What follows belongs to an exercise in optimizing a design on an open flow for small area; a production flow would make more cautious choices. Only simulation tests tie the RTL to the original design; equivalence was not proved. The series may have gaps, and a smaller design here may also do less where the tests do not look.

===== config.mk =====
export PLATFORM = sky130hd
export DESIGN_NAME = fifo
export DESIGN_NICKNAME = fifo
export VERILOG_FILES = /design/flow/design.v
export SDC_FILE = /design/flow/constraint.sdc
export NUM_CORES = 4
export LEC_CHECK = 0
export CAP_MARGIN = 20
export CORE_MARGIN = 2
export CORE_UTILIZATION = 40
export SLEW_MARGIN = 20

===== constraint.sdc =====
create_clock -name core_clock -period 5.0 [get_ports {clk}]
set_input_delay 1.0000 -clock core_clock [delete_from_list [all_inputs] [get_ports {clk}]]
set_output_delay 1.0000 -clock core_clock [all_outputs]
set_load 0.01 [all_outputs]

===== design.v =====
`timescale 1ns / 1ps
module fifo #(parameter WIDTH=64, parameter DEPTH=8)(
    input clk, 
    input res_n, 
    input shift_in, 
    input shift_out, 
    input [WIDTH-1:0] data_in,  
    output full, 
    output empty,
    output [WIDTH-1:0] data_out
    );
    wire [DEPTH-1:0] valid;
    wire [WIDTH-1:0] out [DEPTH-1:0];
    assign full = &valid;
    assign empty = ~(|valid);
    assign data_out = out[DEPTH-1] ;
    genvar i;
    generate
        for (i = 0; i < DEPTH; i = i+1) begin
            if (i == 0)begin
                FF ff(  .clk(clk), .res_n(res_n), .si(shift_in), .so(shift_out), 
                        .data_in(data_in), .pre(1'b0), .next(valid[i+1]), .pre_out(0), 
                        .out(out[i]), .valid(valid[i]));
            end else if (i == DEPTH - 1) begin
                FF ff(  .clk(clk), .res_n(res_n), .si(shift_in), .so(shift_out), 
                        .data_in(data_in), .pre(valid[i-1]), .next(1'b1), .pre_out(out[i-1]), 
                        .out(out[i]), .valid(valid[i]));
            end else begin
                FF ff(  .clk(clk), .res_n(res_n), .si(shift_in), .so(shift_out), 
                        .data_in(data_in), .pre(valid[i-1]), .next(valid[i+1]), .pre_out(out[i-1]), 
                        .out(out[i]), .valid(valid[i]));
            end
        end
    endgenerate
endmodule
module FF #(parameter WIDTH = 64, parameter DEPTH=8)(
    input clk,
    input res_n,
    input [WIDTH - 1: 0] data_in,
    input [WIDTH - 1: 0] pre_out,
    input si,
    input so,
    input pre,
    input next,
    output [WIDTH - 1:0] out,
    output reg valid
);
    reg [WIDTH-1:0] data;
    assign out = data;
    always @(posedge clk or negedge res_n) begin
        if (~res_n) begin
            data <= 0;
            valid <= 1'b0;
        end else begin
            if (~so && ~si) begin
                data <= data;
                valid <= valid;
            end else if (so && si) begin
                if(valid && ~pre) begin
                    data <= data_in;
                    valid <= 1'b1;
                end else begin
                    data <= pre_out;
                    valid <= pre;
                end
            end else if (~so && si ) begin
                if (~valid && next) begin
                    data <= data_in;
                    valid <= 1'b1;
                end else begin
                    data <= data;
                    valid <= valid;
                end
            end else if (so && ~si) begin
                data <= pre_out;
                valid <= pre;
            end else begin
                data <= data;
                valid <= 1'bx;
            end
        end
    end
endmodule 

===== run.sh =====
#!/bin/bash
# synth_recipe.tcl (not shown) runs the flow's synth.tcl, then flattens the netlist and writes it again
# the make line also repeats each setting of config.mk as NAME=value (left out here)
make -C /OpenROAD-flow-scripts/flow DESIGN_CONFIG=/design/flow/config.mk WORK_HOME=/design/flow/orfs CLKGATE_MAP_FILE= SYNTH_SCRIPT=/design/flow/synth_recipe.tcl finish

run_1/flops_by_reg.png
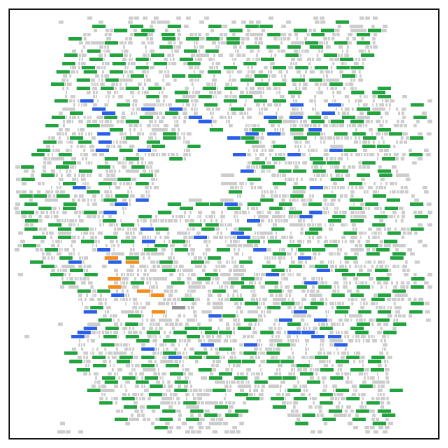
blue -> genblk1.genblk1.ff.data  # flops 64
green -> genblk1.genblk1.genblk1.ff.data  # flops 448, where spread over the die
orange -> genblk1.genblk1.genblk1.ff.valid  # flops 7
not coloured = 1

run_1/congestion.png
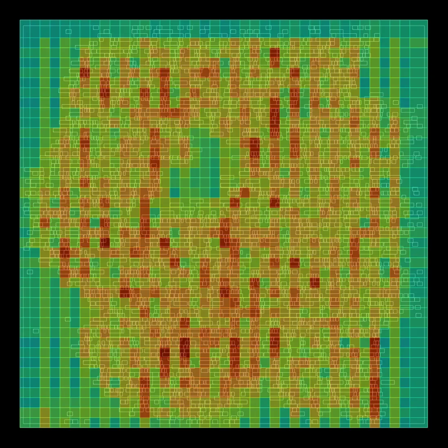
met2 Resource Use GR: 33.1%
GRT Overall Usage: 20.4%
Finished Core Util: 45.0%
met3 Resource Use GR: 3.22%
gr busiest metal: met2

run_1/metal_density.png
Scale bar: 100 um. 28 x 28 tiles, from dark blue (low) to red (high), scaled to the fullest tile. Values are wire area over tile area, all layers added.
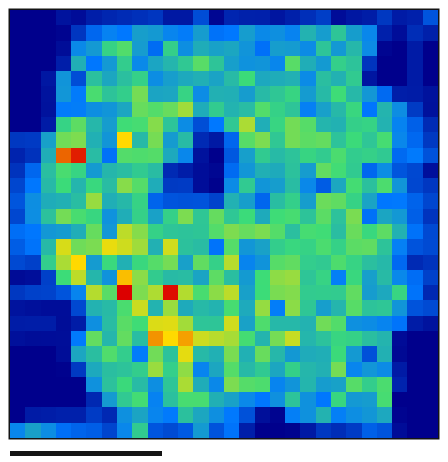
mean over tiles = 0.16
fullest tile = 0.50
tiles over half the peak = 19%
WL/cell: 19.2 um
via count: 25222
Total Wirelength: 82000 um

==> run_results.csv, run 1 <==
group,metric,value,unit
yosys,syn_area_per_cell,9.19,sq um
yosys,async_flop_share,100,%
yosys,yosys_most_used_dff,"dfrtp_1",
clock_tree,post_cts_resized,0,
route,viasPerCell,5.89,
clock_tree,path_clk_slew,0.06,ns
layout,layout-drive-gt1-share,4.86,%
sta,tightestPinTransition,1.07,ns
yosys,yosysWarnings,2,
global_routing,antenna_found_initial,7,
clock_tree,ctsHoldBuffers,0,
yosys,yosys.cell_count.top_type,"dfrtp_1",
worst_setup_path,crit_fanout,8,
sta,slew_headroom,28.9,%
layout,fill_cells,7412,
worst_setup_path,cp_num_buf_inv,1,
yosys,yosysSeqAreaShare,42.3,%
die,fp.dieW,281,um
route,drtIter0Drc,2257,
worst_setup_path,rrSetupSlack,2.44,ns
sta,fmax,304,MHz
placed_design,place_hpwl,44800,um
sta,timing.setup.tns,0,ns
sta,whs,0.405,ns
route,first_pass_iters,5,
yosys,synth_area,0.0308,sq mm
worst_setup_path,path_delay_family,"simple AND/OR/NAND/NOR gates",
yosys,synth_top_area_share,42.3,%
worst_setup_path,r2r_end,"genblk1[2].genblk1.genblk1.ff.data[5]$_DFFE_PN0P_",
sta,finalCritPeriodShare,65.7,%
layout,area_growth,11.2,%
die,rows,101,
worst_setup_path,cp_slowest_cell,"clkdlybuf4s50_1",
hold_path,hold_path.class,"in -> async",
sta,setup_violations,0,
global_routing,grt_overflow_total,0,
sta,drv_slew,0,
clock_tree,cts_setup_buffers,0,
worst_setup_path,arrival,2.29,ns
route,route.detailed.drc,0,
worst_setup_path,critPathLaunchType,"register",
clock_tree,clockBufferDepth,3,
die,die_height,281,um
clock_tree,clockRootBuffer,"clkbuf_16",
die,io_pins,134,
worst_setup_path,path_class,"reg -> out",
worst_setup_path,cp.depth,3,
die,coreArea,0.0761,sq mm
worst_setup_path,crit_start,"genblk1[5].genblk1.genblk1.ff.valid$_DFFE_PN0N_",
worst_setup_path,rr_startpoint,"genblk1[1].genblk1.genblk1.ff.valid$_DFFE_PN0N_",
global_routing,grt_pass1_wl,134000,um
die,die_area,0.0792,sq mm
yosys,netlist_top_cells_count,"dfrtp_1 (520), a21oi_1 (461), a211o_1 (384), mux2i_1 (384), o21ai_0 (384)",
route,ant_nets,0,
placed_design,finalWeightedCongestion,0.726,
worst_setup_path,required,4.00,ns
sta,grt_setup_unrepaired,"no",
worst_setup_path,crit_path_max_incr_delay,0.59,ns
die,start_util,40.5,%
yosys,syn_inst,3350,
yosys,syn-num-nets,3423,
layout,nets,3281,
clock_tree,cts_tree,"done",
yosys,yosys.cell_types.count,31,
sta,hold_viol_final,0,
clock_tree,h-tree-depth,2,
worst_setup_path,crit_chain,"nor4_1, and3_1, clkdlybuf4s50_1",
worst_setup_path,cp-end-kind,"primary output",
outcome,status,"finished clean",
global_routing,grt_pass1_vias,24277,
placed_design,portBuffers,133,
worst_setup_path,worstSetupEndpoint,"empty",
yosys,synth_edf_count,0,
sta,fin_crit,3.29,ns
## run 1: layout make-up
| class | count | area (sq um) | share of cell area (%) |
|---|---|---|---|
| sequential | 520 | 13000 | 38.0 |
| inverter | 10 | 37.5 | 0.110 |
| clock buffer | 90 | 1730 | 5.04 |
| clock inverter | 15 | 161 | 0.472 |
| antenna | 1 | 2.50 | 0.00731 |
| multi-input combinational | 2427 | 16000 | 46.6 |
| timing repair buffer | 189 | 2040 | 5.96 |
| tap | 1030 | 1290 | 3.77 |
## run 1: per-layer routing
metal	GRT usage [%]	vias up	wire length, um
li1	-	12063	-
met5	0	-	77
met2	33.1	426	37100
met4	4.64	12	1260
met1	28.5	12626	40000
met3	3.22	95	3540
## run 1: logic make-up (layout without fill, tap and decap cells)
logic type	Yosys count	count (layout)	share of synthesized area [%]
AOI/OAI and AO/OA	1497	1497	31.5
adders and majority gates	5	5	0.203
buffers and inverters	403	304	6.27
DFF	520	520	42.3
muxes	384	384	12.5
other	0	1	0
and+or+nand+nor	541	541	7.29
## run 1: layout by cell type, fill, tap and decap left out, drive strengths merged, types with 9 or more instances in the layout
cell           instances
clkbuf                90
nor2b                 63
inv                   13
buf                   57
clkinv                 9
a21oi                461
nand2                128
nor2                 328
dfrtp                520
a211oi               128
a211o                384
mux2i                384
a21o                  65
a22o                  64
clkdlybuf4s50        132
o21ai                385
## run 1: sequential cells by signal, summed over array words and instances (netlist names)
name                              cells
genblk1.genblk1.genblk1.ff.data     448
genblk1.genblk1.ff.data              64
genblk1.genblk1.genblk1.ff.valid      7
genblk1.genblk1.ff.valid              1
## run 1: metrics by stage
stage | instances | utilization [%] | cell area (sq um) | setup slack [ns]
6_report | 4282 | 45.0 | 34200 | 1.71
5_1_grt | 4281 | 45.0 | 34200 | 1.62
4_1_cts | 4280 | 44.9 | 34200 | 1.68
3_5_place_dp | 4175 | 42.5 | 32300 | 1.27
3_3_place_gp | 4175 | 42.5 | 32300 | 1.30
2_1_floorplan | 3350 | - | 30800 | 2.57
--- run 2 (diff from run 1) ---
==> design.v (replaced) <==
module fifo #(parameter WIDTH=64, parameter DEPTH=8)(
    input clk,
    input res_n,
    input shift_in,
    input shift_out,
    input [WIDTH-1:0] data_in,
    output full,
    output empty,
    output [WIDTH-1:0] data_out
    );
    reg [2:0] wp, rp;
    reg       full_r, empty_r;
    reg [WIDTH-1:0] mem [0:DEPTH-1];
    wire pop  = shift_out & ~empty_r;
    wire push = shift_in & (empty_r ? ~shift_out : (~full_r | shift_out));
    assign full = full_r;
    assign empty = empty_r;
    always @(posedge clk or negedge res_n) begin
        if (~res_n) begin
            wp <= 3'd0; rp <= 3'd0; full_r <= 1'b0; empty_r <= 1'b1;
        end else begin
            if (push) wp <= wp + 3'd1;
            if (pop)  rp <= rp + 3'd1;
            if (push & ~pop) begin
                empty_r <= 1'b0;
                full_r  <= (wp + 3'd1) == rp;
            end else if (pop & ~push) begin
                full_r  <= 1'b0;
                empty_r <= (rp + 3'd1) == wp;
            end
        end
    end
    integer k;
    always @(posedge clk)
        for (k = 0; k < DEPTH; k = k + 1)
            if (push && wp == k) mem[k] <= data_in;
    reg [WIDTH-1:0] rd;
    always @* begin
        rd = {WIDTH{1'b0}};
        for (k = 0; k < DEPTH; k = k + 1)
            rd = rd | (mem[k] & {WIDTH{rp == k}});
    end
    assign data_out = rd;
endmodule
==> flow/run.sh (new file) <==
#!/bin/bash
# Standard ORFS layout, with the port buffers made of the smallest buffer and a clock tree
# built from small clock buffers without dummy loads.
set -euo pipefail
bash standard.sh \
  "BUFFER_PORTS_ARGS=-buffer_cell sky130_fd_sc_hd__buf_1" \
  "CTS_ARGS=-sink_clustering_enable -repair_clock_nets -dont_use_dummy_load -buf_list {sky130_fd_sc_hd__clkbuf_4 sky130_fd_sc_hd__clkbuf_8}" \
  finish > flow_make.log 2>&1
==> standard.sh (new file) <==
#!/bin/bash
# synth_recipe.tcl (not shown) runs the flow's synth.tcl, then flattens the netlist and writes it again
# the make line also repeats each setting of config.mk as NAME=value (left out here)
make -C /OpenROAD-flow-scripts/flow DESIGN_CONFIG=/design/flow/config.mk WORK_HOME=/design/flow/orfs CLKGATE_MAP_FILE= SYNTH_SCRIPT=/design/flow/synth_recipe.tcl "${@:-finish}"
removed: run.sh
run_2/congestion.png
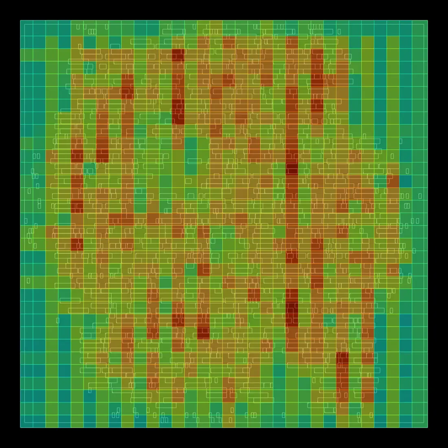
met3 Resource Use GR: 3.91%
GRT Overall Usage: 18.4%
met2 Resource Use GR: 29.4%

run_2/metal_density.png
Scale bar: 50 um. 22 x 22 tiles, from dark blue (low) to red (high), scaled to the fullest tile. Values are wire area over tile area, all layers added.
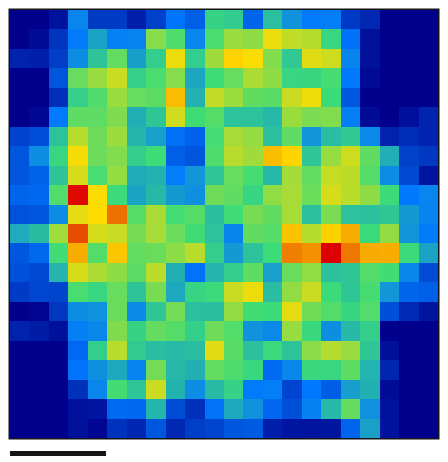
tiles over half the peak = 36%
fullest tile = 0.39
emptiest ninth of the die = south-west

==> run 2 against run 1 <==
  * Still clean on timing, DRC and antenna
  * Synthesized area fell by 38%
  * Critical path depth is 3 higher
  * Critical endpoint is now data_out[52]
  * Largest cell class is now flip-flops and latches
==> run_results.csv, run 2 <==
group,metric,value,unit
worst_setup_path,critPathLaunchType,"register",
global_routing,grt_overflow_total,0,
worst_setup_path,path_class,"reg -> out",
yosys,netlist_top_cells_count,"edfxtp_1 (512), a22oi_1 (77), a222oi_1 (64)",
layout,final_cell_mix,"edfxtp_1 (512), buf_1 (133), clkbuf_8 (83)",
yosys,yosysSeqAreaShare,81.6,%
sta,hold_viol_final,0,
global_routing,grt_pass1_wl,67200,um
layout,reg_top3,"mem x512, rp x3, wp x3",
clock_tree,cts_tree,"done",
placed_design,portBuffers,133,
yosys,yosys_most_used_dff,"edfxtp_1",
clock_tree,post_cts_resized,0,
placed_design,place_hpwl,24600,um
sta,setup_violations,0,
yosys,yosys.cell_types.count,38,
sta,grt_setup_unrepaired,"no",
die,io_pins,134,
yosys,synth_area,0.0191,sq mm
yosys,yosys.cell_count.top_type,"edfxtp_1",
worst_setup_path,arrival,3.24,ns
global_routing,antenna_found_initial,0,
worst_setup_path,crit_fanout,44,
yosys,synth_fa_ha_area_share,0.852,%
yosys,synth_edf_count,512,
die,die_height,222,um
outcome,status,"finished clean",
worst_setup_path,required,4.00,ns
layout,largest_reg_flops,512,
layout,nets,1261,
sta,drv_slew,0,
route,via_count,10380,
layout,post-route-util,45.3,%
sta,fin_crit,4.24,ns
yosys,synth_compound_area_share,12.7,%
die,fp.dieW,222,um
die,die_area,0.0495,sq mm
die,start_util,40.2,%
yosys,synth-xor-area-share,0.321,%
clock_tree,clockBufferDepth,3,
route,viasPerCell,5.79,
layout,layout-drive-gt1-share,11.9,%
layout,n_antenna_cell,0,
worst_setup_path,crit_path_max_incr_delay,0.84,ns
sta,slew_headroom,28.3,%
-- run 2: metrics by stage --
stage / instances / area (sq um) / hold WS, ns
floorplan: 1009 / 19100 / 0.532
detailed placement: 1710 / 20300 / 0.586
finish: 1793 / 21500 / 0.315
CTS: 1793 / 21500 / 0.266
global route: 1793 / 21500 / 0.302
global placement: 1710 / 20300 / 0.608
-- run 2: path summary, 6_finish.rpt --
path | to | from | cells past startpoint
worst max-delay path | data_out[52] | rp[2]$_DFFE_PN0P_ | 6
worst min-delay path | wp[1]$_DFFE_PN0P_ | res_n | 1
worst max register to register | mem[0][2]$_DFFE_PP_ | empty_r$_DFFE_PN1P_ | 5
worst min register to register | full_r$_DFFE_PN0P_ | full_r$_DFFE_PN0P_ | 2
max in group asynchronous | rp[2]$_DFFE_PN0P_ | res_n | 1
min in group core_clock | full_r$_DFFE_PN0P_ | full_r$_DFFE_PN0P_ | 2
-- run 2: final cells by class --
class,instances,area (sq um)
inverter,6,22.5
multi-input combinational,412,3200
clock buffer,83,1140
sequential,520,15600
fill,4150,26000
timing repair buffer,157,767
tap,615,769
-- run 2: cell families after synthesis --
family	after synthesis
multiplexers	6
buffers and inverters	77
AO/OA/AOI/OAI	303
adder cells (fa/ha/maj)	13
XOR/XNOR	7
flip-flops	520
AND/OR/NAND/NOR	83
-- run 2: layer usage --
| layer | vias up | global-route usage [%] | routed length [um] |
|---|---|---|---|
| met2 | 344 | 29.4 | 22000 |
| met4 | 0 | 6.15 | 901 |
| met1 | 5403 | 25.1 | 19900 |
| met3 | 70 | 3.91 | 2810 |
| met5 | - | 0 | 0 |
| li1 | 4563 | - | - |
--- run 3 (diff from run 2) ---
==> run.sh (new file) <==
#!/bin/bash
# synth_recipe.tcl (not shown) runs the flow's synth.tcl, then flattens the netlist and writes it again
# the make line also repeats each setting of config.mk as NAME=value (left out here)
make -C /OpenROAD-flow-scripts/flow DESIGN_CONFIG=/design/flow/config.mk WORK_HOME=/design/flow/orfs CLKGATE_MAP_FILE= SYNTH_SCRIPT=/design/flow/synth_recipe.tcl finish
removed: flow/run.sh
removed: standard.sh
run_3/metal_density.png
Scale bar: 50 um. 22 x 22 tiles, from dark blue (low) to red (high), scaled to the fullest tile. Values are wire area over tile area, all layers added.
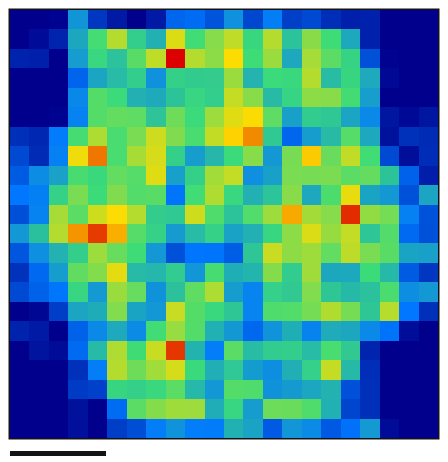
tiles over half the peak = 32%
emptiest ninth of the die = south-west
mean over tiles = 0.15
fullest tile = 0.40

run_3/sizes.png
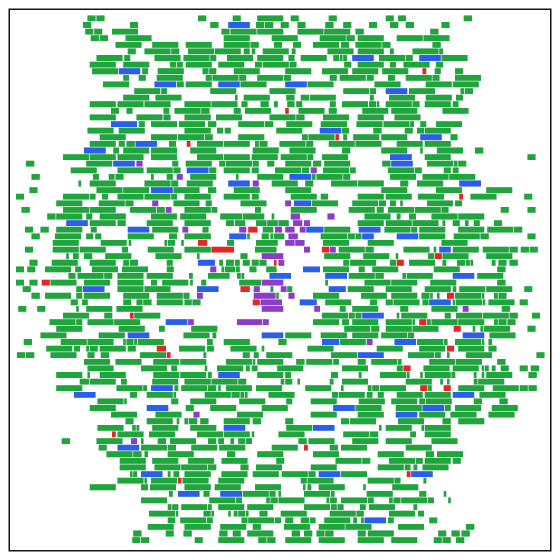
blue -> _6 and larger  # cells 65, share 5.4%
red -> _2 cells  # cells 29, share 2.4%
purple -> _3 and _4 cells  # cells 40, share 3.3%
green -> _0 and _1 cells  # cells 1062, share 89%

==> run 3 against run 2 <==
  * Still clean on timing, DRC and antenna
  * Routed wire length is 0.46% lower
  * Flip-flop and latch count stayed put
  * Final cell count is 1.1% higher
  * Setup slack worse by 0.27 ns
==> run_results.csv, run 3 <==
group,metric,value,unit
layout,area_growth,19.5,%
worst_setup_path,cp-end-kind,"primary output",
yosys,synth_top_area_share,80.6,%
worst_setup_path,critPathLaunchType,"register",
sta,fin_crit,4.50,ns
die,start_util,40.2,%
yosys,synth_edf_count,512,
worst_setup_path,crit_fanout,64,
layout,final_cell_mix,"edfxtp_1 (512), clkdlybuf4s50_1 (133), a22oi_1 (77)",
yosys,netlist_top_cells_count,"edfxtp_1 (512), a22oi_1 (77), a222oi_1 (64)",
route,route.detailed.drc,0,
route,via_count,10385,
sta,grt_setup_unrepaired,"no",
placed_design,post_dp_cell_area,0.0212,sq mm
route,ant_nets,0,
clock_tree,path_clk_slew,0.06,ns
global_routing,grt_overflow_total,0,
route,drtIter0Drc,1220,
clock_tree,ctsHoldBuffers,0,
yosys,yosys.area.top_type,"edfxtp_1",
clock_tree,clockRootBuffer,"clkbuf_16",
die,coreArea,0.0474,sq mm
sta,worst_slack,0.496,ns
outcome,status,"finished clean",
sta,hold_viol_final,0,
yosys,synth_fa_ha_area_share,0.852,%
placed_design,finalWeightedCongestion,0.715,
clock_tree,clock_latency,0.58,ns
run,maxCapViolCount,0,
yosys,async_flop_share,1.54,%
layout,layout-drive-gt1-share,11.2,%
sta,tightestPinTransition,1.02,ns
die,die_area,0.0495,sq mm
route,wl,45500,um
yosys,synth_top_family_by_area,"compound AO/OA/AOI/OAI gates",
worst_setup_path,crit_path_max_incr_delay,0.84,ns
sta,finalCritPeriodShare,90.1,%
layout,largest_reg_flops,512,
worst_setup_path,crit_chain,"inv_2, ha_4, a222oi_1, o211ai_1, clkdlybuf4s50_1",
clock_tree,post_cts_resized,0,
sta,drv_slew,0,
clock_tree,clockBufferDepth,3,
yosys,synth_mux_area_share,0.347,%
layout,regMostFlops,"mem",
yosys,yosys.cell_types.count,38,
layout,fill_cells,3998,
die,io_pins,134,
yosys,synth_compound_area_share,12.7,%
yosys,synth_area,0.0191,sq mm
yosys,yosys.cell_count.top_type,"edfxtp_1",
layout,fin_area,0.0228,sq mm
yosys,yosys_most_used_dff,"edfxtp_1",
global_routing,antenna_found_initial,2,
die,rows,80,
yosys,syn_inst,1009,
layout,layout_commonest_cell,"edfxtp_1",
yosys,synth-xor-area-share,0.321,%
yosys,yosysSeqAreaShare,81.6,%
global_routing,track_usage,18.3,%
layout,nets,1238,
worst_setup_path,arrival,3.50,ns
worst_setup_path,path_class,"reg -> out",
yosys,syn-num-nets,1090,
route,wl_per_cell,25.1,um
layout,reg_top3,"mem x512, rp x3, wp x3",
sta,setup_violations,0,
placed_design,place_hpwl,24800,um
sta,fin_skew,0.0141,ns
placed_design,portBuffers,133,
die,die_height,222,um
sta,slew_headroom,32.0,%
global_routing,grt_start_max_net_pins,65,
yosys,ys_top_cells_by_area,"edfxtp_1 (81%), a222oi_1 (3.4%), a22oi_1 (3.0%)",
route,viasPerCell,5.73,
worst_setup_path,required,4.00,ns
global_routing,grt_pass1_vias,10278,
yosys,syn_area_per_cell,18.9,sq um
die,fp.dieW,222,um
sta,timing.setup.tns,0,ns
global_routing,grt_pass1_wl,67700,um
clock_tree,cts_tree,"done",
clock_tree,h-tree-depth,2,
run 3: critical path: cells and delay by family, from the launching register on:
family	cells	cell delay (ns)
buf+inv	2	0.80
compound gates	2	0.52
flops	1	0.73
fa+ha+maj	1	0.84
run 3: stage by stage:
step,utilization (%),hold slack (ns),cells
6_report,48.1,0.623,1812
5_1_grt,48.1,0.647,1811
4_1_cts,48.1,0.628,1811
3_5_place_dp,44.8,0.602,1719
3_3_place_gp,44.8,0.611,1719
2_1_floorplan,-,0.532,1009
run 3: routing by layer:
metal / GRT usage (%) / wire length [um] / vias to the layer above
met5: 0 / 13 / -
met4: 5.17 / 815 / 2
met3: 3.04 / 2710 / 55
met2: 29.1 / 21500 / 337
met1: 26.1 / 20400 / 5419
li1: - / - / 4572
run 3: area by class of cell:
cell class / instances / area, sq um / share of cell area (%)
timing repair buffer: 166 / 1680 / 7.36
antenna: 1 / 2.50 / 0.0110
multi-input combinational: 412 / 3200 / 14.0
inverter: 6 / 22.5 / 0.0987
clock buffer: 69 / 1410 / 6.17
sequential: 520 / 15600 / 68.3
clock inverter: 23 / 153 / 0.669
tap: 615 / 769 / 3.37
run 3: path summary, 6_finish.rpt:
| path | start | cells after the start | end | slack, ns |
|---|---|---|---|---|
| setup / recovery | rp[2]$_DFFE_PN0P_ | 5 | data_out[41] | 0.50 |
| hold / removal | full_r$_DFFE_PN0P_ | 2 | full_r$_DFFE_PN0P_ | 0.62 |
| setup reg to reg | empty_r$_DFFE_PN1P_ | 5 | mem[4][28]$_DFFE_PP_ | 2.73 |
| hold reg to reg | full_r$_DFFE_PN0P_ | 2 | full_r$_DFFE_PN0P_ | 0.62 |
| max in group asynchronous | res_n | 1 | rp[2]$_DFFE_PN0P_ | 3.96 |
| min in group asynchronous | res_n | 1 | wp[0]$_DFFE_PN0P_ | 0.71 |
run 3: kinds of logic after synthesis:
group,after synthesis
and+or+nand+nor,83
AOI/OAI and AO/OA,303
adders and majority gates,13
buffers and inverters,77
DFF,520
xor gates and xnor gates,7
muxes,6
--- run 4 (diff from run 3) ---
==> design.v (replaced) <==
module fifo #(parameter WIDTH=64, parameter DEPTH=8)(
    input clk,
    input res_n,
    input shift_in,
    input shift_out,
    input [WIDTH-1:0] data_in,
    output full,
    output empty,
    output [WIDTH-1:0] data_out
    );
    reg [DEPTH-1:0] valid;
    reg [WIDTH-1:0] mem [0:DEPTH-1];
    assign full  = valid[DEPTH-1];
    assign empty = ~valid[0];
    wire pop  = shift_out & valid[0];
    wire push = shift_in & (valid[0] ? (~valid[DEPTH-1] | shift_out) : ~shift_out);
    wire grow   = push & ~pop;
    wire shrink = pop & ~push;
    always @(posedge clk or negedge res_n) begin
        if (~res_n)
            valid <= {DEPTH{1'b0}};
        else
            valid <= {1'b0, valid[DEPTH-1:1]}
                   | (valid & {DEPTH{~shrink}})
                   | ({valid[DEPTH-2:0], 1'b1} & {DEPTH{grow}});
    end
    integer k;
    always @(posedge clk)
        if (push) begin
            mem[0] <= data_in;
            for (k = 1; k < DEPTH; k = k + 1)
                mem[k] <= mem[k-1];
        end
    wire [DEPTH-1:0] sel = valid & ~{1'b0, valid[DEPTH-1:1]};
    genvar g;
    generate
        for (g = 0; g < WIDTH; g = g + 1) begin : rm
            fifo_rmux u (.sel(sel),
                .d({mem[7][g], mem[6][g], mem[5][g], mem[4][g], mem[3][g], mem[2][g], mem[1][g], mem[0][g]}),
                .y(data_out[g]));
        end
    endgenerate
endmodule
module fifo_rmux (
    input  [7:0] sel,
    input  [7:0] d,
    output       y
);
    wire n0, n1;
    fifo_aoi222 g0 (.a(d[0]), .b(sel[0]), .c(d[1]), .d(sel[1]), .e(d[2]), .f(sel[2]), .y(n0));
    fifo_aoi222 g1 (.a(d[3]), .b(sel[3]), .c(d[4]), .d(sel[4]), .e(d[5]), .f(sel[5]), .y(n1));
    assign y = ~(n0 & n1) | (d[6] & sel[6]) | (d[7] & sel[7]);
endmodule
module fifo_aoi222 (input a, b, c, d, e, f, output y);
    assign y = ~((a & b) | (c & d) | (e & f));
endmodule
--- a/config.mk
+++ b/config.mk
@@ -7,5 +7,10 @@
 export LEC_CHECK = 0
 export CAP_MARGIN = 20
 export CORE_MARGIN = 2
-export CORE_UTILIZATION = 40
+export CORE_UTILIZATION = 60
+export CTS_BUF_LIST = sky130_fd_sc_hd__clkbuf_4 sky130_fd_sc_hd__clkbuf_8
+export CTS_CLUSTER_DIAMETER = 60
+export CTS_CLUSTER_SIZE = 20
 export SLEW_MARGIN = 20
+export SYNTH_HIERARCHICAL = 1
+export SYNTH_MINIMUM_KEEP_SIZE = 0
run_4/flops_by_reg.png
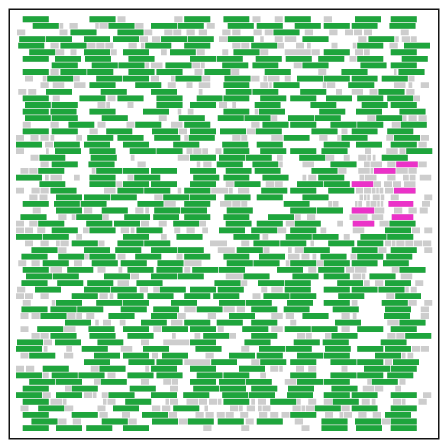
green -> mem  # flops 512, where spread over the die
magenta -> valid  # flops 8, where east

run_4/cell_density.png
18 x 18 tiles, from dark blue (low) to red (high), 0 to 100% covered.
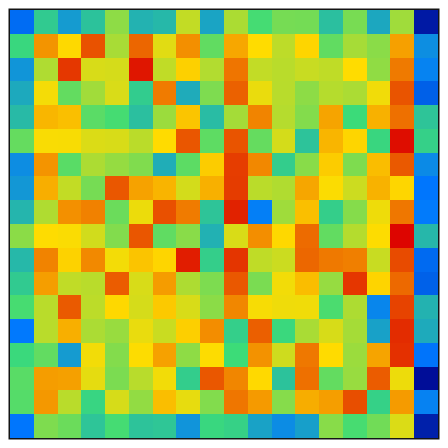
mean over tiles = 65%
tiles over 75% full = 34%
fullest tile = 99%

==> run 4 against run 3 <==
  * Still clean on timing, DRC and antenna
  * Register-to-register slack got worse by 0.65 ns
  * Setup slack improved by 0.095 ns
  * Routed wire length fell by 20%
  * Core utilization rose by 22 points
  * Final cell count fell by 22%
  * Clock skew rose by 0.00053 ns
  * Cell area fell by 9.3%
  * Via count fell by 6.3%
  * First-iteration DRC count rose by 51%
  * Maximum frequency rose by 2.2%
  * Critical path type unchanged
==> run_results.csv, run 4 <==
group,metric,value,unit
route,route.detailed.drc,0,
layout,reg_top3,"mem x512, valid x8",
yosys,yosys_most_used_dff,"edfxtp_1",
sta,hold_viol_final,0,
clock_tree,cts_tree,"done",
clock_tree,clockRootBuffer,"clkbuf_8",
placed_design,portBuffers,133,
yosys,yosysSeqAreaShare,87.2,%
clock_tree,post_cts_resized,0,
die,coreArea,0.0295,sq mm
yosys,yosys.area.top_type,"edfxtp_1",
die,rows,63,
yosys,async_flop_share,1.54,%
layout,layout_commonest_cell,"edfxtp_1",
global_routing,track_usage,23.2,%
layout,regMostFlops,"mem",
run,maxCapViolCount,0,
global_routing,grt_pass1_wl,55700,um
sta,fin_crit,4.41,ns
route,met1_length,14900,um
sta,whs,0.451,ns
clock_tree,h-tree-depth,2,
layout,final_cell_mix,"edfxtp_1 (512), clkdlybuf4s50_1 (133), a222oi_1 (128)",
worst_setup_path,path_class,"reg -> out",
sta,drv_slew,0,
route,drtIter0Drc,1842,
route,met2WireLength,17000,um
clock_tree,clock_latency,0.56,ns
route,top_layer,"met4",
sta,setup_violations,0,
yosys,syn-num-nets,876,
die,fp.dieW,177,um
route,wl_met3,3730,um
route,wl,36400,um
worst_setup_path,required,4.00,ns
yosys,yosys.cell_count.top_type,"edfxtp_1",
clock_tree,ctsHoldBuffers,0,
outcome,status,"finished clean",
worst_setup_path,cp_num_buf_inv,3,
layout,stdcell_count,1409,
placed_design,place_hpwl,19000,um
sta,timing.setup.tns,0,ns
==> run 4: Yosys stat by module (local to each module, per instance) <==
module | area, sq um | times used | flops+latches
fifo_aoi222 | 10.0 | 128 | 0
fifo | 15800 | 1 | 520
fifo_rmux | 12.5 | 64 | 0
==> run 4: area by class of cell <==
cell class	instances	area (sq um)
well taps	390	488
clock inverters	21	210
multi-input cells	286	2350
clock buffers	37	509
repair buffers	153	1540
inverters	2	7.51
fillers	1843	8790
flip-flops and latches	520	15600
==> run 4: logic make-up (layout without fill, tap and decap cells) <==
family / after synthesis / in the layout / synth area share, %
compound gates: 205 / 205 / 10.4
buf+inv: 2 / 213 / 0.0420
flops: 520 / 520 / 87.2
simple gates: 81 / 81 / 2.37
==> run 4: final timing paths <==
kind | cells past startpoint | startpoint | to | slack (ns)
hold reg to reg | 0 | mem[1][1]$_DFFE_PP_ | mem[2][1]$_DFFE_PP_ | 0.45
setup / recovery | 6 | valid[0]$_DFF_PN0_ | data_out[7] | 0.59
setup reg to reg | 3 | valid[7]$_DFF_PN0_ | mem[4][26]$_DFFE_PP_ | 2.08
min in group asynchronous | 1 | res_n | valid[6]$_DFF_PN0_ | 0.72
hold / removal | 0 | mem[1][1]$_DFFE_PP_ | mem[2][1]$_DFFE_PP_ | 0.45
max in group asynchronous | 1 | res_n | valid[7]$_DFF_PN0_ | 3.98
==> run 4: routing by layer <==
metal | global-route usage, % | vias up
li1 | - | 4090
met1 | 35.4 | 4989
met2 | 35.3 | 605
met3 | 4.44 | 47
met4 | 6.06 | 0
met5 | 0 | -
==> run 4: worst register-to-register path: stages (launching register included) <==
cell     delay [ns]
dfrtp_4        0.69
buf_4          0.43
a31oi_4        0.69
buf_4          0.71
==> run 4: per-stage QoR <==
| step | setup slack (ns) | instance area [sq um] |
|---|---|---|
| finish | 0.591 | 20700 |
| global route | 0.526 | 20700 |
| CTS | 0.611 | 20700 |
| floorplan | -24.60 | 17900 |
| global placement | 1.32 | 20000 |
| detailed placement | 1.26 | 20000 |
--- run 5 (diff from run 4) ---
==> flow/run.sh (new file) <==
#!/bin/bash
# The standard layout (standard.sh), with two changes: the port buffers are the
# smallest buffer cell, and the clock tree is built from small clock buffers in larger
# sink clusters, without dummy loads. make's output goes to flow_make.log; each ORFS step
# also keeps its own log under orfs/logs/.
set -euo pipefail
bash standard.sh \
  "BUFFER_PORTS_ARGS=-buffer_cell sky130_fd_sc_hd__buf_1" \
  "CTS_ARGS=-sink_clustering_enable -repair_clock_nets -dont_use_dummy_load -sink_clustering_size 20 -sink_clustering_max_diameter 60 -buf_list {sky130_fd_sc_hd__clkbuf_4 sky130_fd_sc_hd__clkbuf_8}" \
  finish > flow_make.log 2>&1
==> standard.sh (new file) <==
#!/bin/bash
# synth_recipe.tcl (not shown) runs the flow's synth.tcl, then flattens the netlist and writes it again
# the make line also repeats each setting of config.mk as NAME=value (left out here)
make -C /OpenROAD-flow-scripts/flow DESIGN_CONFIG=/design/flow/config.mk WORK_HOME=/design/flow/orfs CLKGATE_MAP_FILE= SYNTH_SCRIPT=/design/flow/synth_recipe.tcl "${@:-finish}"
--- a/config.mk
+++ b/config.mk
@@ -8,9 +8,6 @@
 export CAP_MARGIN = 20
 export CORE_MARGIN = 2
 export CORE_UTILIZATION = 60
-export CTS_BUF_LIST = sky130_fd_sc_hd__clkbuf_4 sky130_fd_sc_hd__clkbuf_8
-export CTS_CLUSTER_DIAMETER = 60
-export CTS_CLUSTER_SIZE = 20
 export SLEW_MARGIN = 20
 export SYNTH_HIERARCHICAL = 1
 export SYNTH_MINIMUM_KEEP_SIZE = 0
removed: run.sh
run_5/metal_density.png
Scale bar: 50 um. 35 x 35 tiles, from dark blue (low) to red (high), scaled to the fullest tile. Values are wire area over tile area, all layers added.
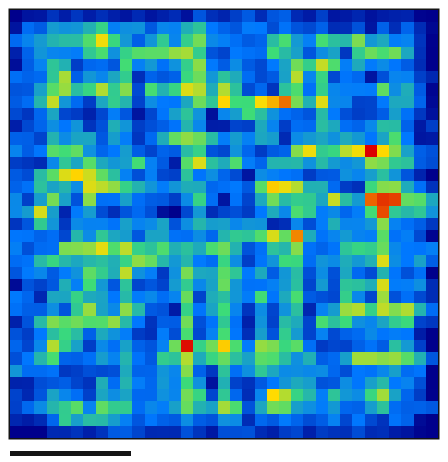
nearly empty tiles = 2.0%
fullest tile = 0.62
tiles over half the peak = 14%
mean over tiles = 0.19

run_5/sizes.png
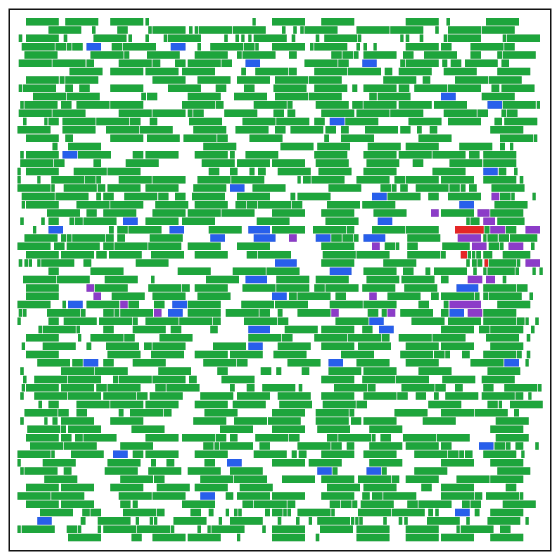
green -> _0 and _1 cells  # cells 926, share 93%
purple -> _3 and _4 cells  # cells 23, share 2.3%
blue -> _6 and larger  # cells 45, share 4.5%
red -> _2 cells  # cells 3, share 0.30%

==> run 5 against run 4 <==
  * Via count is 1.6% lower
  * Highest routed layer unchanged
  * Critical path type unchanged
==> run_results.csv, run 5 <==
group,metric,value,unit
outcome,status,"finished clean",
sta,hold_viol_final,0,
clock_tree,clock_latency,0.56,ns
clock_tree,ctsHoldBuffers,0,
global_routing,grt_pass1_wl,54800,um
clock_tree,cts_tree,"done",
worst_setup_path,rr_startpoint,"valid[7]$_DFF_PN0_",
route,drtIter0Drc,1437,
worst_setup_path,r2r_end,"mem[7][57]$_DFFE_PP_",
layout,layout_commonest_cell,"edfxtp_1",
die,rows,63,
worst_setup_path,path_class,"reg -> out",
worst_setup_path,reg2reg_depth,2,
die,die_area,0.0312,sq mm
yosys,synth_top_family_by_area,"compound AO/OA/AOI/OAI gates",
yosys,synth_fa_ha_area_share,0,%
worst_setup_path,cp-end-kind,"primary output",
sta,drv_slew,0,
layout,regMostFlops,"mem",
yosys,async_flop_share,1.54,%
yosys,yosys.cell_count.top_type,"edfxtp_1",
route,first_pass_iters,11,
yosys,synth-xor-area-share,0,%
route,wl_per_cell,25.8,um
sta,worst_slack,1.15,ns
layout,reg_top3,"mem x512, valid x8",
clock_tree,post_cts_resized,0,
yosys,yosys_most_used_dff,"edfxtp_1",
worst_setup_path,rrSetupSlack,2.35,ns
placed_design,dp_slack,1.70,ns
die,io_pins,134,
yosys,synthSimpleGateAreaFrac,2.37,%
yosys,synth_compound_area_share,10.4,%
layout,final_cell_mix,"edfxtp_1 (512), buf_1 (133), a222oi_1 (128)",
global_routing,track_usage,22.8,%
placed_design,post_dp_cell_area,0.0192,sq mm
route,route.detailed.drc,0,
die,coreArea,0.0295,sq mm
sta,whs,0.371,ns
layout,post-route-util,66.7,%
placed_design,place_hpwl,19100,um
route,wl,35800,um
sta,fin_crit,3.85,ns
run,maxCapViolCount,0,
sta,fmax,260,MHz
layout,fin_area,0.0197,sq mm
layout,stdcell_count,1387,
sta,timing.setup.tns,0,ns
worst_setup_path,required,4.00,ns
yosys,yosys.area.top_type,"edfxtp_1",
yosys,syn_inst,808,
sta,setup_violations,0,
layout,largest_reg_flops,512,
clock_tree,h-tree-depth,2,
yosys,yosysSeqAreaShare,87.2,%
yosys,syn-num-nets,876,
yosys,netlist_top_cells_count,"edfxtp_1 (512), a222oi_1 (128), a22oi_1 (64), nand3_1 (64), dfrtp_1 (8)",
die,fp.dieW,177,um
clock_tree,clockRootBuffer,"clkbuf_8",
placed_design,portBuffers,133,
worst_setup_path,crit_path_max_incr_delay,0.86,ns
global_routing,grt_pass1_vias,9576,
yosys,synth_mux_area_share,0,%
## run 5: area by class of cell
type / instances / area, sq um
Inverter: 2 / 7.51
Multi-Input combinational cell: 286 / 2350
Fill cell: 1999 / 9810
Timing Repair Buffer: 152 / 742
Sequential cell: 520 / 15600
Tap cell: 390 / 488
Clock buffer: 37 / 509
## run 5: worst max-delay path by stage
stage / slack (ns) / to / start
2_1_floorplan: -24.60 / mem[0][0]$_DFFE_PP_ / valid[0]$_DFF_PN0_
3_3_place_gp: 1.74 / data_out[12] / valid[7]$_DFF_PN0_
3_5_place_dp: 1.70 / data_out[60] / valid[7]$_DFF_PN0_
4_1_cts: 1.12 / data_out[39] / valid[7]$_DFF_PN0_
5_1_grt: 1.00 / data_out[39] / valid[7]$_DFF_PN0_
6_report: 1.15 / data_out[18] / valid[7]$_DFF_PN0_
## run 5: per-layer routing
| layer | track usage, % | up-vias | wire length (um) |
|---|---|---|---|
| met1 | 35.0 | 4901 | 15200 |
| met5 | 0 | - | 0 |
| li1 | - | 4053 | - |
| met2 | 34.8 | 563 | 16600 |
| met3 | 3.36 | 56 | 3090 |
| met4 | 6.89 | 0 | 921 |
## run 5: critical path, delay by kind of cell, from the launching register on
kind / cells / cell delay (ns)
AND/OR/NAND/NOR: 2 / 0.73
AO/OA/AOI/OAI: 1 / 0.16
flip-flops: 1 / 0.86
buffers and inverters: 2 / 0.54
## run 5: cells by family after synthesis
logic type	count (synthesis)
DFF	520
AOI/OAI and AO/OA	205
and+or+nand+nor	81
buffers and inverters	2
## run 5: per-module statistics from Yosys, one instance, submodules excluded
module       times used  area, sq um  cells inside
fifo                  1        15800           552
fifo_rmux            64         12.5             2
fifo_aoi222         128         10.0             1
--- run 6 (diff from run 5) ---
--- a/design.v
+++ b/design.v
@@ -8,21 +8,24 @@
     output empty,
     output [WIDTH-1:0] data_out
     );
-    reg [DEPTH-1:0] valid;
+    reg [3:0] cnt;
     reg [WIDTH-1:0] mem [0:DEPTH-1];
-    assign full  = valid[DEPTH-1];
-    assign empty = ~valid[0];
-    wire pop  = shift_out & valid[0];
-    wire push = shift_in & (valid[0] ? (~valid[DEPTH-1] | shift_out) : ~shift_out);
+    assign full  = cnt[3];
+    assign empty = ~(|cnt);
+    wire pop  = shift_out & ~empty;
+    wire push = shift_in & (~empty ? (~full | shift_out) : ~shift_out);
     wire grow   = push & ~pop;
     wire shrink = pop & ~push;
+    wire [3:0] tog;
+    assign tog[0] = grow | shrink;
+    assign tog[1] = tog[0] & (cnt[0] ~^ grow);
+    assign tog[2] = tog[1] & (cnt[1] ~^ grow);
+    assign tog[3] = tog[2] & (cnt[2] ~^ grow);
     always @(posedge clk or negedge res_n) begin
         if (~res_n)
-            valid <= {DEPTH{1'b0}};
+            cnt <= 4'd0;
         else
-            valid <= {1'b0, valid[DEPTH-1:1]}
-                   | (valid & {DEPTH{~shrink}})
-                   | ({valid[DEPTH-2:0], 1'b1} & {DEPTH{grow}});
+            cnt <= cnt ^ tog;
     end
     integer k;
     always @(posedge clk)
@@ -31,8 +34,16 @@
             for (k = 1; k < DEPTH; k = k + 1)
                 mem[k] <= mem[k-1];
         end
-    wire [DEPTH-1:0] sel = valid & ~{1'b0, valid[DEPTH-1:1]};
+    wire [DEPTH-1:0] sel;
     genvar g;
+    generate
+        for (g = 0; g < DEPTH; g = g + 1) begin : dec
+            if (g == DEPTH - 1)
+                assign sel[g] = cnt[3];
+            else
+                assign sel[g] = (cnt[2:0] == g + 1);
+        end
+    endgenerate
     generate
         for (g = 0; g < WIDTH; g = g + 1) begin : rm
             fifo_rmux u (.sel(sel),
==> flow/run.sh (replaced) <==
#!/bin/bash
# The standard layout (standard.sh) with three changes:
#  - the port buffers are the smallest buffer cell (buf_1);
#  - the clock tree is built from small clock buffers in larger sink clusters, without
#    dummy loads;
#  - global placement and placement repair buffer high-fanout nets with the small buffers
#    only (flow/small_bufs.tcl, sourced before those two steps).
# make's output goes to flow_make.log; each ORFS step also keeps its own log under orfs/logs/.
set -euo pipefail
here=$(pwd)
bash standard.sh \
  "BUFFER_PORTS_ARGS=-buffer_cell sky130_fd_sc_hd__buf_1" \
  "CTS_ARGS=-sink_clustering_enable -repair_clock_nets -dont_use_dummy_load -sink_clustering_size 20 -sink_clustering_max_diameter 60 -buf_list {sky130_fd_sc_hd__clkbuf_4 sky130_fd_sc_hd__clkbuf_8}" \
  "PRE_GLOBAL_PLACE_TCL=$here/flow/small_bufs.tcl" \
  "PRE_RESIZE_TCL=$here/flow/small_bufs.tcl" \
  finish > flow_make.log 2>&1
==> flow/small_bufs.tcl (new file) <==
# keep the resizer's buffering to the small buffers
set_dont_use [get_lib_cells {sky130_fd_sc_hd__buf_6 sky130_fd_sc_hd__buf_8 sky130_fd_sc_hd__buf_12 sky130_fd_sc_hd__buf_16 sky130_fd_sc_hd__bufbuf_8 sky130_fd_sc_hd__bufbuf_16}]
run_6/flops_by_reg.png
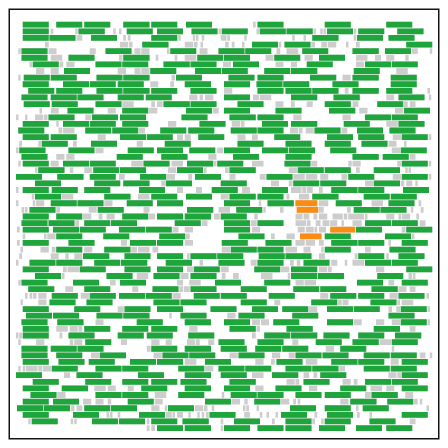
orange -> cnt  # flops 4
green -> mem  # flops 512, where spread over the die
register fraction of the total cell area: 79.7%
Finished Core Util: 67.1%
Sequential Area: 0.0155 sq mm

run_6/congestion.png
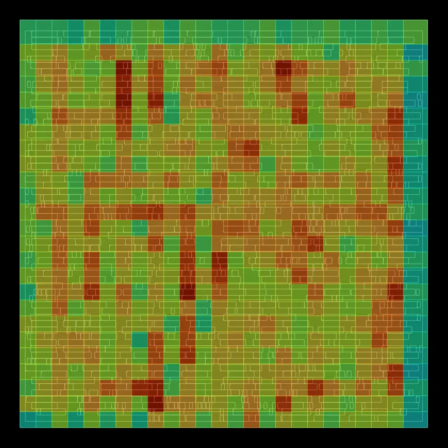
met1 Use GR: 34.1%
met3 Resource Use GR: 3.60%
met2 Resource Use GR: 36.6%

==> run 6 against run 5 <==
  * Maximum frequency is 4.5% lower
  * Flip-flop and latch count shrank 4
  * Critical path depth unchanged
  * Core utilization rose by 0.39 points
  * Register-to-register slack lost 0.63 ns
  * Setup slack got worse by 0.18 ns
  * Critical path type unchanged
  * Highest routed layer unchanged
==> run_results.csv, run 6 <==
group,metric,value,unit
outcome,status,"finished clean",
yosys,syn_inst,803,
placed_design,place_hpwl,19900,um
route,wl_per_cell,26.0,um
global_routing,track_usage,23.0,%
global_routing,grt_busiest_layer,"met2",
route,top_layer,"met4",
layout,layout_commonest_cell,"edfxtp_1",
clock_tree,post_cts_resized,0,
yosys,synth_top_family_by_area,"compound AO/OA/AOI/OAI gates",
global_routing,grt_pass1_vias,9344,
yosys,synthSimpleGateAreaFrac,2.41,%
sta,fmax,248,MHz
clock_tree,clockRootBuffer,"clkbuf_8",
yosys,yosys.area.top_type,"edfxtp_1",
die,fp.dieW,176,um
worst_setup_path,cp-end-kind,"primary output",
sta,drv_slew,0,
yosys,async_flop_share,0.775,%
die,io_pins,134,
yosys,netlist_top_cells_count,"edfxtp_1 (512), a222oi_1 (128), nand3_1 (65)",
yosys,yosys.cell_count.top_type,"edfxtp_1",
yosys,yosysSeqAreaShare,87.1,%
global_routing,grt_pass1_wl,54800,um
clock_tree,h-tree-depth,2,
yosys,syn-num-nets,872,
route,via_count,9389,
yosys,synth_mux_area_share,0,%
layout,reg_top3,"mem x512, cnt x4",
sta,hold_viol_final,0,
layout,fill_cells,1916,
route,met2WireLength,17200,um
yosys,synth_fa_ha_area_share,0.0704,%
layout,multi_input_area,0.00232,sq mm
layout,fin_area,0.0194,sq mm
sta,fin_crit,4.03,ns
route,drtIter0Drc,1619,
worst_setup_path,required,4.00,ns
route,met1_length,15000,um
yosys,yosys_most_used_dff,"edfxtp_1",
die,die_area,0.0310,sq mm
worst_setup_path,path_class,"reg -> out",
layout,regMostFlops,"mem",
layout,largest_reg_flops,512,
run,maxCapViolCount,0,
worst_setup_path,crit_path_max_incr_delay,0.80,ns
route,wl,35900,um
clock_tree,clock_latency,0.56,ns
sta,setup_violations,0,
layout,stdcell_count,1377,
die,coreArea,0.0289,sq mm
clock_tree,ctsHoldBuffers,0,
clock_tree,cts_tree,"done",
run 6: cell types whose count changed after synthesis, sizes merged, moves of 3 or more:
| cell | previous run | this run |
|---|---|---|
| a221o | 4 | 0 |
| nor3b | 0 | 4 |
| xor2 | 0 | 3 |
| dfrtp | 8 | 4 |
| nor2b | 6 | 0 |
| nand2 | 5 | 1 |
run 6: final timing paths:
| path | depth (start not counted) | startpoint | slack, ns | endpoint |
|---|---|---|---|---|
| setup / recovery | 5 | cnt[1]$_DFF_PN0_ | 0.97 | data_out[8] |
| hold / removal | 1 | res_n | 0.29 | cnt[1]$_DFF_PN0_ |
| setup reg to reg | 4 | cnt[3]$_DFF_PN0_ | 1.72 | mem[5][52]$_DFFE_PP_ |
| hold reg to reg | 0 | mem[0][63]$_DFFE_PP_ | 0.44 | mem[1][63]$_DFFE_PP_ |
| max in group asynchronous | 1 | res_n | 4.45 | cnt[3]$_DFF_PN0_ |
| min in group core_clock | 0 | mem[0][63]$_DFFE_PP_ | 0.44 | mem[1][63]$_DFFE_PP_ |
run 6: final cells by class:
type	instances	area share, %
flip-flops and latches	516	79.7
multi-input cells	283	11.9
repair buffers	157	3.32
clock buffers	36	2.55
well taps	384	2.47
inverters	1	0.0193
run 6: cell families (layout without fill, tap and decap cells):
| group | count (synthesis) | in the layout |
|---|---|---|
| buf+inv | 4 | 194 |
| flops | 516 | 516 |
| xor+xnor | 5 | 5 |
| compound gates | 196 | 196 |
| fa+ha+maj | 1 | 1 |
| simple gates | 81 | 81 |
run 6: critical path: cells and delay by family (launching register included):
kind / cells / cell delay [ns]
compound gates: 1 / 0.17
buf+inv: 2 / 0.67
flops: 1 / 0.63
simple gates: 2 / 0.99
run 6: through the flow:
stage	hold WS (ns)	util, %	TNS (ns)	setup slack, ns
finish	0.291	67.1	0	0.972
global route	0.275	67.1	0	0.846
CTS	0.262	67.1	0	1.00
detailed placement	0.434	65.4	0	1.61
global placement	0.430	65.4	0	1.72
floorplan	0.426	-	-2229.75	-5.07
run 6: per-module statistics from Yosys (local to each module, per instance):
module | cell area, sq um | times used
fifo | 15700 | 1
fifo_aoi222 | 10.0 | 128
fifo_rmux | 12.5 | 64
--- run 7 (diff from run 6) ---
--- a/flow/run.sh
+++ b/flow/run.sh
@@ -10,7 +10,7 @@
 here=$(pwd)
 bash standard.sh \
   "BUFFER_PORTS_ARGS=-buffer_cell sky130_fd_sc_hd__buf_1" \
-  "CTS_ARGS=-sink_clustering_enable -repair_clock_nets -dont_use_dummy_load -sink_clustering_size 20 -sink_clustering_max_diameter 60 -buf_list {sky130_fd_sc_hd__clkbuf_4 sky130_fd_sc_hd__clkbuf_8}" \
+  "CTS_ARGS=-sink_clustering_enable -repair_clock_nets -dont_use_dummy_load -sink_clustering_size 11 -sink_clustering_max_diameter 50 -buf_list {sky130_fd_sc_hd__clkbuf_4}" \
   "PRE_GLOBAL_PLACE_TCL=$here/flow/small_bufs.tcl" \
   "PRE_RESIZE_TCL=$here/flow/small_bufs.tcl" \
   finish > flow_make.log 2>&1
run_7/cell_density.png
18 x 18 tiles, from dark blue (low) to red (high), 0 to 100% covered.
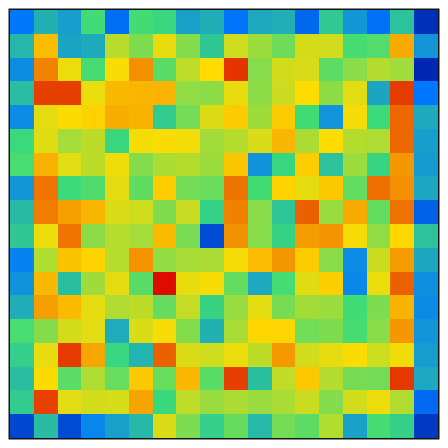
fullest tile = 99%
mean over tiles = 61%
tiles over 75% full = 22%
core footprint: 0.0289 sq mm
initial core utilization: 61.4%
Finished Core Util: 66.8%

run_7/congestion.png
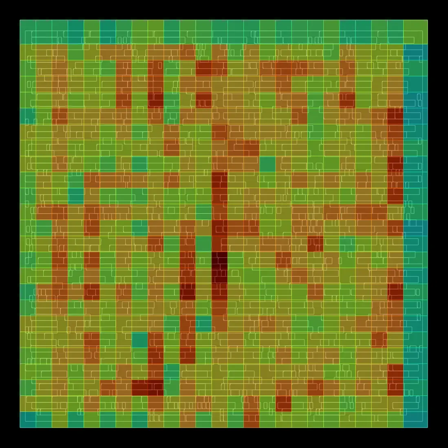
GRT Overall Usage: 23.3%
met2 Resource Use GR: 36.7%
WL/cell: 25.9 um

==> run 7 against run 6 <==
  * Worst hold slack worse by 0.17 ns
  * Non-clock buffer count unchanged
  * Routed wire length up 1.1%
  * Setup slack worse by 0.18 ns
  * Synthesized cell count unchanged
  * Global-route usage up 0.36 points
  * Critical endpoint is now data_out[42]
==> run_results.csv, run 7 <==
group,metric,value,unit
outcome,status,"finished clean",
worst_setup_path,path_class,"reg -> out",
die,fp.dieW,176,um
worst_setup_path,arrival,3.20,ns
layout,reg_top3,"mem x512, cnt x4",
layout,largest_reg_flops,512,
route,ant_nets,0,
yosys,yosys.cell_count.top_type,"edfxtp_1",
sta,fmax,238,MHz
sta,fin_crit,4.20,ns
yosys,synth_edf_count,512,
die,n_tap_cell,384,
layout,buf_share,3.34,%
global_routing,antenna_found_initial,2,
layout,design.seq.count,516,
yosys,yosys.area.top_type,"edfxtp_1",
route,route.detailed.drc,0,
layout,multi_input_area_share,12.0,%
sta,hold_viol_final,0,
sta,grt_setup_unrepaired,"no",
layout,layout-drive-gt1-share,8.51,%
yosys,synth_area,0.0178,sq mm
layout,seqCellArea,0.0155,sq mm
worst_setup_path,r2r_end,"mem[1][49]$_DFFE_PP_",
yosys,yosys.cell_types.count,23,
sta,setup_violations,0,
yosys,synth_seq_cells,516,
clock_tree,path_clk_slew,0.11,ns
clock_tree,clock_latency,0.72,ns
clock_tree,clockRootBuffer,"clkbuf_4",
layout,layout.clock_buffers,53,
global_routing,grt_overflow_total,0,
layout,final-clk-cell-share,2.06,%
placed_design,place_hpwl,19900,um
route,via_count,9536,
layout,num-multi-input-gates,283,
worst_setup_path,cp-end-kind,"primary output",
route,drtIter0Drc,1564,
worst_setup_path,reg2reg_depth,4,
layout,n_all_buffers,157,
worst_setup_path,crit_chain,"and3b_2, buf_2, a222oi_1, nand3_1, buf_1",
yosys,syn_inst,803,
worst_setup_path,crit_path_max_incr_delay,0.81,ns
route,wl,36300,um
clock_tree,post_cts_resized,0,
layout,n_antenna_cell,3,
layout,area_growth,8.85,%
worst_setup_path,path_delay_family,"simple AND/OR/NAND/NOR gates",
layout,nNonClkInverters,1,
global_routing,grt_pass1_wl,55500,um
worst_setup_path,rrSetupSlack,1.71,ns
sta,whs,0.121,ns
layout,stdcell_count,1397,
worst_setup_path,required,4.00,ns
placed_design,place_inst,1341,
clock_tree,cts_tree,"done",
clock_tree,ctsHoldBuffers,0,
layout,largestClassByArea,"flip-flops and latches",
worst_setup_path,cp_slowest_cell,"and3b_2",
run,maxCapViolCount,0,
yosys,syn-num-nets,872,
layout,multi_input_area,0.00232,sq mm
worst_setup_path,rr_startpoint,"cnt[3]$_DFF_PN0_",
yosys,async_flop_share,0.775,%
sta,worst_slack,0.797,ns
global_routing,grt_pass1_vias,9461,
layout,fill_cells,1941,
yosys,netlist_top_cells_count,"edfxtp_1 (512), a222oi_1 (128), nand3_1 (65)",
layout,layout_commonest_cell,"edfxtp_1",
die,die_area,0.0310,sq mm
sta,drv_slew,0,
worst_setup_path,cp_num_buf_inv,2,
yosys,yosysSeqAreaShare,87.1,%
placed_design,finalWeightedCongestion,0.744,
die,io_pins,134,
layout,sh_seq_area,80.1,%
clock_tree,h-tree-depth,2,
yosys,yosys_most_used_dff,"edfxtp_1",
placed_design,dp_slack,1.61,ns
layout,regMostFlops,"mem",
[run 7: changes by cell type in the layout (fill, tap and decap cells not counted)]
cell      before  now
clkbuf_4       0   53
clkbuf_8      36    0
diode_2        0    3
[run 7: layer usage]
| metal | share of wire [%] | GRT usage [%] | up-vias |
|---|---|---|---|
| met5 | 0 | 0 | - |
| met2 | 48 | 36.7 | 546 |
| met4 | 2.1 | 6.23 | 0 |
| met1 | 41 | 34.6 | 4825 |
| met3 | 9.1 | 4.16 | 69 |
| li1 | - | - | 4096 |
[run 7: metrics by stage]
step                      utilization [%]  area (sq um)  TNS (ns)
after detailed placement             65.4         18900         0
after floorplan                         -         17800  -2229.75
after global routing                 66.8         19300         0
final                                66.8         19300         0
after CTS                            66.8         19300         0
after global placement               65.4         18900         0
[run 7: cell families (layout without fill, tap and decap cells)]
kind of cell,after synthesis,count (layout),share of synthesized area [%]
adders and majority gates,1,1,0.0704
xor gates and xnor gates,5,5,0.247
buffers and inverters,4,211,0.0916
and+or+nand+nor,81,81,2.41
AOI/OAI and AO/OA,196,196,10.1
other,0,3,0
DFF,516,516,87.1
[run 7: worst register-to-register path, stage by stage, from the launching register on]
cell	delay (ns)
dfrtp_4	0.87
inv_1	0.24
o21ai_0	0.17
nor2_4	0.78
buf_4	0.82
[run 7: worst max-delay path by stage]
stage / start / endpoint / cells after the start
detailed placement: shift_out / mem[1][46]$_DFFE_PP_ / 4
floorplan: shift_out / cnt[2]$_DFF_PN0_ / 6
global route: cnt[0]$_DFF_PN0_ / data_out[40] / 6
global placement: cnt[1]$_DFF_PN0_ / data_out[2] / 5
CTS: cnt[1]$_DFF_PN0_ / data_out[42] / 5
finish: cnt[1]$_DFF_PN0_ / data_out[42] / 5
[run 7: Yosys stat by module (local to each module, per instance)]
module / flip-flops and latches / cell area (sq um) / copies in the design
fifo_rmux: 0 / 12.5 / 64
fifo_aoi222: 0 / 10.0 / 128
fifo: 516 / 15700 / 1
--- run 8 (diff from run 7) ---
--- a/flow/run.sh
+++ b/flow/run.sh
@@ -10,7 +10,7 @@
 here=$(pwd)
 bash standard.sh \
   "BUFFER_PORTS_ARGS=-buffer_cell sky130_fd_sc_hd__buf_1" \
-  "CTS_ARGS=-sink_clustering_enable -repair_clock_nets -dont_use_dummy_load -sink_clustering_size 11 -sink_clustering_max_diameter 50 -buf_list {sky130_fd_sc_hd__clkbuf_4}" \
+  "CTS_ARGS=-sink_clustering_enable -repair_clock_nets -dont_use_dummy_load -sink_clustering_size 10 -sink_clustering_max_diameter 50 -buf_list {sky130_fd_sc_hd__clkbuf_4}" \
   "PRE_GLOBAL_PLACE_TCL=$here/flow/small_bufs.tcl" \
   "PRE_RESIZE_TCL=$here/flow/small_bufs.tcl" \
   finish > flow_make.log 2>&1
run_8/flops_by_reg.png
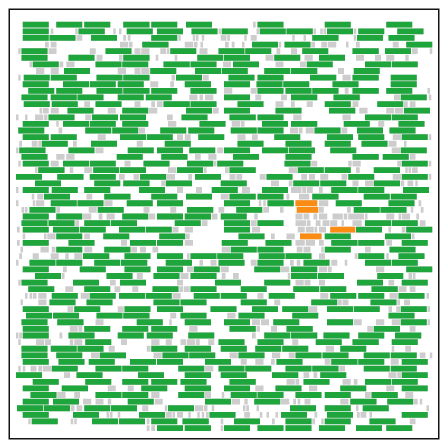
orange -> cnt  # flops 4
green -> mem  # flops 512, where spread over the die

run_8/sizes.png
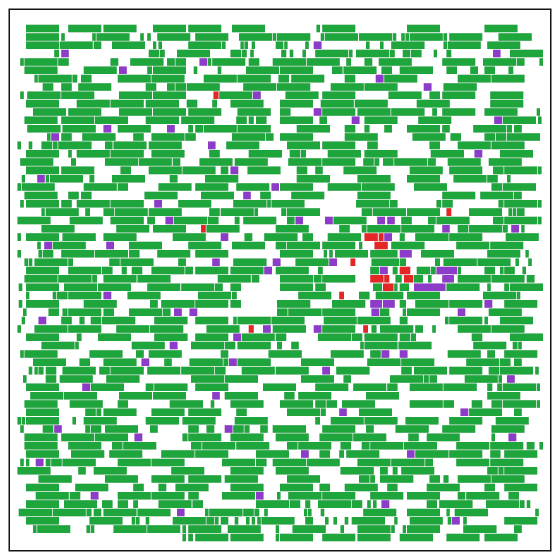
purple -> _3 and _4 cells  # cells 76, share 7.5%
red -> _2 cells  # cells 15, share 1.5%
green -> _0 and _1 cells  # cells 924, share 91%
Non-clock buffers: 157
final setup margin: 0.822 ns
post-route cell area: 0.0194 sq mm
area grow syn2layout: 9.03%

==> run 8 against run 7 <==
  * First-iteration DRC count is 3.5% higher
  * Setup slack better by 0.025 ns
  * Routed wire length is 0.30% lower
  * Die area stayed put
  * Register-to-register slack hardly changed
  * Sequential share of layout area is 0.13 points lower
  * Largest cell class unchanged
  * Synthesized cell count stayed put
  * Cell area is 0.17% higher
==> run_results.csv, run 8 <==
group,metric,value,unit
outcome,status,"finished clean",
die,die_area,0.0310,sq mm
sta,whs,0.133,ns
worst_setup_path,rr_startpoint,"cnt[3]$_DFF_PN0_",
yosys,yosys.cell_count.top_type,"edfxtp_1",
yosys,synth_edf_count,512,
die,coreArea,0.0289,sq mm
clock_tree,cts_tree,"done",
clock_tree,clockBufferDepth,3,
layout,layout-drive-gt1-share,8.97,%
run,maxCapViolCount,0,
global_routing,grt_pass1_wl,55500,um
global_routing,antenna_found_initial,1,
clock_tree,ctsHoldBuffers,0,
die,start_util,61.4,%
route,route.detailed.drc,0,
hold_path,hold_path.class,"in -> async",
sta,fin_skew,0.0431,ns
clock_tree,clock_latency,0.73,ns
yosys,yosys.area.top_type,"edfxtp_1",
die,die_height,176,um
layout,fill_cells,1941,
die,io_pins,134,
worst_setup_path,required,4.00,ns
placed_design,finalWeightedCongestion,0.744,
clock_tree,h-tree-depth,2,
route,via_count,9554,
worst_setup_path,cp-end-kind,"primary output",
sta,finalCritPeriodShare,83.6,%
yosys,yosys.cell_types.count,23,
yosys,async_flop_share,0.775,%
yosys,synth_area,0.0178,sq mm
yosys,ys_top_cells_by_area,"edfxtp_1 (87%), a222oi_1 (7.2%), a22oi_1 (2.7%)",
sta,fmax,239,MHz
yosys,yosysSeqAreaShare,87.1,%
layout,reg_top3,"mem x512, cnt x4",
route,viasPerCell,6.82,
clock_tree,cts_setup_buffers,0,
yosys,synth_seq_cells,516,
sta,tightestPinTransition,1.03,ns
yosys,yosys_most_used_dff,"edfxtp_1",
clock_tree,post_cts_resized,0,
worst_setup_path,reg2reg_depth,4,
route,drtIter0Drc,1619,
route,ant_nets,0,
yosys,syn_area_per_cell,22.1,sq um
worst_setup_path,path_class,"reg -> out",
die,rows,62,
yosys,syn-num-nets,872,
worst_setup_path,arrival,3.18,ns
sta,grt_setup_unrepaired,"no",
layout,largest_reg_flops,512,
sta,timing.setup.tns,0,ns
route,wl_per_cell,25.8,um
clock_tree,path_clk_slew,0.11,ns
yosys,netlist_top_cells_count,"edfxtp_1 (512), a222oi_1 (128), nand3_1 (65)",
sta,fin_crit,4.18,ns
sta,drv_slew,0,
placed_design,place_hpwl,19900,um
sta,setup_violations,0,
global_routing,grt_pass1_vias,9516,
route,wl,36100,um
layout,layout_commonest_cell,"edfxtp_1",
worst_setup_path,r2r_end,"mem[7][46]$_DFFE_PP_",
sta,hold_viol_final,0,
global_routing,grt_overflow_total,0,
global_routing,track_usage,23.3,%
worst_setup_path,rrSetupSlack,1.72,ns
yosys,syn_inst,803,
die,fp.dieW,176,um
clock_tree,clockRootBuffer,"clkbuf_4",
layout,regMostFlops,"mem",
## run 8: cell counts after synthesis
Identical to the previous run, type by type.
## run 8: worst max-delay path, stage by stage, from the launching register on
cell and delay (ns):
dfrtp_1 0.64, and3b_2 0.80, buf_2 0.50, a222oi_1 0.18
nand3_1 0.16, buf_1 0.18
## run 8: cell families after synthesis
logic type	Yosys count	synth area share, %
adders and majority gates	1	0.0704
buffers and inverters	4	0.0916
and+or+nand+nor	81	2.41
DFF	516	87.1
AOI/OAI and AO/OA	196	10.1
xor gates and xnor gates	5	0.247
## run 8: routing by layer
metal | part of all wire [%] | up-vias | track usage, %
met5 | 0 | - | 0
met4 | 2.0 | 0 | 6.40
met3 | 8.9 | 66 | 3.88
met2 | 48 | 570 | 36.8
met1 | 41 | 4817 | 34.4
li1 | - | 4101 | -
## run 8: modules after synthesis (local to each module, per instance)
module / cell area, sq um / cells inside / times used
fifo_rmux: 12.5 / 2 / 64
fifo_aoi222: 10.0 / 1 / 128
fifo: 15700 / 547 / 1
## run 8: cell type report
type	instances	area, sq um	area share (%)
Antenna cell	1	2.50	0.0129
Multi-Input combinational cell	283	2320	12.0
Sequential cell	516	15500	79.9
Timing Repair Buffer	157	646	3.33
Tap cell	384	480	2.48
Clock buffer	58	435	2.25
Inverter	1	3.75	0.0194
## run 8: worst max path at each step
| stage | from | end | slack, ns | cells past startpoint |
|---|---|---|---|---|
| finish | cnt[1]$_DFF_PN0_ | data_out[42] | 0.82 | 5 |
| global route | cnt[0]$_DFF_PN0_ | data_out[40] | 0.68 | 6 |
| CTS | cnt[1]$_DFF_PN0_ | data_out[42] | 0.81 | 5 |
| detailed placement | shift_out | mem[1][46]$_DFFE_PP_ | 1.61 | 4 |
| global placement | cnt[1]$_DFF_PN0_ | data_out[2] | 1.72 | 5 |
| floorplan | shift_out | cnt[2]$_DFF_PN0_ | -5.07 | 6 |
## run 8: metrics by stage
stage	area (sq um)	cells	utilization (%)	worst slack (ns)
2_1_floorplan	17800	803	-	-5.07
6_report	19400	1400	66.9	0.822
5_1_grt	19400	1400	66.9	0.681
3_3_place_gp	18900	1341	65.4	1.72
3_5_place_dp	18900	1341	65.4	1.61
4_1_cts	19400	1399	66.9	0.812
--- run 9 (diff from run 8) ---
--- a/flow/run.sh
+++ b/flow/run.sh
@@ -10,7 +10,7 @@
 here=$(pwd)
 bash standard.sh \
   "BUFFER_PORTS_ARGS=-buffer_cell sky130_fd_sc_hd__buf_1" \
-  "CTS_ARGS=-sink_clustering_enable -repair_clock_nets -dont_use_dummy_load -sink_clustering_size 10 -sink_clustering_max_diameter 50 -buf_list {sky130_fd_sc_hd__clkbuf_4}" \
+  "CTS_ARGS=-sink_clustering_enable -repair_clock_nets -dont_use_dummy_load -sink_clustering_size 11 -sink_clustering_max_diameter 70 -buf_list {sky130_fd_sc_hd__clkbuf_4}" \
   "PRE_GLOBAL_PLACE_TCL=$here/flow/small_bufs.tcl" \
   "PRE_RESIZE_TCL=$here/flow/small_bufs.tcl" \
   finish > flow_make.log 2>&1
run_9/sizes.png
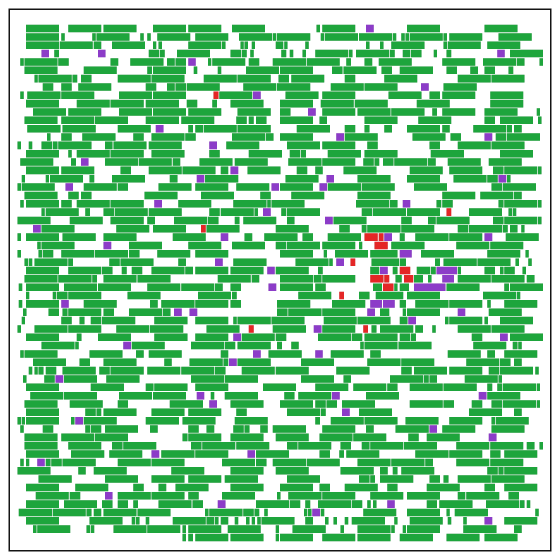
green -> _0 and _1 cells  # cells 924, share 92%
purple -> _3 and _4 cells  # cells 70, share 6.9%
red -> _2 cells  # cells 15, share 1.5%
area grow syn2layout: 8.78%
final setup margin: 0.808 ns
post-route cell area: 0.0193 sq mm

run_9/metal_density.png
Scale bar: 50 um. 35 x 35 tiles, from dark blue (low) to red (high), scaled to the fullest tile. Values are wire area over tile area, all layers added.
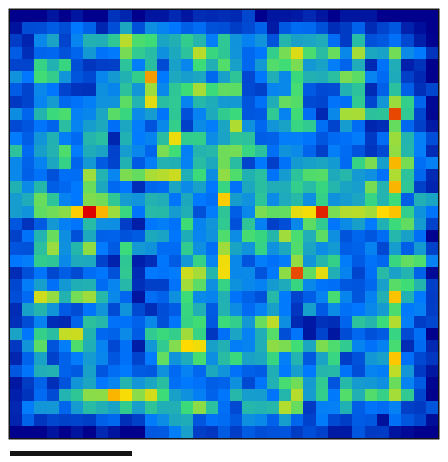
mean over tiles = 0.19
fullest tile = 0.63
tiles over half the peak = 13%

==> run 9 against run 8 <==
  * Clock-buffer cell count down 6
  * Die area unchanged
  * Synthesized cell count unchanged
  * Register-to-register slack worse by 0.04 ns
  * Sequential share of layout area up 0.19 points
  * Flip-flop and latch count did not move
  * Clock skew shrank 0.0063 ns
  * Global-route usage barely moved
  * Cell area is 0.23% lower
==> run_results.csv, run 9 <==
group,metric,value,unit
route,drtIter0Drc,1615,
route,wl_met3,3340,um
worst_setup_path,cp-end-kind,"primary output",
layout,post-route-util,66.8,%
die,io_pins,134,
worst_setup_path,rr_startpoint,"cnt[3]$_DFF_PN0_",
yosys,synthSimpleGateAreaFrac,2.41,%
route,met2WireLength,17300,um
die,coreArea,0.0289,sq mm
outcome,status,"finished clean",
clock_tree,h-tree-depth,2,
sta,fin_crit,4.19,ns
yosys,synth_area,0.0178,sq mm
clock_tree,ctsHoldBuffers,0,
layout,reg_top3,"mem x512, cnt x4",
yosys,syn-num-nets,872,
yosys,syn_inst,803,
die,fp.dieW,176,um
placed_design,place_hpwl,19900,um
yosys,ys_top_cells_by_area,"edfxtp_1 (87%), a222oi_1 (7.2%), a22oi_1 (2.7%)",
yosys,netlist_top_cells_count,"edfxtp_1 (512), a222oi_1 (128), nand3_1 (65)",
layout,regMostFlops,"mem",
die,die_area,0.0310,sq mm
sta,finalCritPeriodShare,83.8,%
yosys,yosys.cell_types.count,23,
clock_tree,clockBufferDepth,3,
placed_design,finalWeightedCongestion,0.744,
sta,hold_viol_final,0,
yosys,async_flop_share,0.775,%
yosys,yosys.area.top_type,"edfxtp_1",
worst_setup_path,worstSetupEndpoint,"data_out[42]",
sta,fmax,239,MHz
global_routing,grt_overflow_total,0,
sta,drv_slew,0,
layout,largest_reg_flops,512,
yosys,yosys_most_used_dff,"edfxtp_1",
yosys,synth_compound_area_share,10.1,%
clock_tree,clock_latency,0.72,ns
worst_setup_path,required,4.00,ns
hold_path,hold_path.class,"in -> async",
route,route.detailed.drc,0,
==> run 9: changes by cell type in the layout (fill, tap and decap cells not counted), sizes merged <==
cell    delta
clkbuf     -6
==> run 9: worst min path at each step <==
stage | start | end | slack, ns | depth (start not counted)
6_report | res_n | cnt[1]$_DFF_PN0_ | 0.12 | 1
5_1_grt | res_n | cnt[2]$_DFF_PN0_ | 0.08 | 1
4_1_cts | res_n | cnt[1]$_DFF_PN0_ | 0.07 | 1
3_5_place_dp | mem[0][3]$_DFFE_PP_ | mem[1][3]$_DFFE_PP_ | 0.43 | 0
3_3_place_gp | mem[4][2]$_DFFE_PP_ | mem[5][2]$_DFFE_PP_ | 0.43 | 0
2_1_floorplan | mem[0][0]$_DFFE_PP_ | mem[1][0]$_DFFE_PP_ | 0.43 | 0
==> run 9: per-module statistics from Yosys (local to each module, per instance) <==
module       times used  flops+latches  cells inside  area (sq um)
fifo_aoi222         128              0             1          10.0
fifo_rmux            64              0             2          12.5
fifo                  1            516           547         15700
==> run 9: cell families after synthesis <==
family,after synthesis
simple gates,81
flops,516
fa+ha+maj,1
xor+xnor,5
compound gates,196
buf+inv,4
==> run 9: cell type report <==
type,instances,area [sq um]
Sequential cell,516,15500
Clock buffer,52,390
Multi-Input combinational cell,283,2320
Timing Repair Buffer,157,646
Tap cell,384,480
Inverter,1,3.75
Fill cell,1959,9620
Antenna cell,1,2.50
==> run 9: metal layers <==
metal,global-route usage [%],up-vias
li1,-,4096
met2,36.5,541
met3,4.29,64
met4,6.37,0
met1,34.4,4825
met5,0,-
==> run 9: critical path, cell delays in order (launching register included) <==
cell and delay [ns]:
dfrtp_1 0.63, and3b_2 0.81, buf_2 0.50, a222oi_1 0.18, nand3_1 0.16, buf_1 0.18
==> run 9: metrics by stage <==
stage | setup TNS [ns] | hold slack (ns) | std cells | cell area [sq um]
final | 0 | 0.125 | 1394 | 19300
after floorplan | -2229.75 | 0.426 | 803 | 17800
after global routing | 0 | 0.0772 | 1394 | 19300
after detailed placement | 0 | 0.434 | 1341 | 18900
after global placement | 0 | 0.430 | 1341 | 18900
after CTS | 0 | 0.0740 | 1393 | 19300

-- separate check: timing with driven ports --
The results above use ideal ports. As a check the final layouts listed here were re-extracted and re-timed, cells and wires unchanged. Step 1: set_driving_cell puts a clkbuf_16 on clk and a buf_2 on each other input, an assumption about the parent block. Step 2 adds t to the input delays and takes it off the output delays; t is the mean of the earliest and latest rising clock arrival at the registers after step 1. Input paths then give back, and output paths get back, about the clock's delay inside the block. Three values: no drivers, after step 1, after step 2; two values: the first two.
| run | t, ns | slack for setup (ns) | worst slew at a driven data input, ns |
|---|---|---|---|
| run 1 | 0.697 | 1.713 / 1.645 / 1.181 | 0.11 |
| run 2 | 0.662 | 0.765 / 0.713 / 1.375 | 0.10 |
| run 3 | 0.631 | 0.496 / 0.440 / 1.071 | 0.08 |
| run 4 | 0.599 | 0.591 / 0.546 / 1.144 | 0.04 |
| run 5 | 0.588 | 1.154 / 1.104 / 1.692 | 0.06 |
| run 6 | 0.593 | 0.972 / 0.926 / 1.518 | 0.08 |
| run 7 | 0.745 | 0.797 / 0.754 / 1.499 | 0.09 |
| run 8 | 0.746 | 0.822 / 0.781 / 1.526 | 0.10 |
| run 9 | 0.748 | 0.808 / 0.764 / 1.512 | 0.08 |
After both steps every run listed still meets setup and hold. For run 1, which loses most, drivers alone change the setup slack by -0.068 ns; drivers and shift together by -0.532 ns.
